Context: an optimization exercise on an open-source flow, tuned for small area. The choices shown serve that exercise and are no tape-out recipe. RTL that was checked went through simulation tests only; none was proved equivalent to the original. Some runs may be left out. An edit can pass the tests and still lose a function that they never use. The RTL of runs 3 to 5 was laid out without a check of its function. Power and IR drop assume default switching activity.

--- flow/constraint.sdc ---
create_clock -name core_clock -period 11.0 [get_ports {clk}]
set_input_delay 2.2000 -clock core_clock [delete_from_list [all_inputs] [get_ports {clk}]]
set_output_delay 2.2000 -clock core_clock [all_outputs]
set_load 0.01 [all_outputs]
--- flow/run.sh ---
#!/bin/bash
# synth_recipe.tcl (not shown) runs the flow's synth.tcl, then flattens the netlist and writes it again
# the make line also repeats each setting of config.mk as NAME=value (left out here)
make -C /OpenROAD-flow-scripts/flow DESIGN_CONFIG=/design/flow/config.mk WORK_HOME=/design/flow/orfs CLKGATE_MAP_FILE= SYNTH_SCRIPT=/design/flow/synth_recipe.tcl finish
--- flow/config.mk ---
export PLATFORM = sky130hd
export DESIGN_NAME = riscv_simple_datapath
export DESIGN_NICKNAME = riscv_simple_datapath
export VERILOG_FILES = /design/flow/design.v
export SDC_FILE = /design/flow/constraint.sdc
export NUM_CORES = 4
export LEC_CHECK = 0
export CAP_MARGIN = 10
export CORE_MARGIN = 2
export CORE_UTILIZATION = 40
export CTS_BUF_LIST = sky130_fd_sc_hd__clkbuf_4 sky130_fd_sc_hd__clkbuf_8
export CTS_CLUSTER_DIAMETER = 50
export CTS_CLUSTER_SIZE = 24
export SETUP_SLACK_MARGIN = 0.1
export SLEW_MARGIN = 10
export SYNTH_HIERARCHICAL = 1
export SYNTH_MINIMUM_KEEP_SIZE = 0
--- flow/design.v ---
`timescale 1ns / 1ps
localparam[31:0] INIT_PC_VALUE = 32'h00400000;
localparam[31:0] DEFAULT_PC_UPDATE = 32'h00000004; 
localparam ONE = 2'b01;
localparam ZERO = 2'b00;
localparam S_TYPE = 7'b0100011;
localparam SB_TYPE = 7'b1100011;
`timescale 1ns / 1ps
localparam[3:0] AND_OP = 4'b0000;
localparam[3:0] OR_OP = 4'b0001; 
localparam[3:0] ADD_OP = 4'b0010;
localparam[3:0] SUB_OP = 4'b0011; 
localparam[3:0] LESS_THAN_OP = 4'b0111;
localparam[3:0] X_OR_OP = 4'b1101; 
`timescale 1ns / 1ps
 `timescale 1ns / 1ps
module alu(
output logic [31:0] result,
input wire logic[31:0] op1,
input wire logic[31:0] op2,
input wire logic[3:0] alu_op
    );
logic is_and, is_or, is_xor, is_slt, is_sub;
logic gen_en, prop_en, carry_en;
logic [31:0] bx, p, g, t;
logic [31:0] G;
logic [31:0] c;
logic [31:0] r;
logic lt;
assign is_and = (alu_op == AND_OP);
assign is_or  = (alu_op == OR_OP);
assign is_xor = (alu_op == X_OR_OP);
assign is_slt = (alu_op == LESS_THAN_OP);
assign is_sub = (alu_op == SUB_OP) || is_slt;
assign gen_en   = is_and | is_or;
assign prop_en  = ~(is_and | is_slt);
assign carry_en = ~(is_and | is_or | is_xor | is_slt);
assign bx = op2 ^ {32{is_sub}};
assign p = op1 ^ bx;
assign g = op1 & bx;
logic [31:0] G0;
assign G0 = {g[31:1], g[0] | (p[0] & is_sub)};
genvar k, i;
generate
    for (k = 0; k < 9; k = k + 1) begin : g_lvl
        localparam int S = (k < 5) ? (1 << k) : (8 >> (k - 5));
        logic [31:0] Gi, Pi, Go, Po;
        if (k == 0) begin : g_in0
            assign Gi = G0;
            assign Pi = p;
        end else begin : g_in
            assign Gi = g_lvl[k - 1].Go;
            assign Pi = g_lvl[k - 1].Po;
        end
        for (i = 0; i < 32; i = i + 1) begin : g_bit
            if ((k < 5 && i % (2 * S) == 2 * S - 1) ||
                (k >= 5 && i >= 3 * S - 1 && (i - (3 * S - 1)) % (2 * S) == 0)) begin : g_node
                assign Go[i] = Gi[i] | (Pi[i] & Gi[i - S]);
                assign Po[i] = Pi[i] & Pi[i - S];
            end else begin : g_pass
                assign Go[i] = Gi[i];
                assign Po[i] = Pi[i];
            end
        end
    end
endgenerate
assign G = g_lvl[8].Go;
assign c = {G[30:0], is_sub};
assign t = (g & {32{gen_en}}) | (p & {32{prop_en}});
assign r = t ^ (c & {32{carry_en}});
assign lt = p[31] ? ~c[31] : op1[31];
assign result = {r[31:1], is_slt ? lt : r[0]};
endmodule
`timescale 1ns / 1ps
module rf_bit_next(
    output logic d,
    input wire logic we,
    input wire logic wd,
    input wire logic hold,
    input wire logic q
    );
    assign d = (we & wd) | (hold & q);
endmodule
module rf_read3(
    output logic y_n,
    input wire logic s0,
    input wire logic d0,
    input wire logic s1,
    input wire logic d1,
    input wire logic s2,
    input wire logic d2
    );
    assign y_n = ~((s0 & d0) | (s1 & d1) | (s2 & d2));
endmodule
module regfile(
    output logic[31:0] regReadDataA,
    output logic[31:0] regReadDataB,
    input wire logic clk,
    input wire logic [4:0] regAddrA,
    input wire logic [4:0] regAddrB,
    input wire logic [4:0] regAddrWrite,
    input wire logic [31:0] regWriteData,
    input wire logic regWrite
    );
    logic [4:0] addrA_q, addrB_q;
    logic [31:0] regq [1:31];
    logic [31:1] selA, selB;
    always_ff @(posedge clk)
    begin
        addrA_q <= regAddrA;
        addrB_q <= regAddrB;
    end
    genvar i, j, g;
    generate
        for (i = 1; i < 32; i = i + 1) begin : g_reg
            logic we, hold;
            logic [31:0] r;
            logic [31:0] d;
            assign we = regWrite && (regAddrWrite == i);
            assign hold = ~we;
            for (j = 0; j < 32; j = j + 1) begin : g_bit
                rf_bit_next u_next(.d(d[j]), .we(we), .wd(regWriteData[j]), .hold(hold), .q(r[j]));
            end
            always_ff @(posedge clk)
                r <= d;
            assign regq[i] = r;
            assign selA[i] = (addrA_q == i);
            assign selB[i] = (addrB_q == i);
        end
        for (j = 0; j < 32; j = j + 1) begin : g_col
            logic [9:0] a_n, b_n;
            for (g = 0; g < 10; g = g + 1) begin : g_grp
                rf_read3 u_a(.y_n(a_n[g]),
                    .s0(selA[3*g+1]), .d0(regq[3*g+1][j]),
                    .s1(selA[3*g+2]), .d1(regq[3*g+2][j]),
                    .s2(selA[3*g+3]), .d2(regq[3*g+3][j]));
                rf_read3 u_b(.y_n(b_n[g]),
                    .s0(selB[3*g+1]), .d0(regq[3*g+1][j]),
                    .s1(selB[3*g+2]), .d1(regq[3*g+2][j]),
                    .s2(selB[3*g+3]), .d2(regq[3*g+3][j]));
            end
            assign regReadDataA[j] = ~(&a_n) | (selA[31] & regq[31][j]);
            assign regReadDataB[j] = ~(&b_n) | (selB[31] & regq[31][j]);
        end
    endgenerate
endmodule
`timescale 1ns / 1ps
 `timescale 1ns / 1ps
module riscv_simple_datapath #(parameter [31:0] INITIAL_PC = INIT_PC_VALUE) (
    output logic[31:0] PC,               
    output logic Zero,                   
    output logic[31:0] dAddress,         
    output logic[31:0] dWriteData,       
    output logic[31:0] WriteBackData,    
    input wire logic clk,                
    input wire logic rst,                
    input wire logic[31:0] instruction,  
    input wire logic PCSrc,              
    input wire logic ALUSrc,             
    input wire logic RegWrite,           
    input wire logic MemtoReg,           
    input logic[31:0] dReadData,         
    input wire logic[3:0] ALUCtrl,       
    input wire logic loadPC              
    );
    logic[31:0] regReadDataA;
    logic[31:0] regReadDataB;
    logic[31:0] regWriteData;
    logic[31:0] immediate_I;
    logic[31:0] immediate_S;
    logic[31:0] op2;
    logic[31:0] result;
    logic[6:0] opCode;
    logic use_S;
    regfile myRegFile(
        .regReadDataA(regReadDataA),
        .regReadDataB(regReadDataB),
        .clk(clk),
        .regAddrA(instruction[19:15]),
        .regAddrB(instruction[24:20]),
        .regAddrWrite(instruction[11:7]),
        .regWriteData(regWriteData),
        .regWrite(RegWrite)
    );
    alu myALU(
        .result(result),
        .op1(regReadDataA),
        .op2(op2),
        .alu_op(ALUCtrl)
    );
    assign opCode = instruction[6:0];
    assign immediate_I = {{20{instruction[31]}}, instruction[31:20]};
    assign immediate_S = {{20{instruction[31]}}, instruction[31:25], instruction[11:7]};
    assign use_S = (opCode == S_TYPE) || (opCode == SB_TYPE);
    assign op2 = ALUSrc ? (use_S ? immediate_S : immediate_I) : regReadDataB;
    assign dAddress = result;
    assign dWriteData = regReadDataB;
    assign Zero = (result == 32'd0);
    assign regWriteData = MemtoReg ? dReadData : result;
    assign WriteBackData = regWriteData;
    always_ff @(posedge clk)
    begin
        if (rst)
            PC <= INITIAL_PC;
        else if (loadPC)
            PC <= PC + (PCSrc ? immediate_S : DEFAULT_PC_UPDATE);
    end
endmodule
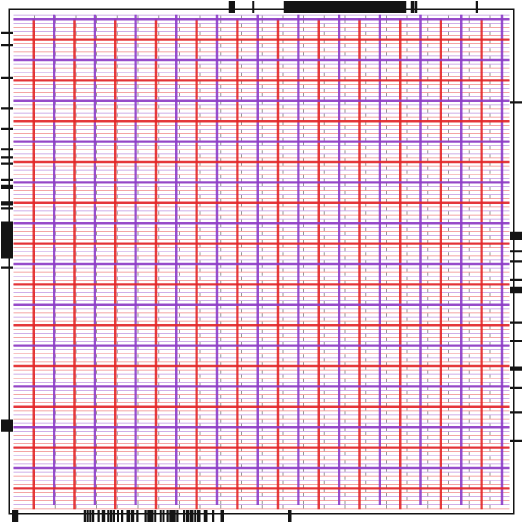
run_1/floorplan.png
Drawn at 1.5 px/um. Pins as bars on the die edge. Tap cells in gray.
VDD: drawn in purple. VSS: drawn in red.
24 straps on met5. 122 met1 rails follow the rows. 204 signal pins sit on the boundary. The core has 121 rows.

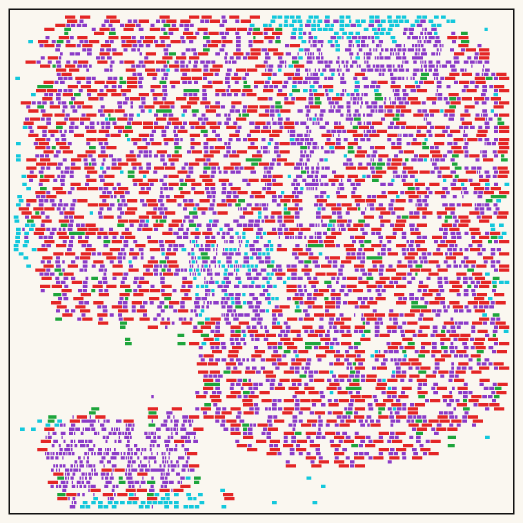
run_1/class_map.png
Drawn at 1.5 px/um.
remaining logic cells: drawn in purple, cells 2,780. clock drivers and dummy loads: drawn in green, cells 214. registers: drawn in red, cells 1,034. remaining buffers and delay cells: drawn in cyan, cells 350.

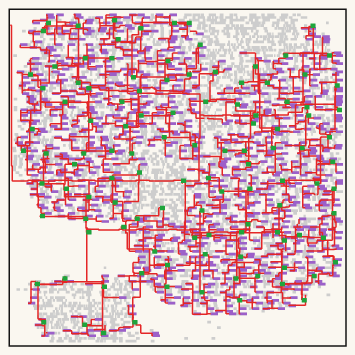
run_1/clock_wires.png
Drawn at 1 px/um.
flip-flops: drawn in purple, count 1,034. clock wires: drawn in red, length 12,900 um. clock-net drivers: drawn in green, count 113.
There are 114 routed clock nets. Position of the flops: all over the die.

==> reports/qor.csv, run 1 <==
stage,metric,value,unit
status,status,no timing/DRC/antenna violations,
critical_path,Arrival @ worst endpoint,8.13,ns
floorplan,Ports,204,
layout,diode count,5,
critical_path,critical path startpoint,myRegFile.addrB_q[1]$_DFF_P_,
floorplan,Die H,335,um
power,internal power,0.00753,W
min_path,Hold Path Origin,myRegFile.g_reg[29].r[24]$_DFF_P_,
routing,Met2 Wirelength,86900,um
critical_path,worst r2r src,myRegFile.addrB_q[1]$_DFF_P_,
sta,final setup fails,0,
critical_path,Crit path top cell by count,o21ai_0,
power,Pleak,20.4,nW
layout,seq_cells,1034,
sta,crit share post-route,93.9,%
power,seq pwr,0.00555,W
critical_path,Reg2Reg Setup Slack,3.54,ns
power,peak supply drop,0.122,mV
place,Placed Area,49100,um2
logic_synthesis,post-synthesis average cell area,11.3,um2
routing,Met3 Wirelength,32900,um
clocking,root buf cell,clkbuf_8,
layout,multi-input gate share of total cell area,45.0,%
logic_synthesis,Syn Inst Count,3886,
logic_synthesis,Synth area leader,dfxtp_1,
==> run 1: modules after synthesis, one instance, submodules excluded <==
module                 area, um2  cells  copies in the design  flops+latches
rf_bit_next                 8.76      1                   992              0
riscv_simple_datapath       3960    516                     1             32
regfile                    22800   1458                     1           1002
rf_read3                    10.0      1                   640              0
alu                         2080    280                     1              0
==> run 1: synth_stat cells, types with 5 or more instances <==
master	count
dfxtp_1	1034
a22o_1	994
a222oi_1	645
nor2_1	171
nand2_1	145
nand4_1	139
a2111o_1	64
xnor2_1	59
ha_1	50
a21oi_1	49
o21ai_0	49
clkbuf_1	43
mux2_2	39
inv_1	34
a22oi_1	27
mux2i_1	27
nand2b_1	24
nand3_1	19
xor2_1	19
nor3_1	18
nor4_1	17
a21o_1	16
a31oi_1	13
and2_1	13
and3_1	11
buf_2	11
nor2b_1	10
buf_6	9
nand3b_1	8
nor3b_1	7
o21ai_1	7
and4_1	5
o21a_1	5
o22ai_1	5
or2_2	5
or3_1	5
==> run 2: changes to the inputs <==
==> flow/flow/run.sh (new file) <==
#!/bin/bash
# The standard layout (standard.sh), with two changes to the ORFS
# settings: the port buffers are buf_1 cells rather than the default
# buffer, and power recovery after global routing downsizes gates that
# have slack. Every tool's output goes to standard.log in the work folder.
set -euo pipefail
cat >> "$FLOW_CONFIG" <<'CFG'
export BUFFER_PORTS_ARGS = -buffer_cell sky130_fd_sc_hd__buf_1
export RECOVER_POWER = 100
CFG
bash standard.sh > standard.log 2>&1
==> flow/standard.sh (new file) <==
#!/bin/bash
# synth_recipe.tcl (not shown) runs the flow's synth.tcl, then flattens the netlist and writes it again
# the make line also repeats each setting of config.mk as NAME=value (left out here)
make -C /OpenROAD-flow-scripts/flow DESIGN_CONFIG=/design/flow/config.mk WORK_HOME=/design/flow/orfs CLKGATE_MAP_FILE= SYNTH_SCRIPT=/design/flow/synth_recipe.tcl "${@:-finish}"
--- a/flow/config.mk
+++ b/flow/config.mk
@@ -15,3 +15,5 @@
 export SLEW_MARGIN = 10
 export SYNTH_HIERARCHICAL = 1
 export SYNTH_MINIMUM_KEEP_SIZE = 0
+export BUFFER_PORTS_ARGS = -buffer_cell sky130_fd_sc_hd__buf_1
+export RECOVER_POWER = 100
removed: flow/run.sh
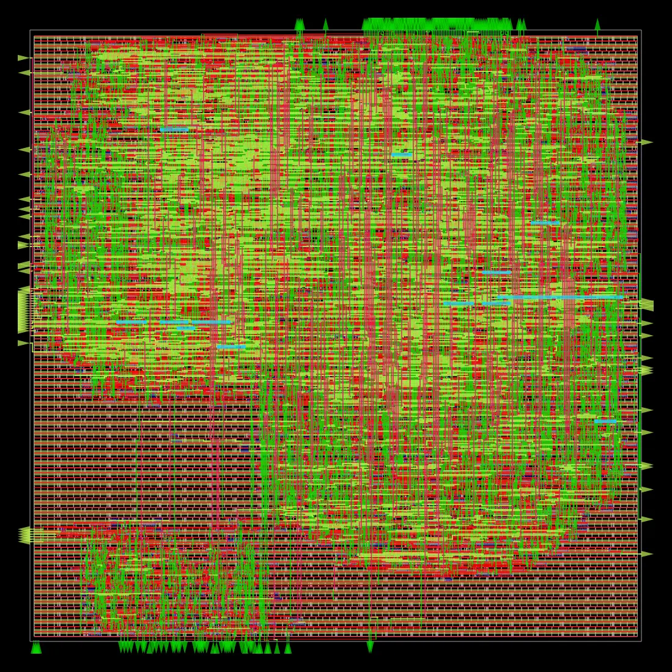
run_2/routed.png
wl on met1: 79,500 um
Met2 Wirelength: 87,700 um
highest metal used: met5
Global Route Usage Sum: 36.7%

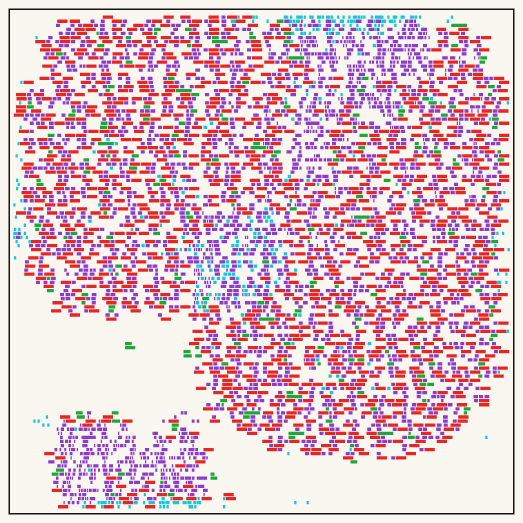
run_2/class_map.png
Drawn at 1.5 px/um.
post-route cell area: 50,400 um2
Row Count: 121
Core Util, Final: 46.3%
sequential share of cell area: 41.0%
Core Footprint: 109,000 um2

==> run 2 against run 1 <==
Now fails the layout checks on capacitance limit, slew limit; register-to-register slack lost 1.8 ns; worst setup slack lost 0.46 ns; cell count is essentially flat; critical endpoint is now WriteBackData[4]; synthesized area is the same; hold slack lost 0.0016 ns; via count grew 0.14%; non-clock buffer count shrank 5; critical path type unchanged.
==> reports/qor.csv, run 2 <==
stage,metric,value,unit,change
status,status,"complete, but fails checks",,
routing,DRT antenna net count,0,,
global_route,GR Layer Usage met2,51.5,%,
place,Placed Area,47800,um2,-2.6%
clocking,CTS H-tree depth,3,,
sta,Tmin final,10.79,ns,
logic_synthesis,Post-synth top cells,"1,034 x dfxtp_1, 994 x a22o_1, 645 x a222oi_1",,
sta,RSZ-0062 raised after global routing,false,,
clocking,TritonCTS buffer count,111,,
critical_path,CP Cell Sequence,"nand2b_1, nor2_1, buf_4, a222oi_1, nand4_1, a2111o_1, nor2_1, a21oi_1, xnor2_1, ha_1, nor2_1, a311oi_4, a21o_1, a222oi_1, a31oi_1, mux2_1, buf_1",,
layout,area growth from synthesis to layout,14.9,%,
global_route,met1 GRT Util,46.0,%,
status,Fail Reasons,"capacitance limit, slew limit",,
logic_synthesis,Syn Inst Count,3886,,unchanged
sta,Max Fclk,92.7,MHz,
sta,Slew Limit Fails,705,,
power,Pleak,19.8,nW,-3.3%
place,GP Congestion,0.970,,
power,Psw,0.00433,W,
critical_path,"Slowest-stage cell, CP",nor2_1,,
logic_synthesis,synthesized area,43900,um2,
logic_synthesis,Synth area leader,dfxtp_1,,
critical_path,Arrival @ worst endpoint,8.59,ns,+0.46 ns
global_route,vias in the first global route,40900,,
routing,via count,44500,,
logic_synthesis,most frequent cell after synthesis,dfxtp_1,,
clocking,CTS max path bufs,3,,
global_route,first-pass GRT wire length,302000,um,
routing,Met3 Wirelength,34400,um,+4.6%
logic_synthesis,Seq cells post-synth,1034,,
routing,drt wl/cell,37.6,um,
run,maxcap violations,23,,
logic_synthesis,post-synthesis average cell area,11.3,um2,unchanged
sta,Setup TNS,0,ns,
floorplan,Die H,335,um,unchanged
floorplan,Ports,204,,unchanged
sta,worst slew pin tran,2.24,ns,
power,Reg power frac,47.8,%,
clocking,# resized after CTS,0,,
critical_path,CP Data Required Time,8.80,ns,
logic_synthesis,"Async S/R FF share, synth",0,%,
power,peak supply drop,0.116,mV,-4.9%
power,Top pwr grp,registers,,
power,seq pwr,0.00555,W,about the same
critical_path,Crit path top cell by count,nor2_1,,
sta,slew margin rel.,-49.2,%,
power,P_comb,0.00295,W,
routing,Pre-antenna DRT Iters,11,,
logic_synthesis,number of synthesized flops with an enable pin,0,,
clocking,"CTS clk-pin slew, worst paths",0.09,ns,
sta,final setup fails,0,,unchanged
global_route,initial antenna violation count,25,,
sta,crit share post-route,98.1,%,+4.2 points
power,clock network power share,26.7,%,
layout,Largest regs,"myRegFile.g.r: 992 flops, PC: 32 flops",,
power,internal power,0.00728,W,-3.3%
clocking,root buf cell,clkbuf_8,,
sta,Final Skew,0.123,ns,
clocking,CTS tree,built,,
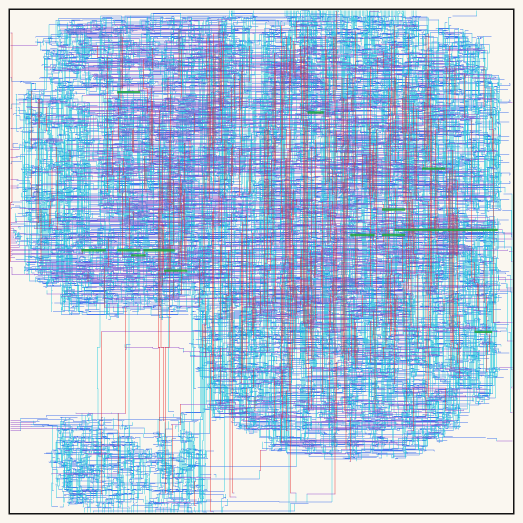
run_2/layers.png
Drawn at 1.5 px/um.
M4: drawn in red, wire length 15,900 um. M5: drawn in green, wire length 226 um. M1: drawn in blue, wire length 79.5 mm. M3: drawn in purple, wire length 34.4 mm. M2: drawn in cyan, wire length 87.7 mm.

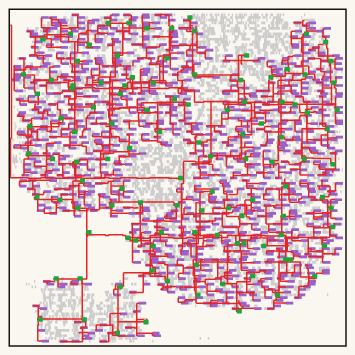
run_2/clock_wires.png
Drawn at 1 px/um.
clock wires: drawn in red, length 12,900 um. clock-net drivers: drawn in green, count 111. flip-flops: drawn in purple, count 1,034.
Position of the flops: all over the die.

[run 2: cell type report]
type,instances,area [um2]
Antenna cell,10,25.0
Clock buffer,123,1670
Clock inverter,88,1090
Fill cell,10100,58400
Inverter,35,131
Multi-Input combinational cell,2745,23300
Sequential cell,1034,20700
Tap cell,1414,1770
Timing Repair Buffer,345,1760
[run 2: final timing paths]
path | cells after the start | slack [ns] | start | endpoint
setup / recovery | 17 | 0.21 | myRegFile.addrB_q[4]$_DFF_P_ | WriteBackData[4]
hold / removal | 1 | 0.50 | myRegFile.g_reg[23].r[8]$_DFF_P_ | myRegFile.g_reg[23].r[8]$_DFF_P_
setup reg to reg | 22 | 1.73 | myRegFile.addrB_q[4]$_DFF_P_ | myRegFile.g_reg[21].r[23]$_DFF_P_
hold reg to reg | 1 | 0.50 | myRegFile.g_reg[23].r[8]$_DFF_P_ | myRegFile.g_reg[23].r[8]$_DFF_P_
[run 2: kinds of logic after synthesis]
kind of cell,Yosys count,synth area share (%)
AO/OA/AOI/OAI,1918,39.5
XOR/XNOR,78,1.56
adder cells (fa/ha/maj),51,1.47
buffers and inverters,107,1.20
flip-flops,1034,47.2
multiplexers,69,1.69
AND/OR/NAND/NOR,629,7.39
==> run 3: changes to the inputs <==
--- a/flow/design.v
+++ b/flow/design.v
@@ -21,55 +21,30 @@
 input wire logic[3:0] alu_op
     );
 logic is_and, is_or, is_xor, is_slt, is_sub;
-logic gen_en, prop_en, carry_en;
-logic [31:0] bx, p, g, t;
-logic [31:0] G;
-logic [31:0] c;
-logic [31:0] r;
+logic [31:0] op2_x;
+logic [31:0] sum;
 logic lt;
 assign is_and = (alu_op == AND_OP);
 assign is_or  = (alu_op == OR_OP);
 assign is_xor = (alu_op == X_OR_OP);
 assign is_slt = (alu_op == LESS_THAN_OP);
 assign is_sub = (alu_op == SUB_OP) || is_slt;
-assign gen_en   = is_and | is_or;
-assign prop_en  = ~(is_and | is_slt);
-assign carry_en = ~(is_and | is_or | is_xor | is_slt);
-assign bx = op2 ^ {32{is_sub}};
-assign p = op1 ^ bx;
-assign g = op1 & bx;
-logic [31:0] G0;
-assign G0 = {g[31:1], g[0] | (p[0] & is_sub)};
-genvar k, i;
-generate
-    for (k = 0; k < 9; k = k + 1) begin : g_lvl
-        localparam int S = (k < 5) ? (1 << k) : (8 >> (k - 5));
-        logic [31:0] Gi, Pi, Go, Po;
-        if (k == 0) begin : g_in0
-            assign Gi = G0;
-            assign Pi = p;
-        end else begin : g_in
-            assign Gi = g_lvl[k - 1].Go;
-            assign Pi = g_lvl[k - 1].Po;
-        end
-        for (i = 0; i < 32; i = i + 1) begin : g_bit
-            if ((k < 5 && i % (2 * S) == 2 * S - 1) ||
-                (k >= 5 && i >= 3 * S - 1 && (i - (3 * S - 1)) % (2 * S) == 0)) begin : g_node
-                assign Go[i] = Gi[i] | (Pi[i] & Gi[i - S]);
-                assign Po[i] = Pi[i] & Pi[i - S];
-            end else begin : g_pass
-                assign Go[i] = Gi[i];
-                assign Po[i] = Pi[i];
-            end
-        end
-    end
-endgenerate
-assign G = g_lvl[8].Go;
-assign c = {G[30:0], is_sub};
-assign t = (g & {32{gen_en}}) | (p & {32{prop_en}});
-assign r = t ^ (c & {32{carry_en}});
-assign lt = p[31] ? ~c[31] : op1[31];
-assign result = {r[31:1], is_slt ? lt : r[0]};
+assign op2_x = is_sub ? ~op2 : op2;
+assign sum = op1 + op2_x + {31'd0, is_sub};
+assign lt = (op1[31] ^ op2[31]) ? op1[31] : sum[31];
+always_comb
+begin
+    if (is_and)
+        result = op1 & op2;
+    else if (is_or)
+        result = op1 | op2;
+    else if (is_xor)
+        result = op1 ^ op2;
+    else if (is_slt)
+        result = {31'd0, lt};
+    else
+        result = sum;
+end
 endmodule
 `timescale 1ns / 1ps
 module rf_bit_next(
==> flow/run.sh (new file) <==
#!/bin/bash
# synth_recipe.tcl (not shown) runs the flow's synth.tcl, then flattens the netlist and writes it again
# the make line also repeats each setting of config.mk as NAME=value (left out here)
make -C /OpenROAD-flow-scripts/flow DESIGN_CONFIG=/design/flow/config.mk WORK_HOME=/design/flow/orfs CLKGATE_MAP_FILE= SYNTH_SCRIPT=/design/flow/synth_recipe.tcl finish
--- a/flow/config.mk
+++ b/flow/config.mk
@@ -9,11 +9,7 @@
 export CORE_MARGIN = 2
 export CORE_UTILIZATION = 40
 export CTS_BUF_LIST = sky130_fd_sc_hd__clkbuf_4 sky130_fd_sc_hd__clkbuf_8
-export CTS_CLUSTER_DIAMETER = 50
-export CTS_CLUSTER_SIZE = 24
 export SETUP_SLACK_MARGIN = 0.1
 export SLEW_MARGIN = 10
 export SYNTH_HIERARCHICAL = 1
 export SYNTH_MINIMUM_KEEP_SIZE = 0
-export BUFFER_PORTS_ARGS = -buffer_cell sky130_fd_sc_hd__buf_1
-export RECOVER_POWER = 100
removed: flow/flow/run.sh
removed: flow/standard.sh
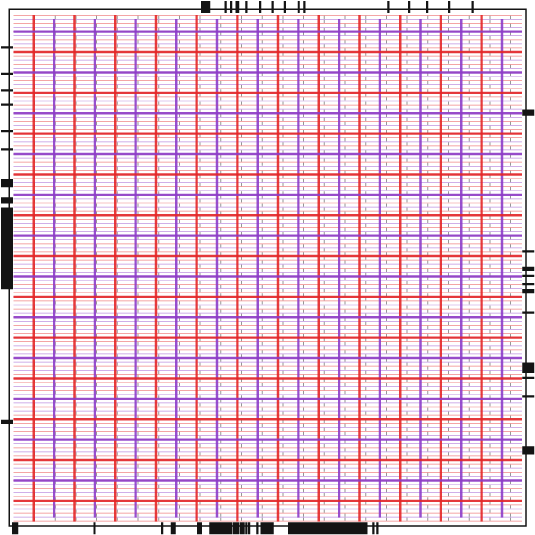
run_3/floorplan.png
Drawn at 1.5 px/um. Pins as bars on the die edge. Tap cells in gray.
Die H: 344 um
Core Footprint: 114,000 um2

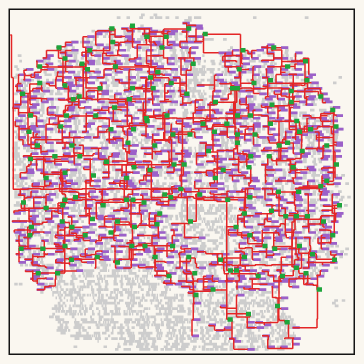
run_3/clock_wires.png
Drawn at 1 px/um.
clock-net drivers: drawn in green, count 175. flip-flops: drawn in purple, count 1,034. clock wires: drawn in red, length 14,200 um.
There are 176 routed clock nets.

==> run 3 against run 2 <==
Now clean on timing, DRC and antenna; die area increased by 5.0%; clock skew fell by 0.075 ns; routed wire length up 7.6%; largest power group unchanged.
==> reports/qor.csv, run 3 <==
stage,metric,value,unit,change
global_route,initial antenna violation count,17,,-32%
power,seq pwr,0.00556,W,about the same
power,clock network power share,29.9,%,+3.2 points
global_route,vias in the first global route,44500,,+8.7%
floorplan,Ports,204,,unchanged
logic_synthesis,"Async S/R FF share, synth",0,%,unchanged
power,Reg power frac,42.9,%,-4.9 points
logic_synthesis,Seq cells post-synth,1034,,unchanged
sta,Final Skew,0.0476,ns,-0.0754 ns
layout,ClkCell Share,7.08,%,+1.6 points
layout,diode count,4,,-6
global_route,total grt overflow,0,,
power,peak supply drop,0.159,mV,+37%
place,Placed Area,51500,um2,+7.7%
sta,Setup TNS,0,ns,unchanged
layout,total area of sequential cells,20700,um2,unchanged
sta,Max Fclk,93.3,MHz,+0.62%
layout,area growth from synthesis to layout,20.5,%,
layout,Largest regs,"myRegFile.g.r: 992 flops, PC: 32 flops",,
sta,final setup fails,0,,unchanged
routing,DRT antenna net count,0,,unchanged
power,internal power,0.00835,W,+15%
logic_synthesis,synthesized area,46100,um2,+5.1%
routing,wl on met1,87700,um,+10%
critical_path,Crit path top cell by count,a21oi_1,,
global_route,first-pass GRT wire length,325000,um,+7.7%
logic_synthesis,Syn Inst Count,4251,,+9.4%
routing,Pre-antenna DRT Iters,14,,+3
clocking,CTS max path bufs,3,,unchanged
layout,inverters,109,,+210%
critical_path,CP Cell Sequence,"or3_2, nor2_4, a222oi_1, nand4_1, a2111o_1, nor2_1, a21oi_1, xnor2_1, ha_1, o21ai_1, a2111oi_2, a21oi_1, or4_1, a21oi_1, or4_1, nand3_1, nor4_1, nand4_1, nor2_1, clkdlybuf4s50_1",,
logic_synthesis,post-synthesis average cell area,10.8,um2,-4.0%
sta,slew margin rel.,10.2,%,+59 points
critical_path,"Slowest-stage cell, CP",nor2_4,,
layout,multi-input gate share of total cell area,45.3,%,-0.83 points
critical_path,FF-to-FF path depth,22,,unchanged
status,status,no timing/DRC/antenna violations,,
place,GP Congestion,0.964,,-0.69%
layout,Signal buffers,387,,+12%
clocking,root buf cell,clkbuf_8,,
logic_synthesis,Post-synth top cells,"1,034 x dfxtp_1, 993 x a22o_1, 640 x a222oi_1",,
layout,multi-input gates,3018,,+9.9%
sta,Slew Limit Fails,0,,-100%
clocking,CTS H-tree depth,4,,+1
global_route,GR Layer Usage met2,51.7,%,+0.15 points
logic_synthesis,number of synthesized flops with an enable pin,0,,unchanged
sta,worst slew pin tran,1.34,ns,-0.895 ns
clocking,CTS tree,built,,
critical_path,Crit path depth,20,,+3
clocking,# resized after CTS,0,,unchanged
routing,Met3 Wirelength,36500,um,+6.0%
routing,drt wl/cell,36.7,um,-2.3%
floorplan,Row Count,124,,+2.5%
min_path,hold depth,1,,unchanged
layout,filler cell count,10500,,+4.4%
power,Psw,0.00459,W,+6.0%
sta,crit share post-route,97.5,%,-0.61 points
floorplan,tapcell count,1512,,+6.9%
logic_synthesis,Synth area leader,dfxtp_1,,
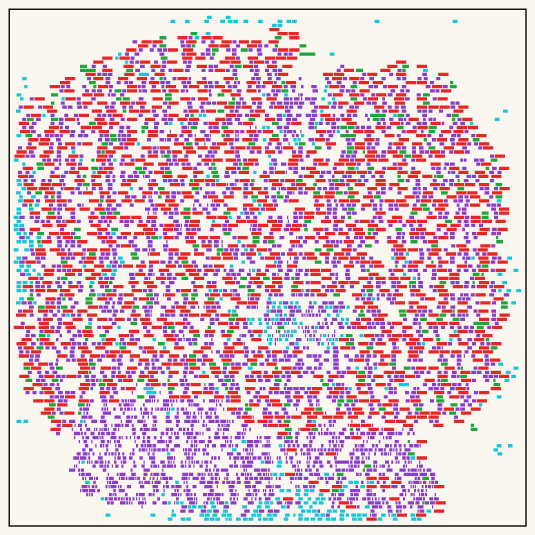
run_3/class_map.png
Drawn at 1.5 px/um.
Core Util, Final: 48.6%
sequential share of cell area: 37.2%
post-route cell area: 55,600 um2

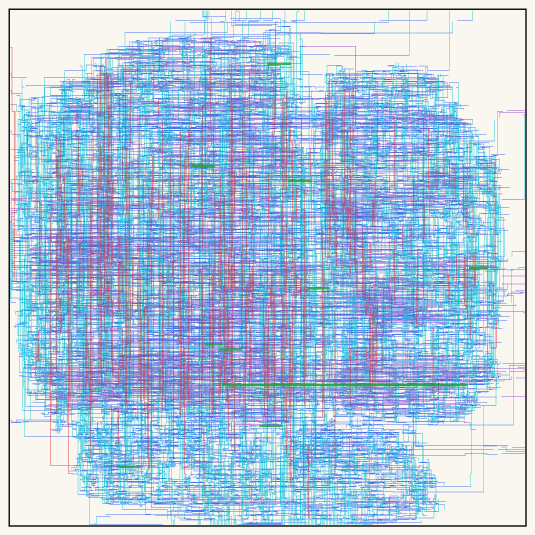
run_3/layers.png
Drawn at 1.5 px/um.
M2: drawn in cyan, wire length 92.1 mm. M3: drawn in purple, wire length 36.5 mm. M1: drawn in blue, wire length 87.7 mm. M5: drawn in green, wire length 278 um. M4: drawn in red, wire length 17,800 um.

run 3: worst paths after layout:
| check | from | endpoint | slack, ns |
|---|---|---|---|
| setup / recovery | myRegFile.addrB_q[0]$_DFF_P_ | Zero | 0.28 |
| hold / removal | myRegFile.g_reg[11].r[31]$_DFF_P_ | myRegFile.g_reg[11].r[31]$_DFF_P_ | 0.49 |
| setup reg to reg | myRegFile.addrB_q[3]$_DFF_P_ | myRegFile.g_reg[21].r[18]$_DFF_P_ | 3.43 |
| hold reg to reg | myRegFile.g_reg[11].r[31]$_DFF_P_ | myRegFile.g_reg[11].r[31]$_DFF_P_ | 0.49 |
run 3: kinds of logic after synthesis:
| family | count (synthesis) | share of synthesized area [%] |
|---|---|---|
| AO/OA/AOI/OAI | 2026 | 39.0 |
| buffers and inverters | 202 | 1.94 |
| AND/OR/NAND/NOR | 730 | 8.00 |
| adder cells (fa/ha/maj) | 115 | 3.15 |
| XOR/XNOR | 75 | 1.42 |
| flip-flops | 1034 | 44.9 |
| multiplexers | 69 | 1.61 |
run 3: through the flow:
stage               std cells  util, %
floorplan                4251        -
global placement         6050     45.0
detailed placement       6050     45.0
CTS                      6371     48.5
global route             6382     48.6
finish                   6385     48.6
==> run 4: changes to the inputs <==
--- a/flow/design.v
+++ b/flow/design.v
@@ -47,26 +47,6 @@
 end
 endmodule
 `timescale 1ns / 1ps
-module rf_bit_next(
-    output logic d,
-    input wire logic we,
-    input wire logic wd,
-    input wire logic hold,
-    input wire logic q
-    );
-    assign d = (we & wd) | (hold & q);
-endmodule
-module rf_read3(
-    output logic y_n,
-    input wire logic s0,
-    input wire logic d0,
-    input wire logic s1,
-    input wire logic d1,
-    input wire logic s2,
-    input wire logic d2
-    );
-    assign y_n = ~((s0 & d0) | (s1 & d1) | (s2 & d2));
-endmodule
 module regfile(
     output logic[31:0] regReadDataA,
     output logic[31:0] regReadDataB,
@@ -78,46 +58,36 @@
     input wire logic regWrite
     );
     logic [4:0] addrA_q, addrB_q;
-    logic [31:0] regq [1:31];
+    logic [31:0] register [1:31];
     logic [31:1] selA, selB;
+    logic [31:0] readA, readB;
     always_ff @(posedge clk)
     begin
         addrA_q <= regAddrA;
         addrB_q <= regAddrB;
     end
-    genvar i, j, g;
+    genvar i;
     generate
         for (i = 1; i < 32; i = i + 1) begin : g_reg
-            logic we, hold;
-            logic [31:0] r;
-            logic [31:0] d;
+            logic we;
             assign we = regWrite && (regAddrWrite == i);
-            assign hold = ~we;
-            for (j = 0; j < 32; j = j + 1) begin : g_bit
-                rf_bit_next u_next(.d(d[j]), .we(we), .wd(regWriteData[j]), .hold(hold), .q(r[j]));
-            end
             always_ff @(posedge clk)
-                r <= d;
-            assign regq[i] = r;
+                register[i] <= ({32{we}} & regWriteData) | ({32{~we}} & register[i]);
             assign selA[i] = (addrA_q == i);
             assign selB[i] = (addrB_q == i);
         end
-        for (j = 0; j < 32; j = j + 1) begin : g_col
-            logic [9:0] a_n, b_n;
-            for (g = 0; g < 10; g = g + 1) begin : g_grp
-                rf_read3 u_a(.y_n(a_n[g]),
-                    .s0(selA[3*g+1]), .d0(regq[3*g+1][j]),
-                    .s1(selA[3*g+2]), .d1(regq[3*g+2][j]),
-                    .s2(selA[3*g+3]), .d2(regq[3*g+3][j]));
-                rf_read3 u_b(.y_n(b_n[g]),
-                    .s0(selB[3*g+1]), .d0(regq[3*g+1][j]),
-                    .s1(selB[3*g+2]), .d1(regq[3*g+2][j]),
-                    .s2(selB[3*g+3]), .d2(regq[3*g+3][j]));
-            end
-            assign regReadDataA[j] = ~(&a_n) | (selA[31] & regq[31][j]);
-            assign regReadDataB[j] = ~(&b_n) | (selB[31] & regq[31][j]);
+    endgenerate
+    always_comb
+    begin
+        readA = 32'd0;
+        readB = 32'd0;
+        for (int k = 1; k < 32; k = k + 1) begin
+            readA = readA | ({32{selA[k]}} & register[k]);
+            readB = readB | ({32{selB[k]}} & register[k]);
         end
-    endgenerate
+    end
+    assign regReadDataA = readA;
+    assign regReadDataB = readB;
 endmodule
 `timescale 1ns / 1ps
  `timescale 1ns / 1ps
==> flow/config.mk (replaced) <==
export PLATFORM = sky130hd
export DESIGN_NAME = riscv_simple_datapath
export DESIGN_NICKNAME = riscv_simple_datapath
export VERILOG_FILES = /design/flow/design.v
export SDC_FILE = /design/flow/constraint.sdc
export NUM_CORES = 4
export LEC_CHECK = 0
export CAP_MARGIN = 20
export CORE_MARGIN = 2
export CORE_UTILIZATION = 40
export SETUP_SLACK_MARGIN = 0.3
export SLEW_MARGIN = 20
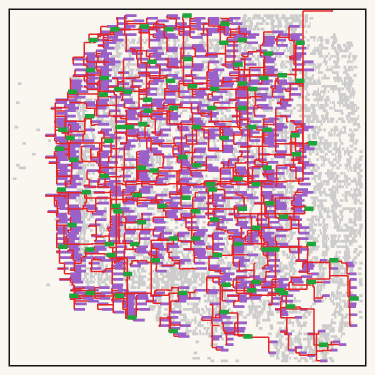
run_4/clock_wires.png
Drawn at 1 px/um.
clock wires: drawn in red, length 12,400 um. clock-net drivers: drawn in green, count 106. flip-flops: drawn in purple, count 1,034.
There are 107 routed clock nets.

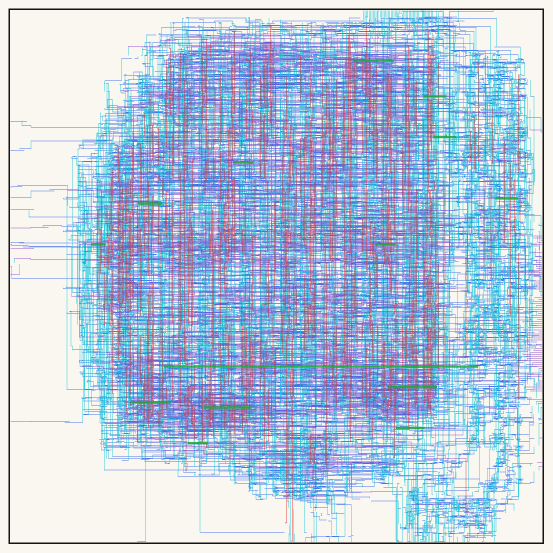
run_4/layers.png
Drawn at 1.5 px/um.
via count: 43,100
drt wl/cell: 41.9 um

==> run 4 against run 3 <==
Clock skew rose by 0.0046 ns; clock power fell by 2%; utilization fell by 0.41 points.
==> reports/qor.csv, run 4 <==
stage,metric,value,unit,change
min_path,Hold Path End,PC[24]$_SDFFE_PP0P_,,
routing,Pre-antenna DRT Iters,10,,-4
logic_synthesis,synthesized area,49300,um2,+6.9%
clocking,CTS H-tree depth,3,,-1
logic_synthesis,Syn Inst Count,3778,,-11%
sta,final setup fails,0,,unchanged
sta,worst slew pin tran,1.38,ns,+0.0336 ns
floorplan,Core Footprint,122000,um2,+6.7%
logic_synthesis,Adder-Cell Fraction of Synth Area,3.25,%,+0.10 points
sta,Slew Limit Fails,0,,unchanged
global_route,GR Layer Usage met2,53.3,%,+1.6 points
critical_path,Worst setup endpoint,Zero,,
min_path,hold depth,2,,+1
global_route,total grt overflow,0,,unchanged
critical_path,"Slowest-stage cell, CP",nor2_4,,
critical_path,critical path startpoint,myRegFile.addrA_q[4]$_DFF_P_,,
routing,DRT antenna net count,0,,unchanged
logic_synthesis,Synth area leader,edfxtp_1,,
power,peak supply drop,0.139,mV,-12%
floorplan,Die H,355,um,+3.4%
power,clock network power share,36.0,%,+6.1 points
logic_synthesis,Post-synth top cells,"992 x edfxtp_1, 529 x a22oi_1, 218 x clkbuf_1",,
logic_synthesis,Synth Area in Compound Gates,19.7,%,-19 points
sta,Final Skew,0.0522,ns,+0.00458 ns
critical_path,CP Cell Sequence,"nand2b_1, nor2_4, buf_4, a22oi_1, nand4_1, or4_1, ha_1, nand4_1, nand2_1, a41oi_1, or3b_2, a31o_2, or2_2, a211o_1, nor4_1, and4bb_1, nand4b_1, nor3_2, clkdlybuf4s50_1",,
floorplan,Row Count,128,,+3.2%
power,internal power,0.00753,W,-9.9%
clocking,CTS tree,built,,
clocking,CTS max path bufs,3,,unchanged
critical_path,Reg2Reg Setup Slack,3.38,ns,-0.05 ns
logic_synthesis,XOR/XNOR Fraction of Synth Area,1.23,%,-0.20 points
clocking,root buf cell,clkbuf_16,,
status,status,no timing/DRC/antenna violations,,
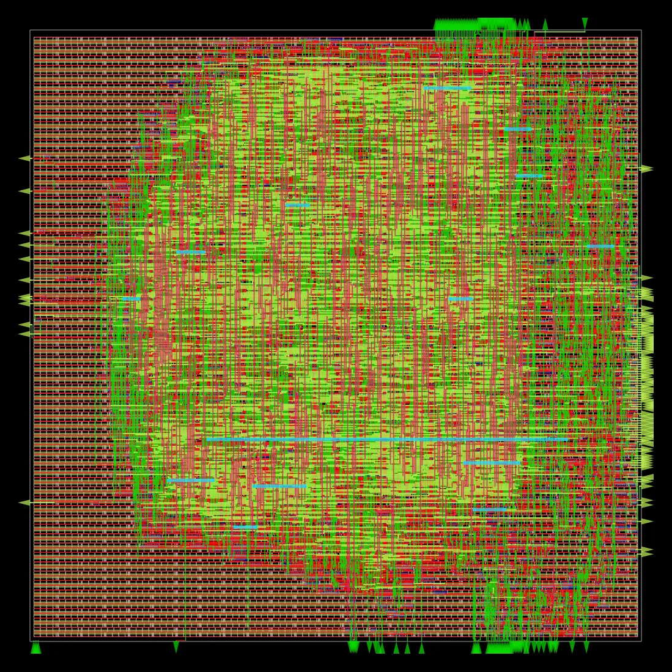
run_4/routed.png
drt total wl: 243,000 um
Global Route Usage Sum: 37.3%
Met2 Wirelength: 97,200 um
Met3 Wirelength: 43,900 um
wl on met1: 79,500 um

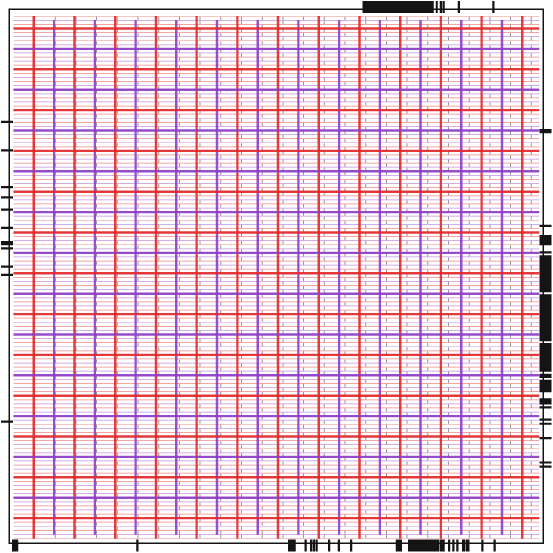
run_4/floorplan.png
Drawn at 1.5 px/um. Pins as bars on the die edge. Tap cells in gray.
VDD: drawn in purple. VSS: drawn in red.
129 met1 rails follow the rows. 25 straps on met5.

[run 4: changes by cell type in the layout (fill, tap and decap cells not counted), moves of 177 or more]
cell | before | now
dfxtp_1 | 1034 | 37
edfxtp_1 | 0 | 992
a22o_1 | 993 | 187
a222oi_1 | 640 | 44
a22oi_1 | 11 | 529
clkbuf_8 | 228 | 0
a221oi_1 | 10 | 187
[run 4: final cells by class]
type	instances	share of cell area (%)
tap	1625	3.46
antenna	10	0.0425
sequential	1034	52.1
clock inverter	73	1.49
timing repair buffer	452	6.93
clock buffer	119	4.63
multi-input combinational	2372	30.7
inverter	108	0.689
[run 4: power by group through the flow]
stage / combinational, W / sequential, W / clock [W]
after floorplan: 0.000983 / 0.00477 / 0
after global placement: 0.00196 / 0.00478 / 0
after detailed placement: 0.00197 / 0.00478 / 0
after CTS: 0.00197 / 0.00469 / 0.00378
after global routing: 0.00215 / 0.00470 / 0.00394
final: 0.00205 / 0.00470 / 0.00380
[run 4: stage by stage]
stage	cells	util, %
final	5793	48.2
after global routing	5783	48.2
after CTS	5760	47.9
after detailed placement	5568	45.0
after global placement	5567	44.9
after floorplan	3778	-
==> run 5: changes to the inputs <==
==> flow/design.v (replaced) <==
`timescale 1ns / 1ps
localparam[31:0] INIT_PC_VALUE = 32'h00400000;
localparam[31:0] DEFAULT_PC_UPDATE = 32'h00000004; 
localparam ONE = 2'b01;
localparam ZERO = 2'b00;
localparam S_TYPE = 7'b0100011;
localparam SB_TYPE = 7'b1100011;
`timescale 1ns / 1ps
localparam[3:0] AND_OP = 4'b0000;
localparam[3:0] OR_OP = 4'b0001; 
localparam[3:0] ADD_OP = 4'b0010;
localparam[3:0] SUB_OP = 4'b0011; 
localparam[3:0] LESS_THAN_OP = 4'b0111;
localparam[3:0] X_OR_OP = 4'b1101; 
`timescale 1ns / 1ps
 `timescale 1ns / 1ps
module alu(
output logic [31:0] result,
input wire logic[31:0] op1,
input wire logic[31:0] op2,
input wire logic[3:0] alu_op
    );
always_comb
begin
    case(alu_op)
        AND_OP:
            result = op1 & op2;
        OR_OP:
            result = op1 | op2;
        ADD_OP:
            result = op1 + op2;
        SUB_OP:
            result = op1 - op2;
        LESS_THAN_OP:
            result = $signed(op1) < $signed(op2);
        X_OR_OP:
            result = op1 ^ op2;
        default:
            result = op1 + op2;
    endcase
end
endmodule
`timescale 1ns / 1ps
module regfile(
    output logic[31:0] regReadDataA,
    output logic[31:0] regReadDataB,
    input wire logic clk,
    input wire logic [4:0] regAddrA,
    input wire logic [4:0] regAddrB,
    input wire logic [4:0] regAddrWrite,
    input wire logic [31:0] regWriteData,
    input wire logic regWrite
    );
    localparam ZERO = 0;
    logic[31:0] register[31:0];
    always_ff@(posedge clk) 
    begin
        regReadDataA <= (regAddrA == ZERO) ? ZERO : register[regAddrA];
        regReadDataB <= (regAddrB == ZERO) ? ZERO : register[regAddrB];
        if (regWrite && (regAddrWrite != ZERO)) 
        begin
            register[regAddrWrite] <= (regWriteData);
            if (regAddrA == regAddrWrite)
                regReadDataA <= regWriteData;
            if (regAddrB == regAddrWrite)
                regReadDataB <= regWriteData;
        end
    end
endmodule
`timescale 1ns / 1ps
 `timescale 1ns / 1ps
module riscv_simple_datapath #(parameter [31:0] INITIAL_PC = INIT_PC_VALUE) (
    output logic[31:0] PC,               
    output logic Zero,                   
    output logic[31:0] dAddress,         
    output logic[31:0] dWriteData,       
    output logic[31:0] WriteBackData,    
    input wire logic clk,                
    input wire logic rst,                
    input wire logic[31:0] instruction,  
    input wire logic PCSrc,              
    input wire logic ALUSrc,             
    input wire logic RegWrite,           
    input wire logic MemtoReg,           
    input logic[31:0] dReadData,        
    input wire logic[3:0] ALUCtrl,       
    input wire logic loadPC              
    );
    logic[31:0] regReadDataA;
    logic[31:0] regReadDataB;
    logic [4:0] regAddrA;
    logic [4:0] regAddrB;
    logic [4:0] regAddrWrite;
    logic [31:0] regWriteData;
    logic [31:0] immediate_I;
    logic [31:0] immediate_S;
    logic[31:0] op1;
    logic[31:0] ALUsrc_signal_out;
    logic[31:0] result;
    logic[31:0] branch_offset;
    logic[6:0] opCode;
    regfile myRegFile(
        regReadDataA,    
        regReadDataB,   
        clk,             
        regAddrA,        
        regAddrB,        
        regAddrWrite,    
        regWriteData,
        RegWrite         
    );
    alu myALU(
        result,              
        regReadDataA,        
        ALUsrc_signal_out,   
        ALUCtrl              
    );
    assign dAddress = result;
    assign dWriteData = regReadDataB;
    always_comb
    begin
        if(opCode == S_TYPE)
        begin
            ALUsrc_signal_out = (ALUSrc ? immediate_S : regReadDataB);
        end
        else if (opCode == SB_TYPE)
        begin
           ALUsrc_signal_out = (ALUSrc ? immediate_S : regReadDataB);  
        end
        else
        begin
            ALUsrc_signal_out = (ALUSrc ? immediate_I : regReadDataB);           
        end
    end
    assign regAddrA = instruction[19:15];
    assign regAddrB = instruction[24:20];
    assign regAddrWrite = instruction[11:7];
    assign opCode = instruction[6:0];
    assign immediate_I = 32'(signed'(instruction[31:20]));
    assign immediate_S = {{20{instruction[31]}},{instruction[31:25]},{instruction[11:7]}};   
    assign branch_offset = (immediate_S);
    always_comb
    begin
        if(result == ZERO)
            Zero = ONE;
        else
            Zero = ZERO;
    end
    assign regWriteData = (MemtoReg ? dReadData : result);
    assign WriteBackData = regWriteData;
    always_ff@(posedge clk)
    begin
        if(rst)
            PC <= INITIAL_PC;
        else if (loadPC)
        begin
            if(PCSrc)
                PC <= PC + branch_offset;   
            else
                PC <= PC + DEFAULT_PC_UPDATE;   
        end     
    end
endmodule
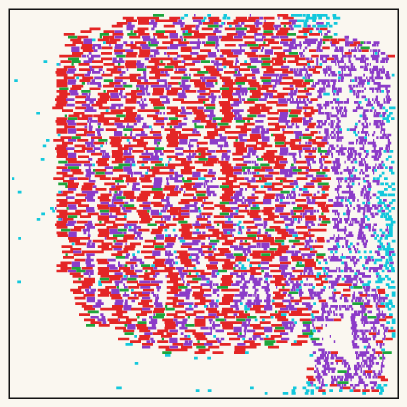
run_5/class_map.png
Drawn at 1 px/um.
Core Footprint: 146,000 um2
Row Count: 140
post-route cell area: 68,200 um2
Core Util, Final: 46.8%

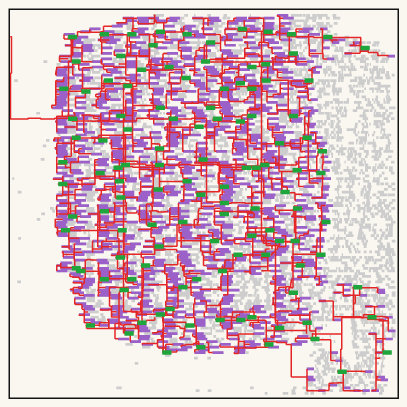
run_5/clock_wires.png
Drawn at 1 px/um.
Clk power: 0.00406 W
Final Skew: 0.0550 ns
clock network power share: 34.8%
worst-skew pair later-pin latency: 0.77 ns

==> run 5 against run 4 <==
Global-route usage fell by 11 points; flip-flop and latch count rose by 86; clock skew rose by 0.0028 ns; maximum frequency rose by 0.28%; largest cell class unchanged; power rose by 11%; clock power rose by 6.8%; count of clock-buffer cells in the layout rose by 18; worst setup slack improved by 0.030 ns; first-iteration DRC count fell by 38%; non-clock buffer count fell by 38; highest routed layer unchanged; combinational power rose by 23%; via count fell by 5.5%.
==> reports/qor.csv, run 5 <==
stage,metric,value,unit,change
status,status,no timing/DRC/antenna violations,,
routing,drt total wl,201000,um,-17%
clocking,CTS H-tree depth,3,,unchanged
logic_synthesis,Synth area leader,edfxtp_1,,
logic_synthesis,Adder-Cell Fraction of Synth Area,2.85,%,-0.41 points
global_route,GR Layer Usage met2,41.3,%,-12 points
layout,filler cell count,12600,,
critical_path,Buffers & Inverters on Critical Path,6,,
critical_path,"Slowest-stage cell, CP",o311ai_0,,
logic_synthesis,synthesized area,58800,um2,+19%
logic_synthesis,simple-gate area share of the yosys netlist,5.08,%,
place,cell total after placement,6148,,+10%
sta,slew margin rel.,24.9,%,
critical_path,Arrival @ worst endpoint,8.44,ns,
critical_path,CP Cell Sequence,"clkdlybuf4s50_1, buf_12, clkinvlp_4, a21oi_1, ha_1, nor4_1, o311ai_4, buf_4, a21o_1, o311ai_0, nor4b_1, o21ai_0, or2_2, or4_1, nor4bb_2, buf_4, dlygate4sd2_1",,
routing,highest metal used,met5,,
global_route,met1 GRT Util,35.6,%,
logic_synthesis,Synth Flop Type,edfxtp_1,,
critical_path,Crit path top cell by count,buf_4,,
logic_synthesis,post-synthesis average cell area,14.4,um2,
place,Placed Area,64200,um2,
logic_synthesis,Post-synth top cells,"1,024 x edfxtp_1, 424 x mux4_2, 289 x mux2i_1",,
sta,Tmin final,10.64,ns,
sta,Final WS setup,0.356,ns,
sta,worst slew pin tran,1.13,ns,-0.250 ns
logic_synthesis,mux contribution to synthesized area,22.6,%,
routing,DRC,0,,
critical_path,CP Data Required Time,8.80,ns,
global_route,first-pass GRT wire length,286000,um,
layout,largest register by flop count,myRegFile.register,,
routing,DRT antenna net count,0,,unchanged
logic_synthesis,Area contributors post-synth,"edfxtp_1 52%, mux4_2 16%, mux2i_1 4.9%, dfxtp_1 3.3%, ha_1 2.7%",,
logic_synthesis,Ys Warns,3,,
critical_path,CP Capture Type,output pin,,
power,peak supply drop,0.139,mV,-0.51%
logic_synthesis,Syn Inst Count,4081,,+8.0%
routing,DRT iter0 DRCs,5269,,
sta,final setup fails,0,,unchanged
clocking,CTS max path bufs,3,,unchanged
clocking,CTS tree,built,,
clocking,root buf cell,clkbuf_16,,
logic_synthesis,XOR/XNOR Fraction of Synth Area,0.596,%,-0.63 points
layout,most frequent cells in the layout,"1,024 x edfxtp_1, 424 x mux4_2, 288 x mux2i_1",,
clocking,Clock Sinks,1120,,
global_route,met3 Track Usage GR,6.05,%,
floorplan,Die H,387,um,+9.1%
routing,Pre-antenna DRT Iters,11,,+1
global_route,total grt overflow,0,,unchanged
sta,Slew Limit Fails,0,,unchanged
global_route,Global Route Usage Sum,26.3,%,-11 points
place,Post-Place Worst Slack,-0.00172,ns,
layout,Finished Layout Cells,6373,,+10%
clocking,TritonCTS buffer count,117,,
logic_synthesis,Synth Area in Compound Gates,10.6,%,-9.2 points
floorplan,die area,150000,um2,
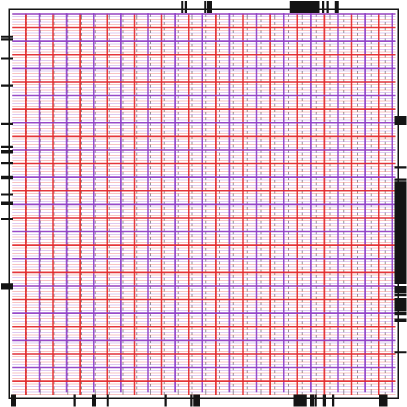
run_5/floorplan.png
Drawn at 1 px/um. Pins as bars on the die edge. Tap cells in gray.
VSS: drawn in red. VDD: drawn in purple.
141 met1 rails follow the rows. 204 signal pins sit on the boundary. 1,917 tap cells. 28 straps on met4.

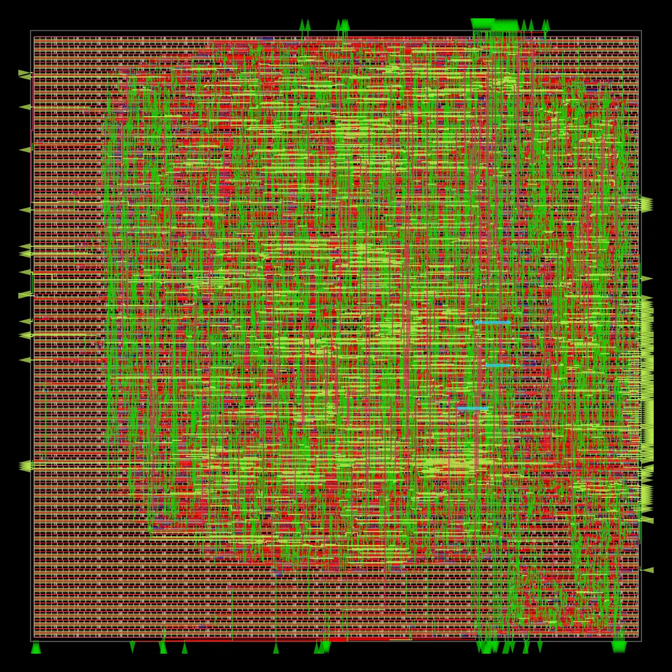
run_5/routed.png
via count: 40,700
Met3 Wirelength: 20,700 um
wl on met1: 79,700 um
Met2 Wirelength: 92,300 um
drt wl/cell: 31.6 um

==> run 5: cell count changes after synthesis, moves of 97 or more <==
cell,delta
a21oi_1,+121
a221oi_1,-113
a22o_1,-185
a22oi_1,-441
mux2i_1,+233
mux4_2,+424
nand3_1,-97
o21ai_0,+176
==> run 5: power breakdown <==
part	total, W	internal, W	switching [W]
Sequential	0.00510	0.00501	0.0000873
Clock	0.00406	0.00232	0.00174
Combinational	0.00252	0.000955	0.00156
Total	0.0117	0.00829	0.00339
==> run 5: worst paths after layout <==
kind                                     start                              endpoint  slack, ns  depth (start not counted)
max                                     ALUSrc                                  Zero       0.36                         17
min                         PC[0]$_SDFFE_PP0P_                    PC[0]$_SDFFE_PP0P_       0.50                          2
min reg2reg                 PC[0]$_SDFFE_PP0P_                    PC[0]$_SDFFE_PP0P_       0.50                          2
max reg2reg  myRegFile.regReadDataB[1]$_DFF_P_  myRegFile.register[26][27]$_DFFE_PP_       5.55                         21
==> run 5: layout make-up <==
class	instances	share of cell area (%)
inverters	139	0.770
repair buffers	414	5.36
well taps	1917	3.52
flip-flops and latches	1120	47.9
clock inverters	82	1.32
clock buffers	137	4.43
multi-input cells	2561	36.7
diodes	3	0.0110
==> run 6: a larger rewrite; changed files in full <==
removed: flow/run.sh
==> flow/design.v <==
`timescale 1ns / 1ps
localparam[31:0] INIT_PC_VALUE = 32'h00400000;
localparam[31:0] DEFAULT_PC_UPDATE = 32'h00000004; 
localparam ONE = 2'b01;
localparam ZERO = 2'b00;
localparam S_TYPE = 7'b0100011;
localparam SB_TYPE = 7'b1100011;
`timescale 1ns / 1ps
localparam[3:0] AND_OP = 4'b0000;
localparam[3:0] OR_OP = 4'b0001; 
localparam[3:0] ADD_OP = 4'b0010;
localparam[3:0] SUB_OP = 4'b0011; 
localparam[3:0] LESS_THAN_OP = 4'b0111;
localparam[3:0] X_OR_OP = 4'b1101; 
`timescale 1ns / 1ps
 `timescale 1ns / 1ps
module alu(
output logic [31:0] result,
input wire logic[31:0] op1,
input wire logic[31:0] op2,
input wire logic[3:0] alu_op
    );
logic is_and, is_or, is_xor, is_slt, is_sub;
logic gen_en, prop_en, carry_en;
logic [31:0] bx, p, g, t;
logic [31:0] G;
logic [31:0] c;
logic [31:0] r;
logic lt;
assign is_and = (alu_op == AND_OP);
assign is_or  = (alu_op == OR_OP);
assign is_xor = (alu_op == X_OR_OP);
assign is_slt = (alu_op == LESS_THAN_OP);
assign is_sub = (alu_op == SUB_OP) || is_slt;
assign gen_en   = is_and | is_or;
assign prop_en  = ~(is_and | is_slt);
assign carry_en = ~(is_and | is_or | is_xor | is_slt);
assign bx = op2 ^ {32{is_sub}};
assign p = op1 ^ bx;
assign g = op1 & bx;
logic [31:0] G0;
assign G0 = {g[31:1], g[0] | (p[0] & is_sub)};
genvar k, i;
generate
    for (k = 0; k < 9; k = k + 1) begin : g_lvl
        localparam int S = (k < 5) ? (1 << k) : (8 >> (k - 5));
        logic [31:0] Gi, Pi, Go, Po;
        if (k == 0) begin : g_in0
            assign Gi = G0;
            assign Pi = p;
        end else begin : g_in
            assign Gi = g_lvl[k - 1].Go;
            assign Pi = g_lvl[k - 1].Po;
        end
        for (i = 0; i < 32; i = i + 1) begin : g_bit
            if ((k < 5 && i % (2 * S) == 2 * S - 1) ||
                (k >= 5 && i >= 3 * S - 1 && (i - (3 * S - 1)) % (2 * S) == 0)) begin : g_node
                assign Go[i] = Gi[i] | (Pi[i] & Gi[i - S]);
                assign Po[i] = Pi[i] & Pi[i - S];
            end else begin : g_pass
                assign Go[i] = Gi[i];
                assign Po[i] = Pi[i];
            end
        end
    end
endgenerate
assign G = g_lvl[8].Go;
assign c = {G[30:0], is_sub};
assign t = (g & {32{gen_en}}) | (p & {32{prop_en}});
assign r = t ^ (c & {32{carry_en}});
assign lt = p[31] ? ~c[31] : op1[31];
assign result = {r[31:1], is_slt ? lt : r[0]};
endmodule
`timescale 1ns / 1ps
module rf_bit_next(
    output logic d,
    input wire logic we,
    input wire logic wd,
    input wire logic hold,
    input wire logic q
    );
    assign d = (we & wd) | (hold & q);
endmodule
module rf_read3(
    output logic y_n,
    input wire logic s0,
    input wire logic d0,
    input wire logic s1,
    input wire logic d1,
    input wire logic s2,
    input wire logic d2
    );
    assign y_n = ~((s0 & d0) | (s1 & d1) | (s2 & d2));
endmodule
module regfile(
    output logic[31:0] regReadDataA,
    output logic[31:0] regReadDataB,
    input wire logic clk,
    input wire logic [4:0] regAddrA,
    input wire logic [4:0] regAddrB,
    input wire logic [4:0] regAddrWrite,
    input wire logic [31:0] regWriteData,
    input wire logic regWrite
    );
    logic [4:0] addrA_q, addrB_q;
    logic [31:0] regq [1:31];
    logic [31:1] selA, selB;
    always_ff @(posedge clk)
    begin
        addrA_q <= regAddrA;
        addrB_q <= regAddrB;
    end
    genvar i, j, g;
    generate
        for (i = 1; i < 32; i = i + 1) begin : g_reg
            logic we, hold;
            logic [31:0] r;
            logic [31:0] d;
            assign we = regWrite && (regAddrWrite == i);
            assign hold = ~we;
            for (j = 0; j < 32; j = j + 1) begin : g_bit
                rf_bit_next u_next(.d(d[j]), .we(we), .wd(regWriteData[j]), .hold(hold), .q(r[j]));
            end
            always_ff @(posedge clk)
                r <= d;
            assign regq[i] = r;
            assign selA[i] = (addrA_q == i);
            assign selB[i] = (addrB_q == i);
        end
        for (j = 0; j < 32; j = j + 1) begin : g_col
            logic [9:0] a_n, b_n;
            for (g = 0; g < 10; g = g + 1) begin : g_grp
                rf_read3 u_a(.y_n(a_n[g]),
                    .s0(selA[3*g+1]), .d0(regq[3*g+1][j]),
                    .s1(selA[3*g+2]), .d1(regq[3*g+2][j]),
                    .s2(selA[3*g+3]), .d2(regq[3*g+3][j]));
                rf_read3 u_b(.y_n(b_n[g]),
                    .s0(selB[3*g+1]), .d0(regq[3*g+1][j]),
                    .s1(selB[3*g+2]), .d1(regq[3*g+2][j]),
                    .s2(selB[3*g+3]), .d2(regq[3*g+3][j]));
            end
            assign regReadDataA[j] = ~(&a_n) | (selA[31] & regq[31][j]);
            assign regReadDataB[j] = ~(&b_n) | (selB[31] & regq[31][j]);
        end
    endgenerate
endmodule
`timescale 1ns / 1ps
 `timescale 1ns / 1ps
module riscv_simple_datapath #(parameter [31:0] INITIAL_PC = INIT_PC_VALUE) (
    output logic[31:0] PC,               
    output logic Zero,                   
    output logic[31:0] dAddress,         
    output logic[31:0] dWriteData,       
    output logic[31:0] WriteBackData,    
    input wire logic clk,                
    input wire logic rst,                
    input wire logic[31:0] instruction,  
    input wire logic PCSrc,              
    input wire logic ALUSrc,             
    input wire logic RegWrite,           
    input wire logic MemtoReg,           
    input logic[31:0] dReadData,         
    input wire logic[3:0] ALUCtrl,       
    input wire logic loadPC              
    );
    logic[31:0] regReadDataA;
    logic[31:0] regReadDataB;
    logic[31:0] regWriteData;
    logic[31:0] immediate_I;
    logic[31:0] immediate_S;
    logic[31:0] op2;
    logic[31:0] result;
    logic[6:0] opCode;
    logic use_S;
    regfile myRegFile(
        .regReadDataA(regReadDataA),
        .regReadDataB(regReadDataB),
        .clk(clk),
        .regAddrA(instruction[19:15]),
        .regAddrB(instruction[24:20]),
        .regAddrWrite(instruction[11:7]),
        .regWriteData(regWriteData),
        .regWrite(RegWrite)
    );
    alu myALU(
        .result(result),
        .op1(regReadDataA),
        .op2(op2),
        .alu_op(ALUCtrl)
    );
    assign opCode = instruction[6:0];
    assign immediate_I = {{20{instruction[31]}}, instruction[31:20]};
    assign immediate_S = {{20{instruction[31]}}, instruction[31:25], instruction[11:7]};
    assign use_S = (opCode == S_TYPE) || (opCode == SB_TYPE);
    assign op2 = ALUSrc ? (use_S ? immediate_S : immediate_I) : regReadDataB;
    assign dAddress = result;
    assign dWriteData = regReadDataB;
    assign Zero = (result == 32'd0);
    assign regWriteData = MemtoReg ? dReadData : result;
    assign WriteBackData = regWriteData;
    pc_reg #(.INITIAL_PC(INITIAL_PC)) myPC(
        .PC(PC),
        .clk(clk),
        .rst(rst),
        .loadPC(loadPC),
        .PCSrc(PCSrc),
        .offset(immediate_S[11:0])
    );
endmodule
module pc_reg #(parameter [31:0] INITIAL_PC = INIT_PC_VALUE) (
    output logic[31:0] PC,
    input wire logic clk,
    input wire logic rst,
    input wire logic loadPC,
    input wire logic PCSrc,
    input wire logic[11:0] offset
    );
    logic[11:0] inc_lo;
    logic[12:0] sum_lo;
    logic sign;
    logic[31:12] z;
    logic[31:12] t;
    logic toggle;
    logic[31:0] pc_next;
    assign inc_lo = PCSrc ? offset : DEFAULT_PC_UPDATE[11:0];
    assign sum_lo = {1'b0, PC[11:0]} + {1'b0, inc_lo};
    assign sign = PCSrc & offset[11];
    assign z = PC[31:12] ^ {20{sign}};
    assign toggle = sum_lo[12] ^ sign;
    genvar i;
    generate
        for (i = 12; i < 32; i = i + 1) begin : g_hi
            if (i == 12) begin : g_first
                assign t[i] = toggle;
            end else begin : g_next
                assign t[i] = t[i - 1] & z[i - 1];
            end
        end
    endgenerate
    assign pc_next = {PC[31:12] ^ t, sum_lo[11:0]};
    always_ff @(posedge clk)
    begin
        if (rst)
            PC <= INITIAL_PC;
        else if (loadPC)
            PC <= pc_next;
    end
endmodule
==> flow/flow/run.sh <==
#!/bin/bash
# The standard layout (standard.sh), with these changes to the ORFS
# settings:
# - the port buffers are buf_1 cells rather than the default buffer;
# - clock tree synthesis inserts no dummy loads (same arguments as ORFS's
#   cts.tcl builds from config.mk otherwise);
# Every tool's output goes to standard.log in the work folder.
set -euo pipefail
cat >> "$FLOW_CONFIG" <<'CFG'
export BUFFER_PORTS_ARGS = -buffer_cell sky130_fd_sc_hd__buf_1
export CTS_ARGS = -sink_clustering_enable -repair_clock_nets -sink_clustering_size 18 -sink_clustering_max_diameter 50 -buf_list {sky130_fd_sc_hd__clkbuf_4 sky130_fd_sc_hd__clkbuf_8} -dont_use_dummy_load
CFG
bash standard.sh > standard.log 2>&1
==> flow/standard.sh <==
#!/bin/bash
# synth_recipe.tcl (not shown) runs the flow's synth.tcl, then flattens the netlist and writes it again
# the make line also repeats each setting of config.mk as NAME=value (left out here)
make -C /OpenROAD-flow-scripts/flow DESIGN_CONFIG=/design/flow/config.mk WORK_HOME=/design/flow/orfs CLKGATE_MAP_FILE= SYNTH_SCRIPT=/design/flow/synth_recipe.tcl "${@:-finish}"
==> flow/config.mk <==
export PLATFORM = sky130hd
export DESIGN_NAME = riscv_simple_datapath
export DESIGN_NICKNAME = riscv_simple_datapath
export VERILOG_FILES = /design/flow/design.v
export SDC_FILE = /design/flow/constraint.sdc
export NUM_CORES = 4
export LEC_CHECK = 0
export CAP_MARGIN = 10
export CORE_MARGIN = 2
export CORE_UTILIZATION = 40
export CTS_BUF_LIST = sky130_fd_sc_hd__clkbuf_4 sky130_fd_sc_hd__clkbuf_8
export CTS_CLUSTER_DIAMETER = 50
export CTS_CLUSTER_SIZE = 18
export PLACE_DENSITY = 0.8
export SETUP_SLACK_MARGIN = 0.1
export SLEW_MARGIN = 10
export SYNTH_HIERARCHICAL = 1
export SYNTH_MINIMUM_KEEP_SIZE = 0
export BUFFER_PORTS_ARGS = -buffer_cell sky130_fd_sc_hd__buf_1
export CTS_ARGS = -sink_clustering_enable -repair_clock_nets -sink_clustering_size 18 -sink_clustering_max_diameter 50 -buf_list {sky130_fd_sc_hd__clkbuf_4 sky130_fd_sc_hd__clkbuf_8} -dont_use_dummy_load
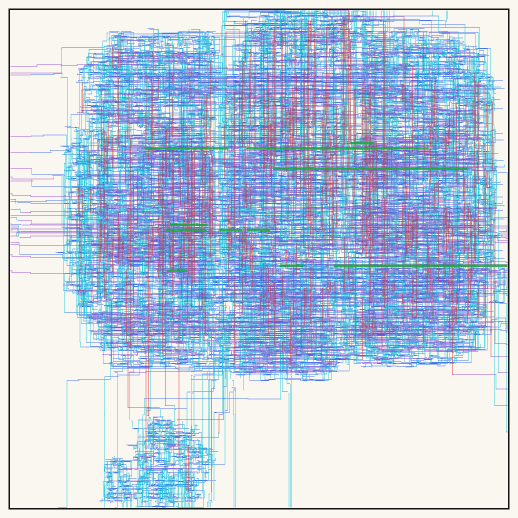
run_6/layers.png
Drawn at 1.5 px/um.
M4: drawn in red, wire length 15,400 um. M2: drawn in cyan, wire length 76.0 mm. M3: drawn in purple, wire length 37.6 mm. M5: drawn in green, wire length 533 um. M1: drawn in blue, wire length 66.7 mm.

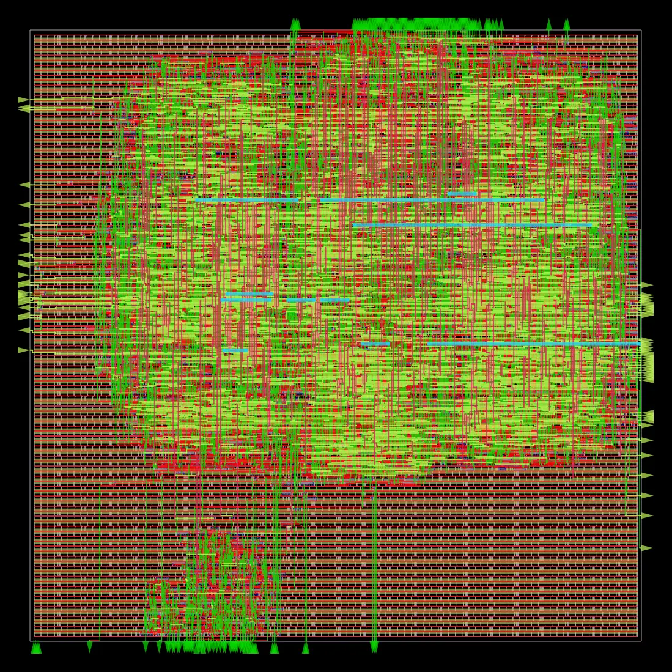
run_6/routed.png
via count: 44,400
Global Route Usage Sum: 33.1%
Met2 Wirelength: 76,000 um
Met3 Wirelength: 37,600 um

==> run 6 against run 5 <==
The layout now fails its checks (setup timing); critical path depth grew 4; first-iteration DRC count increased by 120%; combinational power grew 14%; synthesized cell count down 7.8%; sequential power is 9.0% higher; critical path type is now reg2out; critical endpoint unchanged; largest power group unchanged; highest routed layer unchanged.
==> reports/qor.csv, run 6 <==
stage,metric,value,unit,change
sta,Final Skew,0.169,ns,+0.114 ns
critical_path,CP Capture Type,output pin,,
global_route,met1 GRT Util,40.1,%,+4.5 points
logic_synthesis,simple-gate area share of the yosys netlist,6.77,%,+1.7 points
logic_synthesis,Synth Flop Type,dfxtp_1,,
sta,Tmin final,11.06,ns,+0.418 ns
logic_synthesis,Ys Warns,10,,+7
sta,Final WS setup,-0.0616,ns,-0.418 ns
status,Fail Reasons,setup timing,,
layout,"Core Util, Final",44.9,%,-1.8 points
critical_path,"Slowest-stage cell, CP",a221oi_1,,
place,Post-Place Worst Slack,1.38,ns,+1.38 ns
routing,DRC,0,,unchanged
logic_synthesis,Adder-Cell Fraction of Synth Area,1.33,%,-1.5 points
layout,largest register by flop count,myRegFile.g.r,,
routing,drt wl/cell,35.5,um,+12%
floorplan,Die H,332,um,-14%
critical_path,Buffers & Inverters on Critical Path,2,,-4
global_route,GR Layer Usage met2,46.4,%,+5.1 points
routing,drt total wl,196000,um,-2.5%
routing,highest metal used,met5,,
clocking,TritonCTS buffer count,91,,-22%
logic_synthesis,post-synthesis average cell area,11.4,um2,-21%
logic_synthesis,Post-synth top cells,"1,034 x dfxtp_1, 993 x a22o_1, 644 x a222oi_1",,
sta,final setup fails,1,,+1
critical_path,Arrival @ worst endpoint,8.86,ns,+0.42 ns
status,status,"complete, but fails checks",,
clocking,root buf cell,clkbuf_8,,
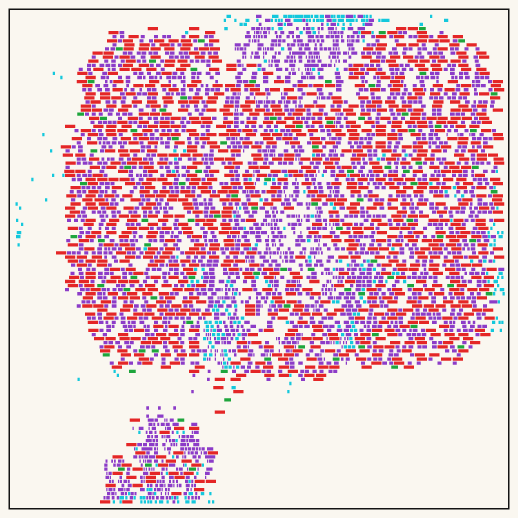
run_6/class_map.png
Drawn at 1.5 px/um.
clock-net drivers: drawn in green, cells 91. remaining logic cells: drawn in purple, cells 2,669. remaining buffers and delay cells: drawn in cyan, cells 327. registers: drawn in red, cells 1,034.

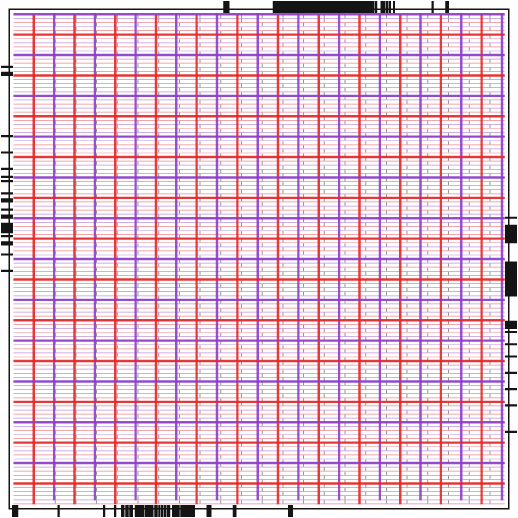
run_6/floorplan.png
Drawn at 1.5 px/um. Pins as bars on the die edge. Tap cells in gray.
VSS: drawn in red. VDD: drawn in purple.
121 met1 rails follow the rows. 204 signal pins sit on the boundary.

## run 6: cell count changes after synthesis, sizes merged, moves of 169 or more
cell / change
a222oi: +643
a22o: +991
edfxtp: -1024
clkbuf: -177
mux4: -424
o21ai: -175
a21oi: -169
dfxtp: +938
mux2i: -279
## run 6: path summary, 6_finish.rpt
check,startpoint,end,slack [ns],cells past startpoint
hold / removal,myPC.PC[10]$_SDFFE_PP0P_,myPC.PC[10]$_SDFFE_PP0P_,0.49,2
hold reg to reg,myPC.PC[10]$_SDFFE_PP0P_,myPC.PC[10]$_SDFFE_PP0P_,0.49,2
setup / recovery,myRegFile.addrB_q[1]$_DFF_P_,Zero,-0.06,21
setup reg to reg,myRegFile.addrB_q[1]$_DFF_P_,myRegFile.g_reg[14].r[0]$_DFF_P_,2.53,20
## run 6: power by group
part	switching (W)	internal, W	leakage, nW
clock	0.00126	0.000735	0.654
sequential	0.000809	0.00475	8.58
combinational	0.00176	0.00112	9.47
## run 6: layout make-up
class	instances	area (um2)
tap	1403	1760
sequential	1034	20700
inverter	34	128
clock buffer	91	1250
multi-input combinational	2635	22400
fill	9842	58900
timing repair buffer	327	1710
antenna	9	22.5
==> run 7: changes to the inputs <==
--- a/flow/flow/run.sh
+++ b/flow/flow/run.sh
@@ -8,6 +8,6 @@
 set -euo pipefail
 cat >> "$FLOW_CONFIG" <<'CFG'
 export BUFFER_PORTS_ARGS = -buffer_cell sky130_fd_sc_hd__buf_1
-export CTS_ARGS = -sink_clustering_enable -repair_clock_nets -sink_clustering_size 18 -sink_clustering_max_diameter 50 -buf_list {sky130_fd_sc_hd__clkbuf_4 sky130_fd_sc_hd__clkbuf_8} -dont_use_dummy_load
+export CTS_ARGS = -sink_clustering_enable -repair_clock_nets -sink_clustering_size 24 -sink_clustering_max_diameter 50 -buf_list {sky130_fd_sc_hd__clkbuf_4 sky130_fd_sc_hd__clkbuf_8} -dont_use_dummy_load
 CFG
 bash standard.sh > standard.log 2>&1
==> flow/config.mk (replaced) <==
export PLATFORM = sky130hd
export DESIGN_NAME = riscv_simple_datapath
export DESIGN_NICKNAME = riscv_simple_datapath
export VERILOG_FILES = /design/flow/design.v
export SDC_FILE = /design/flow/constraint.sdc
export NUM_CORES = 4
export LEC_CHECK = 0
export CAP_MARGIN = 10
export CORE_MARGIN = 2
export CORE_UTILIZATION = 40
export CTS_BUF_LIST = sky130_fd_sc_hd__clkbuf_4 sky130_fd_sc_hd__clkbuf_8
export CTS_CLUSTER_DIAMETER = 50
export CTS_CLUSTER_SIZE = 24
export SETUP_SLACK_MARGIN = 0.1
export SLEW_MARGIN = 10
export SYNTH_HIERARCHICAL = 1
export SYNTH_MINIMUM_KEEP_SIZE = 0
export BUFFER_PORTS_ARGS = -buffer_cell sky130_fd_sc_hd__buf_1
export CTS_ARGS = -sink_clustering_enable -repair_clock_nets -sink_clustering_size 24 -sink_clustering_max_diameter 50 -buf_list {sky130_fd_sc_hd__clkbuf_4 sky130_fd_sc_hd__clkbuf_8} -dont_use_dummy_load
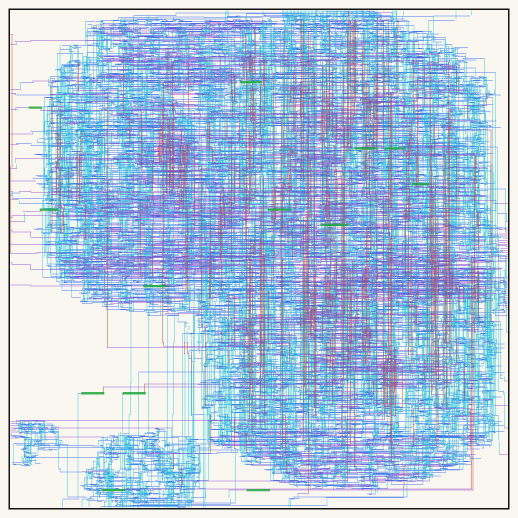
run_7/layers.png
Drawn at 1.5 px/um.
M5: drawn in green, wire length 166 um. M3: drawn in purple, wire length 33.5 mm. M2: drawn in cyan, wire length 86.5 mm. M4: drawn in red, wire length 15,100 um. M1: drawn in blue, wire length 77.4 mm.

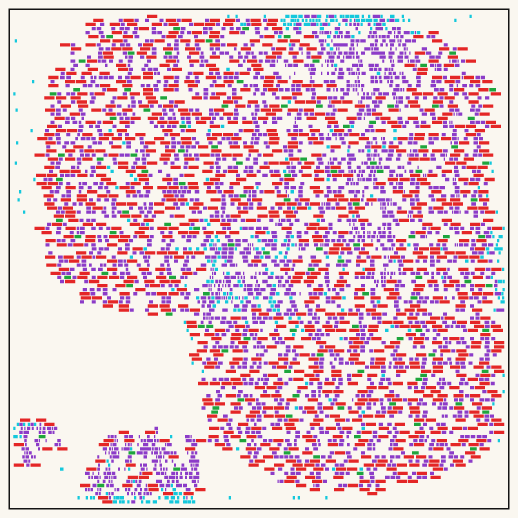
run_7/class_map.png
Drawn at 1.5 px/um.
registers: drawn in red, cells 1,034. remaining logic cells: drawn in purple, cells 2,669. remaining buffers and delay cells: drawn in cyan, cells 348. clock-net drivers: drawn in green, cells 113.

==> run 7 against run 6 <==
Now clean on timing, DRC and antenna; register-to-register slack better by 0.96 ns; first-iteration DRC count fell by 17%; combinational power rose by 3%; flip-flop and latch count unchanged; utilization up 0.53 points; global-route usage rose by 3.3 points; highest routed layer unchanged.
==> reports/qor.csv, run 7 <==
stage,metric,value,unit,change
critical_path,"Slowest-stage cell, CP",nand2b_1,,
layout,largest register by flop count,myRegFile.g.r,,
logic_synthesis,post-synthesis average cell area,11.4,um2,unchanged
clocking,TritonCTS buffer count,113,,+24%
layout,# clk buffers,113,,+24%
status,status,no timing/DRC/antenna violations,,
layout,ClkCell Share,3.20,%,+0.59 points
power,clock network power share,20.9,%,+1.8 points
layout,Signal buffers,348,,+6.4%
sta,Final Skew,0.137,ns,-0.0327 ns
floorplan,tapcell count,1403,,unchanged
layout,top cell category,multi-input combinational cells,,
power,switch share,36.7,%,+0.12 points
layout,diode count,12,,+3
critical_path,Arrival @ worst endpoint,8.00,ns,-0.86 ns
logic_synthesis,Ys Warns,10,,unchanged
layout,multi-input gate share of total cell area,46.4,%,-0.34 points
floorplan,Die H,332,um,unchanged
layout,filler cell count,10000,,+2.0%
power,Reg power frac,51.6,%,-1.7 points
critical_path,Buffers & Inverters on Critical Path,3,,+1
routing,drt wl/cell,38.1,um,+7.5%
layout,sequential share of cell area,42.6,%,-0.50 points
critical_path,CP Capture Type,output pin,,
sta,Tmin final,10.20,ns,-0.857 ns
layout,"Core Util, Final",45.4,%,+0.53 points
power,Top pwr grp,registers,,
routing,DRC,0,,unchanged
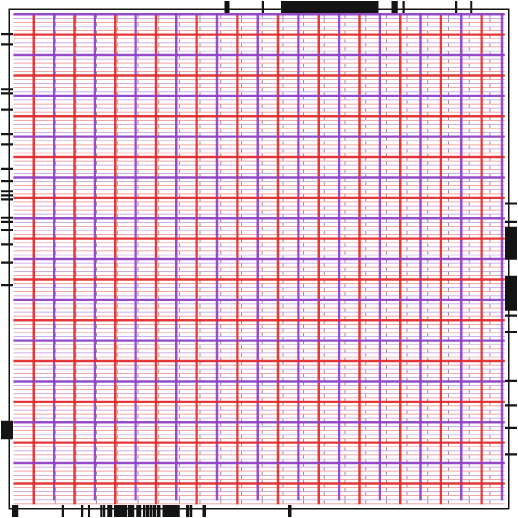
run_7/floorplan.png
Drawn at 1.5 px/um. Pins as bars on the die edge. Tap cells in gray.
VSS: drawn in red. VDD: drawn in purple.
24 straps on met4. 121 met1 rails follow the rows. The core has 120 rows. 204 signal pins sit on the boundary. 24 straps on met5.

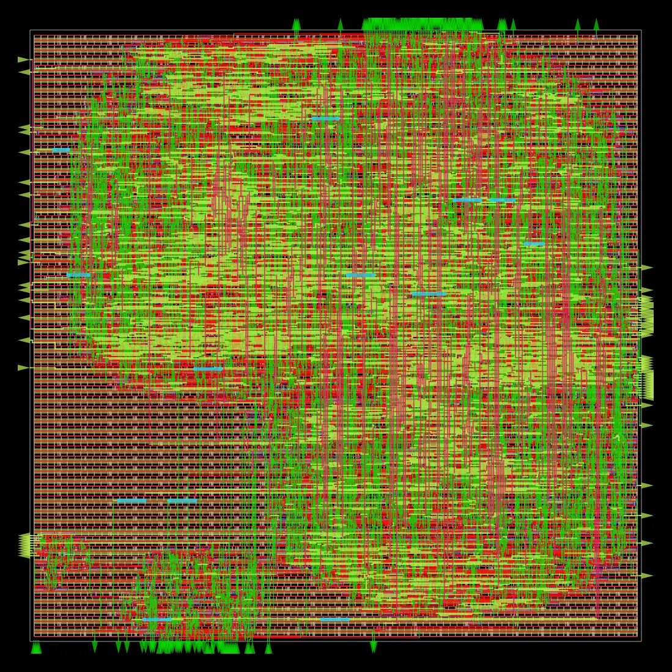
run_7/routed.png
Global Route Usage Sum: 36.4%
Met2 Wirelength: 86,500 um
via count: 43,300
drt total wl: 213,000 um

==> run 7: final timing paths <==
kind / startpoint / slack [ns] / cells after the start / endpoint
worst max-delay path: myRegFile.addrB_q[4]$_DFF_P_ / 0.80 / 24 / Zero
worst min-delay path: myRegFile.g_reg[17].r[19]$_DFF_P_ / 0.50 / 1 / myRegFile.g_reg[17].r[19]$_DFF_P_
worst max register to register: myRegFile.addrB_q[1]$_DFF_P_ / 3.49 / 20 / myRegFile.g_reg[26].r[28]$_DFF_P_
worst min register to register: myRegFile.g_reg[17].r[19]$_DFF_P_ / 0.50 / 1 / myRegFile.g_reg[17].r[19]$_DFF_P_
==> run 7: metal layers <==
metal	up-vias	GRT usage (%)
met5	-	0
met2	3721	51.8
met3	774	14.1
li1	17700	-
met1	21100	45.9
met4	26	22.8
==> run 7: cells by family (layout without fill, tap and decap cells) <==
logic type	count (synthesis)	count (layout)	share of synthesized area (%)
compound gates	1906	1906	40.0
xor+xnor	68	68	1.38
fa+ha+maj	45	45	1.33
buf+inv	93	495	1.07
flops	1034	1034	48.1
mux	51	51	1.34
other cells	0	12	0
simple gates	565	565	6.77
==> run 8: changes to the inputs <==
--- a/flow/design.v
+++ b/flow/design.v
@@ -92,6 +92,20 @@
     );
     assign y_n = ~((s0 & d0) | (s1 & d1) | (s2 & d2));
 endmodule
+module rf_and2(
+    output logic y,
+    input wire logic a,
+    input wire logic b
+    );
+    assign y = a & b;
+endmodule
+module rf_nand2(
+    output logic y_n,
+    input wire logic a,
+    input wire logic b
+    );
+    assign y_n = ~(a & b);
+endmodule
 module regfile(
     output logic[31:0] regReadDataA,
     output logic[31:0] regReadDataB,
@@ -104,43 +118,62 @@
     );
     logic [4:0] addrA_q, addrB_q;
     logic [31:0] regq [1:31];
-    logic [31:1] selA, selB;
+    logic [3:0] hiA, hiB, hiW;
+    logic [7:0] loA, loB, loW;
     always_ff @(posedge clk)
     begin
         addrA_q <= regAddrA;
         addrB_q <= regAddrB;
     end
-    genvar i, j, g;
+    genvar i, j, g, h;
     generate
+        for (i = 0; i < 4; i = i + 1) begin : g_hi
+            assign hiA[i] = (addrA_q[4:3] == i);
+            assign hiB[i] = (addrB_q[4:3] == i);
+            assign hiW[i] = regWrite && (regAddrWrite[4:3] == i);
+        end
+        for (i = 0; i < 8; i = i + 1) begin : g_lo
+            assign loA[i] = (addrA_q[2:0] == i);
+            assign loB[i] = (addrB_q[2:0] == i);
+            assign loW[i] = (regAddrWrite[2:0] == i);
+        end
+        for (h = 0; h < 2; h = h + 1) begin : g_half
+            logic [31:1] selA, selB, we, hold;
+            for (i = 1; i < 32; i = i + 1) begin : g_dec
+                rf_and2 u_selA(.y(selA[i]), .a(hiA[i / 8]), .b(loA[i % 8]));
+                rf_and2 u_selB(.y(selB[i]), .a(hiB[i / 8]), .b(loB[i % 8]));
+                rf_and2 u_we(.y(we[i]), .a(hiW[i / 8]), .b(loW[i % 8]));
+                rf_nand2 u_hold(.y_n(hold[i]), .a(hiW[i / 8]), .b(loW[i % 8]));
+            end
+        end
         for (i = 1; i < 32; i = i + 1) begin : g_reg
-            logic we, hold;
             logic [31:0] r;
             logic [31:0] d;
-            assign we = regWrite && (regAddrWrite == i);
-            assign hold = ~we;
             for (j = 0; j < 32; j = j + 1) begin : g_bit
-                rf_bit_next u_next(.d(d[j]), .we(we), .wd(regWriteData[j]), .hold(hold), .q(r[j]));
+                rf_bit_next u_next(.d(d[j]), .we(g_half[j / 16].we[i]), .wd(regWriteData[j]),
+                    .hold(g_half[j / 16].hold[i]), .q(r[j]));
             end
             always_ff @(posedge clk)
                 r <= d;
             assign regq[i] = r;
-            assign selA[i] = (addrA_q == i);
-            assign selB[i] = (addrB_q == i);
         end
         for (j = 0; j < 32; j = j + 1) begin : g_col
             logic [9:0] a_n, b_n;
+            logic [31:1] sA, sB;
+            assign sA = g_half[j / 16].selA;
+            assign sB = g_half[j / 16].selB;
             for (g = 0; g < 10; g = g + 1) begin : g_grp
                 rf_read3 u_a(.y_n(a_n[g]),
-                    .s0(selA[3*g+1]), .d0(regq[3*g+1][j]),
-                    .s1(selA[3*g+2]), .d1(regq[3*g+2][j]),
-                    .s2(selA[3*g+3]), .d2(regq[3*g+3][j]));
+                    .s0(sA[3*g+1]), .d0(regq[3*g+1][j]),
+                    .s1(sA[3*g+2]), .d1(regq[3*g+2][j]),
+                    .s2(sA[3*g+3]), .d2(regq[3*g+3][j]));
                 rf_read3 u_b(.y_n(b_n[g]),
-                    .s0(selB[3*g+1]), .d0(regq[3*g+1][j]),
-                    .s1(selB[3*g+2]), .d1(regq[3*g+2][j]),
-                    .s2(selB[3*g+3]), .d2(regq[3*g+3][j]));
-            end
-            assign regReadDataA[j] = ~(&a_n) | (selA[31] & regq[31][j]);
-            assign regReadDataB[j] = ~(&b_n) | (selB[31] & regq[31][j]);
+                    .s0(sB[3*g+1]), .d0(regq[3*g+1][j]),
+                    .s1(sB[3*g+2]), .d1(regq[3*g+2][j]),
+                    .s2(sB[3*g+3]), .d2(regq[3*g+3][j]));
+            end
+            assign regReadDataA[j] = ~(&a_n) | (sA[31] & regq[31][j]);
+            assign regReadDataB[j] = ~(&b_n) | (sB[31] & regq[31][j]);
         end
     endgenerate
 endmodule
@@ -216,33 +249,83 @@
     input wire logic[11:0] offset
     );
     logic[11:0] inc_lo;
-    logic[12:0] sum_lo;
+    logic[12:0] c;
     logic sign;
-    logic[31:12] z;
-    logic[31:12] t;
-    logic toggle;
+    logic[32:12] t;
     logic[31:0] pc_next;
     assign inc_lo = PCSrc ? offset : DEFAULT_PC_UPDATE[11:0];
-    assign sum_lo = {1'b0, PC[11:0]} + {1'b0, inc_lo};
     assign sign = PCSrc & offset[11];
-    assign z = PC[31:12] ^ {20{sign}};
-    assign toggle = sum_lo[12] ^ sign;
+    assign c[0] = 1'b0;
+    assign t[12] = loadPC & (c[12] ^ sign);
     genvar i;
     generate
+        for (i = 0; i < 12; i = i + 1) begin : g_lo
+            if (INITIAL_PC[i]) begin : g_one
+                pc_lo_bit1 u_bit(.d(pc_next[i]), .cout(c[i + 1]), .pc(PC[i]), .a(inc_lo[i]),
+                    .cin(c[i]), .load(loadPC), .rst(rst));
+            end else begin : g_zero
+                pc_lo_bit0 u_bit(.d(pc_next[i]), .cout(c[i + 1]), .pc(PC[i]), .a(inc_lo[i]),
+                    .cin(c[i]), .load(loadPC), .rst(rst));
+            end
+        end
         for (i = 12; i < 32; i = i + 1) begin : g_hi
-            if (i == 12) begin : g_first
-                assign t[i] = toggle;
-            end else begin : g_next
-                assign t[i] = t[i - 1] & z[i - 1];
+            if (INITIAL_PC[i]) begin : g_one
+                pc_hi_bit1 u_bit(.d(pc_next[i]), .tout(t[i + 1]), .pc(PC[i]), .s(sign),
+                    .tin(t[i]), .rst(rst));
+            end else begin : g_zero
+                pc_hi_bit0 u_bit(.d(pc_next[i]), .tout(t[i + 1]), .pc(PC[i]), .s(sign),
+                    .tin(t[i]), .rst(rst));
             end
         end
     endgenerate
-    assign pc_next = {PC[31:12] ^ t, sum_lo[11:0]};
     always_ff @(posedge clk)
-    begin
-        if (rst)
-            PC <= INITIAL_PC;
-        else if (loadPC)
-            PC <= pc_next;
-    end
-endmodule
+        PC <= pc_next;
+endmodule
+module pc_lo_bit0(
+    output logic d,
+    output logic cout,
+    input wire logic pc,
+    input wire logic a,
+    input wire logic cin,
+    input wire logic load,
+    input wire logic rst
+    );
+    logic sum;
+    assign {cout, sum} = {1'b0, pc} + {1'b0, a} + {1'b0, cin};
+    assign d = ~rst & (load ? sum : pc);
+endmodule
+module pc_lo_bit1(
+    output logic d,
+    output logic cout,
+    input wire logic pc,
+    input wire logic a,
+    input wire logic cin,
+    input wire logic load,
+    input wire logic rst
+    );
+    logic sum;
+    assign {cout, sum} = {1'b0, pc} + {1'b0, a} + {1'b0, cin};
+    assign d = rst | (load ? sum : pc);
+endmodule
+module pc_hi_bit0(
+    output logic d,
+    output logic tout,
+    input wire logic pc,
+    input wire logic s,
+    input wire logic tin,
+    input wire logic rst
+    );
+    assign tout = tin & (pc ^ s);
+    assign d = ~rst & (pc ^ tin);
+endmodule
+module pc_hi_bit1(
+    output logic d,
+    output logic tout,
+    input wire logic pc,
+    input wire logic s,
+    input wire logic tin,
+    input wire logic rst
+    );
+    assign tout = tin & (pc ^ s);
+    assign d = rst | (pc ^ tin);
+endmodule
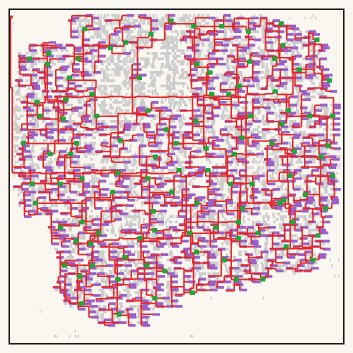
run_8/clock_wires.png
Drawn at 1 px/um.
flip-flops: drawn in purple, count 1,034. clock wires: drawn in red, length 12,600 um. clock-net drivers: drawn in green, count 107.
There are 108 routed clock nets.

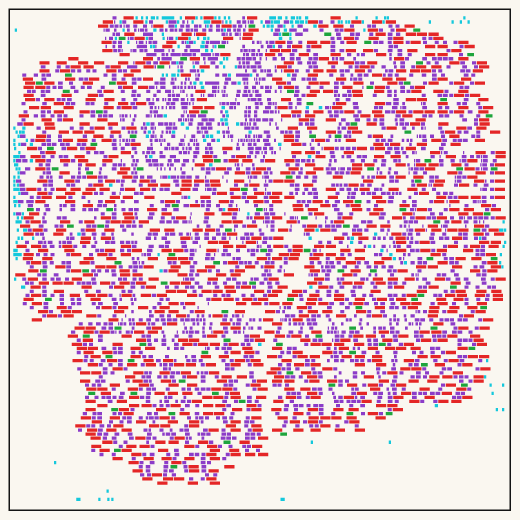
run_8/class_map.png
Drawn at 1.5 px/um.
post-route cell area: 47,600 um2
Row Count: 120
sequential share of cell area: 43.4%
Core Util, Final: 44.4%

==> run 8 against run 7 <==
Die area up 0.65%; largest cell class unchanged; cell count shrank 1.4%; synthesized area up 0.66%; critical path depth is 3 lower; combinational power is 3% higher; hold slack improved by 0.0020 ns; synthesized cell count fell by 0.35%; routed wire length down 5.5%; utilization fell by 1.0 points; sequential power is essentially flat; count of clock-buffer cells in the layout down 6; largest power group unchanged.
==> reports/qor.csv, run 8 <==
stage,metric,value,unit,change
status,status,no timing/DRC/antenna violations,,
layout,diode count,14,,+2
floorplan,Ports,204,,
critical_path,worst r2r src,myPC.PC[0]$_DFF_P_,,
layout,filler cell count,10200,,+1.1%
global_route,GR Layer Usage met2,49.2,%,-2.6 points
power,switch share,37.4,%,+0.68 points
clocking,TritonCTS buffer count,107,,-5.3%
critical_path,Worst setup endpoint,WriteBackData[23],,
logic_synthesis,post-synthesis average cell area,11.6,um2,+1.0%
layout,top cell category,multi-input combinational cells,,
critical_path,Reg-to-Reg End,myPC.PC[31]$_DFF_P_,,
critical_path,CP Capture Type,output pin,,
layout,largest register by flop count,myRegFile.g.r,,
routing,drt wl/cell,36.5,um,-4.2%
layout,Signal buffers,264,,-24%
min_path,hold depth,1,,unchanged
layout,multi-input logic area,22400,um2,
layout,ClkCell Share,3.09,%,-0.11 points
min_path,Hold Path End,myRegFile.g_reg[23].r[3]$_DFF_P_,,
sta,Tmin final,10.04,ns,-0.170 ns
min_path,Hold Path Origin,myRegFile.g_reg[23].r[3]$_DFF_P_,,
critical_path,Arrival @ worst endpoint,7.84,ns,-0.16 ns
power,total power,0.0108,W,
floorplan,tapcell count,1403,,unchanged
power,Reg power frac,51.5,%,about the same
place,GP Congestion,1.02,,
critical_path,Reg2Reg Setup Slack,2.38,ns,-1.11 ns
critical_path,FF-to-FF path depth,35,,+75%
layout,share of cells above drive strength 1,6.07,%,
global_route,global routing's busiest layer,met2,,
critical_path,"Slowest-stage cell, CP",a222oi_1,,
floorplan,Die H,333,um,+0.33%
layout,multi-input gate share of total cell area,46.9,%,+0.52 points
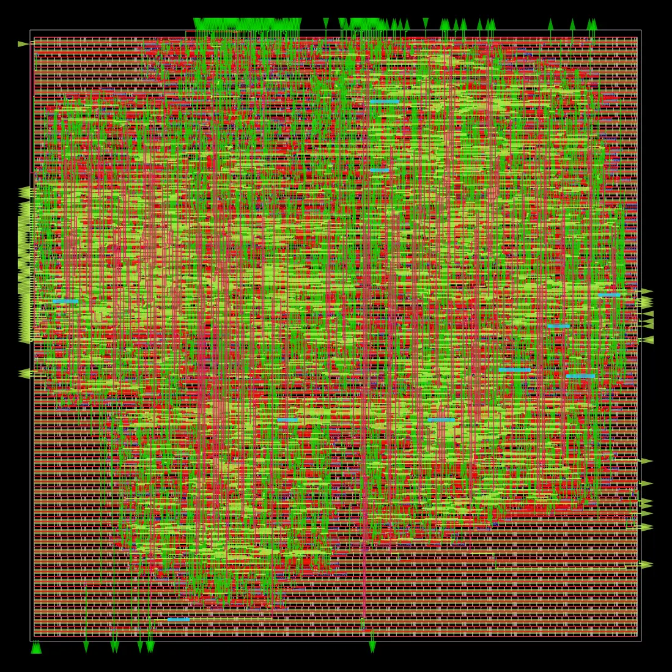
run_8/routed.png
drt total wl: 201,000 um
Met3 Wirelength: 26,400 um

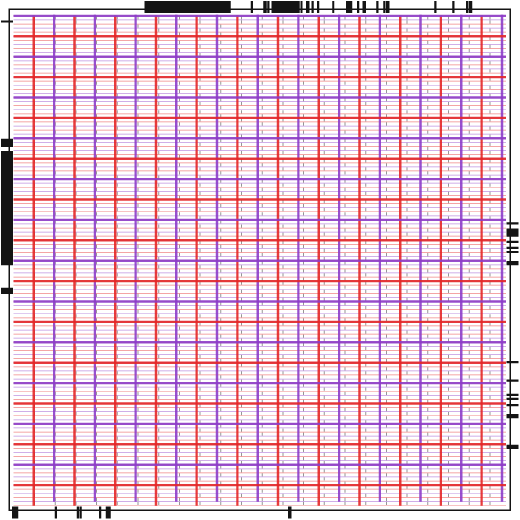
run_8/floorplan.png
Drawn at 1.5 px/um. Pins as bars on the die edge. Tap cells in gray.
VSS: drawn in red. VDD: drawn in purple.
121 met1 rails follow the rows. 24 straps on met5. 204 signal pins sit on the boundary. 1,403 tap cells. 24 straps on met4.

==> run 8: cell types whose count changed in the layout (fill, tap and decap cells not counted), sizes merged, moves of 10 or more <==
cell	before	now
o31ai	11	1
xor2	19	33
inv	34	23
o21ai	57	41
ha	44	32
fa	1	12
or3	13	1
nand3	27	12
buf	346	262
nor3b	0	10
a21oi	45	19
nor2	143	60
xnor2	49	62
and2	12	219
==> run 8: worst max-delay path, delay by kind of cell, from the launching register on <==
| kind | cells | cell delay (ns) |
|---|---|---|
| adder cells (fa/ha/maj) | 1 | 0.32 |
| XOR/XNOR | 2 | 0.59 |
| buffers and inverters | 2 | 0.65 |
| multiplexers | 1 | 0.24 |
| AND/OR/NAND/NOR | 7 | 2.54 |
| flip-flops | 1 | 0.48 |
| AO/OA/AOI/OAI | 8 | 2.20 |
==> run 8: power by group through the flow <==
stage | logic, W | registers [W] | clock network [W]
2_1_floorplan | 0.00174 | 0.00538 | 0
3_3_place_gp | 0.00288 | 0.00556 | 0
3_5_place_dp | 0.00292 | 0.00557 | 0
4_1_cts | 0.00292 | 0.00551 | 0.00219
5_1_grt | 0.00314 | 0.00567 | 0.00234
6_report | 0.00305 | 0.00556 | 0.00219
==> run 9: changes to the inputs <==
--- a/flow/flow/run.sh
+++ b/flow/flow/run.sh
@@ -8,6 +8,6 @@
 set -euo pipefail
 cat >> "$FLOW_CONFIG" <<'CFG'
 export BUFFER_PORTS_ARGS = -buffer_cell sky130_fd_sc_hd__buf_1
-export CTS_ARGS = -sink_clustering_enable -repair_clock_nets -sink_clustering_size 24 -sink_clustering_max_diameter 50 -buf_list {sky130_fd_sc_hd__clkbuf_4 sky130_fd_sc_hd__clkbuf_8} -dont_use_dummy_load
+export CTS_ARGS = -sink_clustering_enable -repair_clock_nets -sink_clustering_size 10 -sink_clustering_max_diameter 40 -buf_list {sky130_fd_sc_hd__clkbuf_4} -dont_use_dummy_load
 CFG
 bash standard.sh > standard.log 2>&1
==> flow/config.mk (replaced) <==
export PLATFORM = sky130hd
export DESIGN_NAME = riscv_simple_datapath
export DESIGN_NICKNAME = riscv_simple_datapath
export VERILOG_FILES = /design/flow/design.v
export SDC_FILE = /design/flow/constraint.sdc
export NUM_CORES = 4
export LEC_CHECK = 0
export CAP_MARGIN = 10
export CORE_MARGIN = 2
export CORE_UTILIZATION = 55
export CTS_BUF_LIST = sky130_fd_sc_hd__clkbuf_4
export CTS_CLUSTER_DIAMETER = 40
export CTS_CLUSTER_SIZE = 10
export PLACE_DENSITY = 0.7
export SETUP_SLACK_MARGIN = 0.5
export SLEW_MARGIN = 10
export SYNTH_HIERARCHICAL = 1
export SYNTH_MINIMUM_KEEP_SIZE = 0
export BUFFER_PORTS_ARGS = -buffer_cell sky130_fd_sc_hd__buf_1
export CTS_ARGS = -sink_clustering_enable -repair_clock_nets -sink_clustering_size 10 -sink_clustering_max_diameter 40 -buf_list {sky130_fd_sc_hd__clkbuf_4} -dont_use_dummy_load
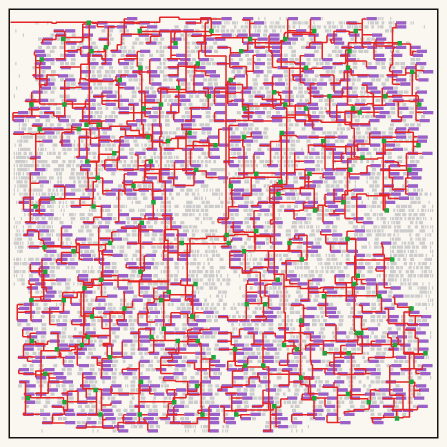
run_9/clock_wires.png
Drawn at 1.5 px/um.
Final Skew: 0.136 ns
clock network power share: 18.2%
worst-skew pair later-pin latency: 1.11 ns
Clk power: 0.00188 W

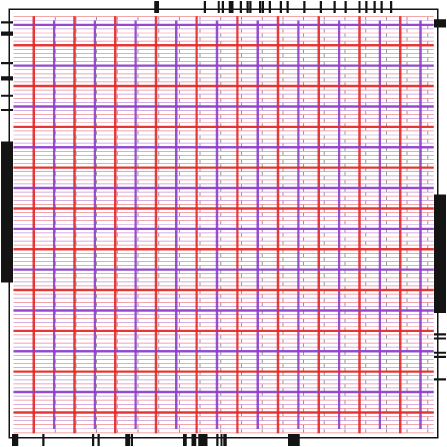
run_9/floorplan.png
Drawn at 1.5 px/um. Pins as bars on the die edge. Tap cells in gray.
Die H: 285 um
Core Footprint: 77,700 um2

==> run 9 against run 8 <==
Combinational power is 6% lower; power shrank 4.7%; highest routed layer unchanged; count of clock-buffer cells in the layout is 37 higher; largest power group unchanged; first-iteration DRC count shrank 5.9%; maximum frequency decreased by 4.1%; cell count is 6.1% lower.
==> reports/qor.csv, run 9 <==
stage,metric,value,unit,change
routing,vias per cell,8.18,,
logic_synthesis,synthesized area,43300,um2,
critical_path,Arrival @ worst endpoint,8.27,ns,+0.43 ns
routing,drt total wl,183000,um,-9.0%
power,Pleak,18.8,nW,
status,status,no timing/DRC/antenna violations,,
critical_path,CP Capture Type,output pin,,
place,Placed Area,45600,um2,
global_route,Global Route Usage Sum,42.6,%,
place,GP Congestion,1.05,,+3.7%
floorplan,Starting Density,55.7,%,
global_route,first-pass GRT wire length,259000,um,
floorplan,Ports,204,,unchanged
run,maxcap violations,0,,
power,total power,0.0103,W,-4.7%
critical_path,CP Max Fanout,16,,
layout,multi-input logic area,22400,um2,+0.17%
critical_path,critical path's top delay family,simple AND/OR/NAND/NOR gates,,
sta,Final WS setup,0.533,ns,
sta,slew margin rel.,7.82,%,
routing,Pre-antenna DRT Iters,14,,
layout,most frequent cells in the layout,"1,034 x dfxtp_1, 993 x a22o_1, 644 x a222oi_1",,
critical_path,CP Data Required Time,8.80,ns,
global_route,total grt overflow,0,,
routing,DRT antenna net count,0,,
clocking,CTS max path bufs,3,,
layout,"Core Util, Final",60.2,%,+16 points
logic_synthesis,post-synthesis average cell area,11.6,um2,unchanged
critical_path,worst r2r src,myPC.PC[0]$_DFF_P_,,
logic_synthesis,Syn Inst Count,3749,,
logic_synthesis,Ys Warns,10,,
clocking,TritonCTS buffer count,144,,+35%
routing,drt wl/cell,35.4,um,-3.1%
place,Post-Place Worst Slack,-0.0314,ns,
sta,Slew Limit Fails,0,,
min_path,Hold Path Origin,myRegFile.g_reg[17].r[11]$_DFF_P_,,
critical_path,"Slowest-stage cell, CP",nor2b_2,,
critical_path,Buffers & Inverters on Critical Path,2,,unchanged
sta,worst slew pin tran,1.38,ns,
layout,filler cell count,6620,,-35%
layout,NumNets Final,4236,,
sta,Tmin final,10.47,ns,+0.432 ns
place,port buffer count,199,,
sta,Hold WS,0.502,ns,
critical_path,Setup crit start kind,flop,,
sta,final setup fails,0,,
layout,share of cells above drive strength 1,6.95,%,+0.88 points
layout,largest register by flop count,myRegFile.g.r,,
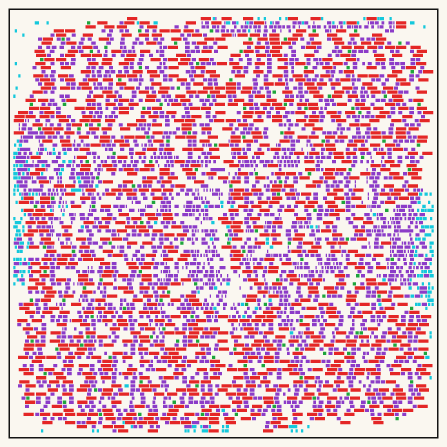
run_9/class_map.png
Drawn at 1.5 px/um.
post-route cell area: 46,800 um2
Row Count: 102

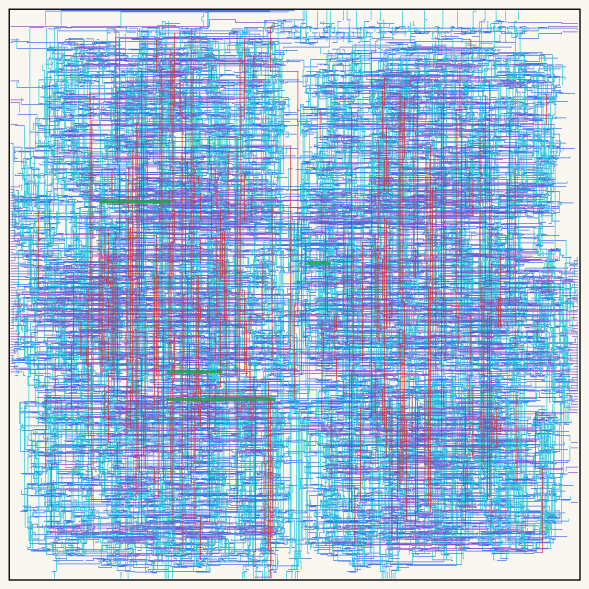
run_9/layers.png
Drawn at 2 px/um.
M3: drawn in purple, wire length 30.3 mm. M5: drawn in green, wire length 124 um. M2: drawn in cyan, wire length 71.4 mm. M1: drawn in blue, wire length 68.8 mm. M4: drawn in red, wire length 12,200 um.

==> run 9: report_power, final <==
group	internal, W	switching [W]
Sequential	0.00475	0.000806
Combinational	0.00112	0.00174
Clock	0.000602	0.00127
Total	0.00648	0.00382
==> run 9: cell type report <==
type                            instances  share of cell area [%]
Sequential cell                      1034                    44.2
Timing Repair Buffer                  258                    2.58
Clock buffer                          144                    2.31
Antenna cell                           13                  0.0695
Tap cell                             1040                    2.78
Multi-Input combinational cell       2656                    47.9
Inverter                               23                   0.184
==> run 9: final timing paths <==
| check | end | slack (ns) | cells after the start |
|---|---|---|---|
| worst max register to register | myPC.PC[31]$_DFF_P_ | 2.13 | 35 |
| worst max-delay path | Zero | 0.53 | 23 |
| worst min-delay path | myRegFile.g_reg[17].r[11]$_DFF_P_ | 0.50 | 1 |
| worst min register to register | myRegFile.g_reg[17].r[11]$_DFF_P_ | 0.50 | 1 |
==> run 9: metal layers <==
metal / track usage, % / share of wire (%)
met1: 58.4 / 38
met2: 57.2 / 39
met3: 15.8 / 17
met4: 23.3 / 6.7
met5: 0.774 / 0.067
==> run 9: repair_timing <==
action                                  CTS  global route
endpoints found under the setup margin    0             8
buffers inserted                          0             2
gates resized for setup                   0             7

## Gallery

Metal layers overlaid.
Drawn at 1.5 px/um.
(a)
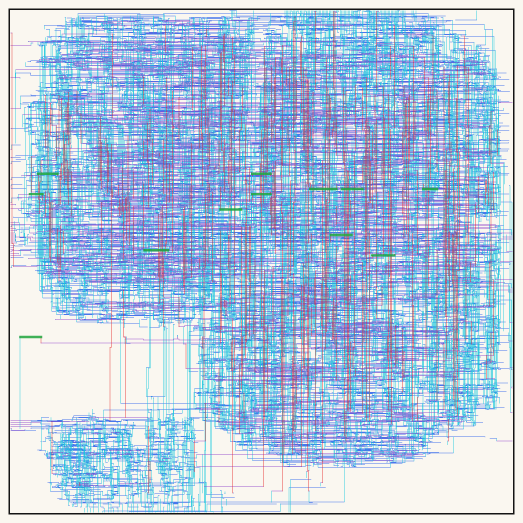
(b)
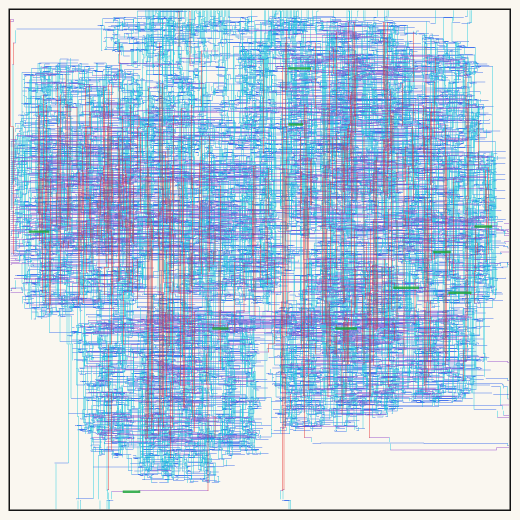
(c)
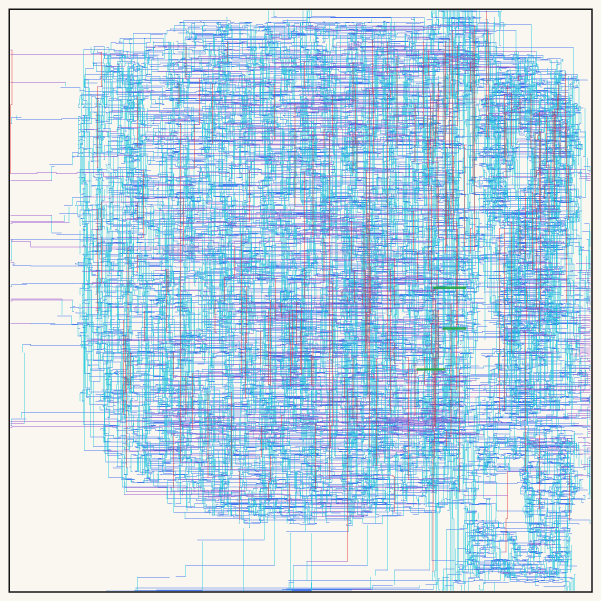
Of these, largest die: (c)
(a) comes from run 1.
(c) comes from run 5.
(b) comes from run 8.


==> gallery <==
Routing view.
panel A
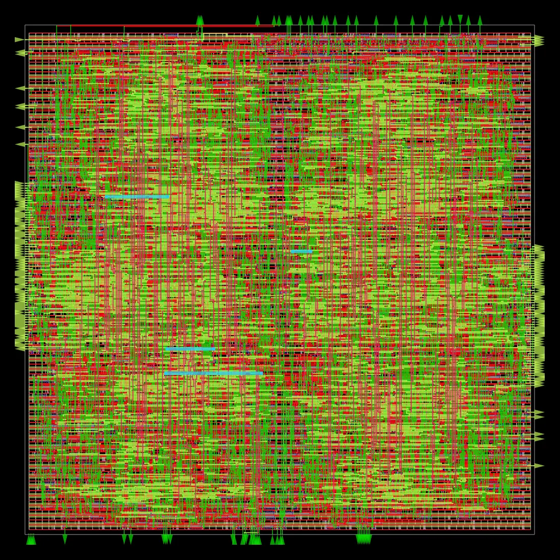
panel B
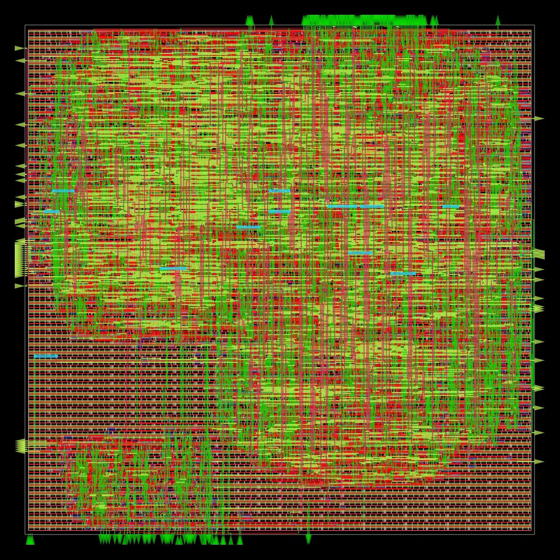
panel C
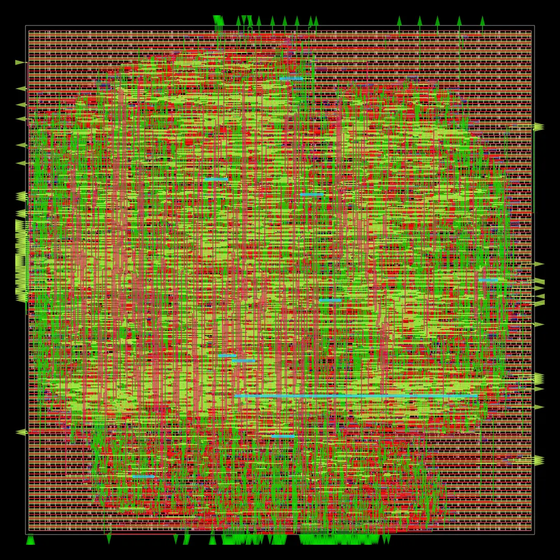
panel C: run 3
panel A: run 9
panel B: run 1
Of these, least wire: panel A

## separate check: timing with driven ports
The results above use ideal ports. As a check the final layouts listed here were re-extracted and re-timed, cells and wires unchanged. Step 1 assumes that a clkbuf_16 drives the clock port and a buf_2 every other input. Step 2 moves the port delays by t, midway between the first and last clock arrival at a register: inputs arrive t later, outputs are due t later. That takes back most of the time a late clock gives input paths. Three values: ideal, step 1, step 2; two values: the first two.
| run | shift t [ns] | setup WS [ns] | worst setup path after step 2 | clock arrival spread, ns |
|---|---|---|---|---|
| run 1 | 0.917 | 0.667 / 0.594 / 0.764 | input to output | 0.100 / 0.101 |
| run 2 | 0.926 | 0.210 / 0.139 / 1.065 | register to output | 0.129 / 0.128 |
| run 3 | 0.967 | 0.276 / 0.195 / 0.484 | input to output | 0.048 / 0.048 |
| run 4 | 0.794 | 0.326 / 0.246 / 0.466 | input to output | 0.052 / 0.052 |
| run 5 | 0.823 | 0.356 / 0.320 / 0.320 | input to output | 0.058 / 0.058 |
| run 6 | 0.836 | -0.062 / -0.141 / 0.695 | register to output | 0.169 / 0.169 |
| run 7 | 0.864 | 0.795 / 0.727 / 1.591 | register to output | 0.137 / 0.136 |
| run 8 | 0.896 | 0.965 / 0.885 / 0.128 | input to register | 0.152 / 0.152 |
| run 9 | 1.107 | 0.533 / 0.465 / -0.046 | input to register | 0.136 / 0.135 |
Met with ideal ports but missed after step 2: setup timing in run 9. The setup slack of run 8, which loses most, moves by -0.080 ns with the drivers and by -0.837 ns with both steps.
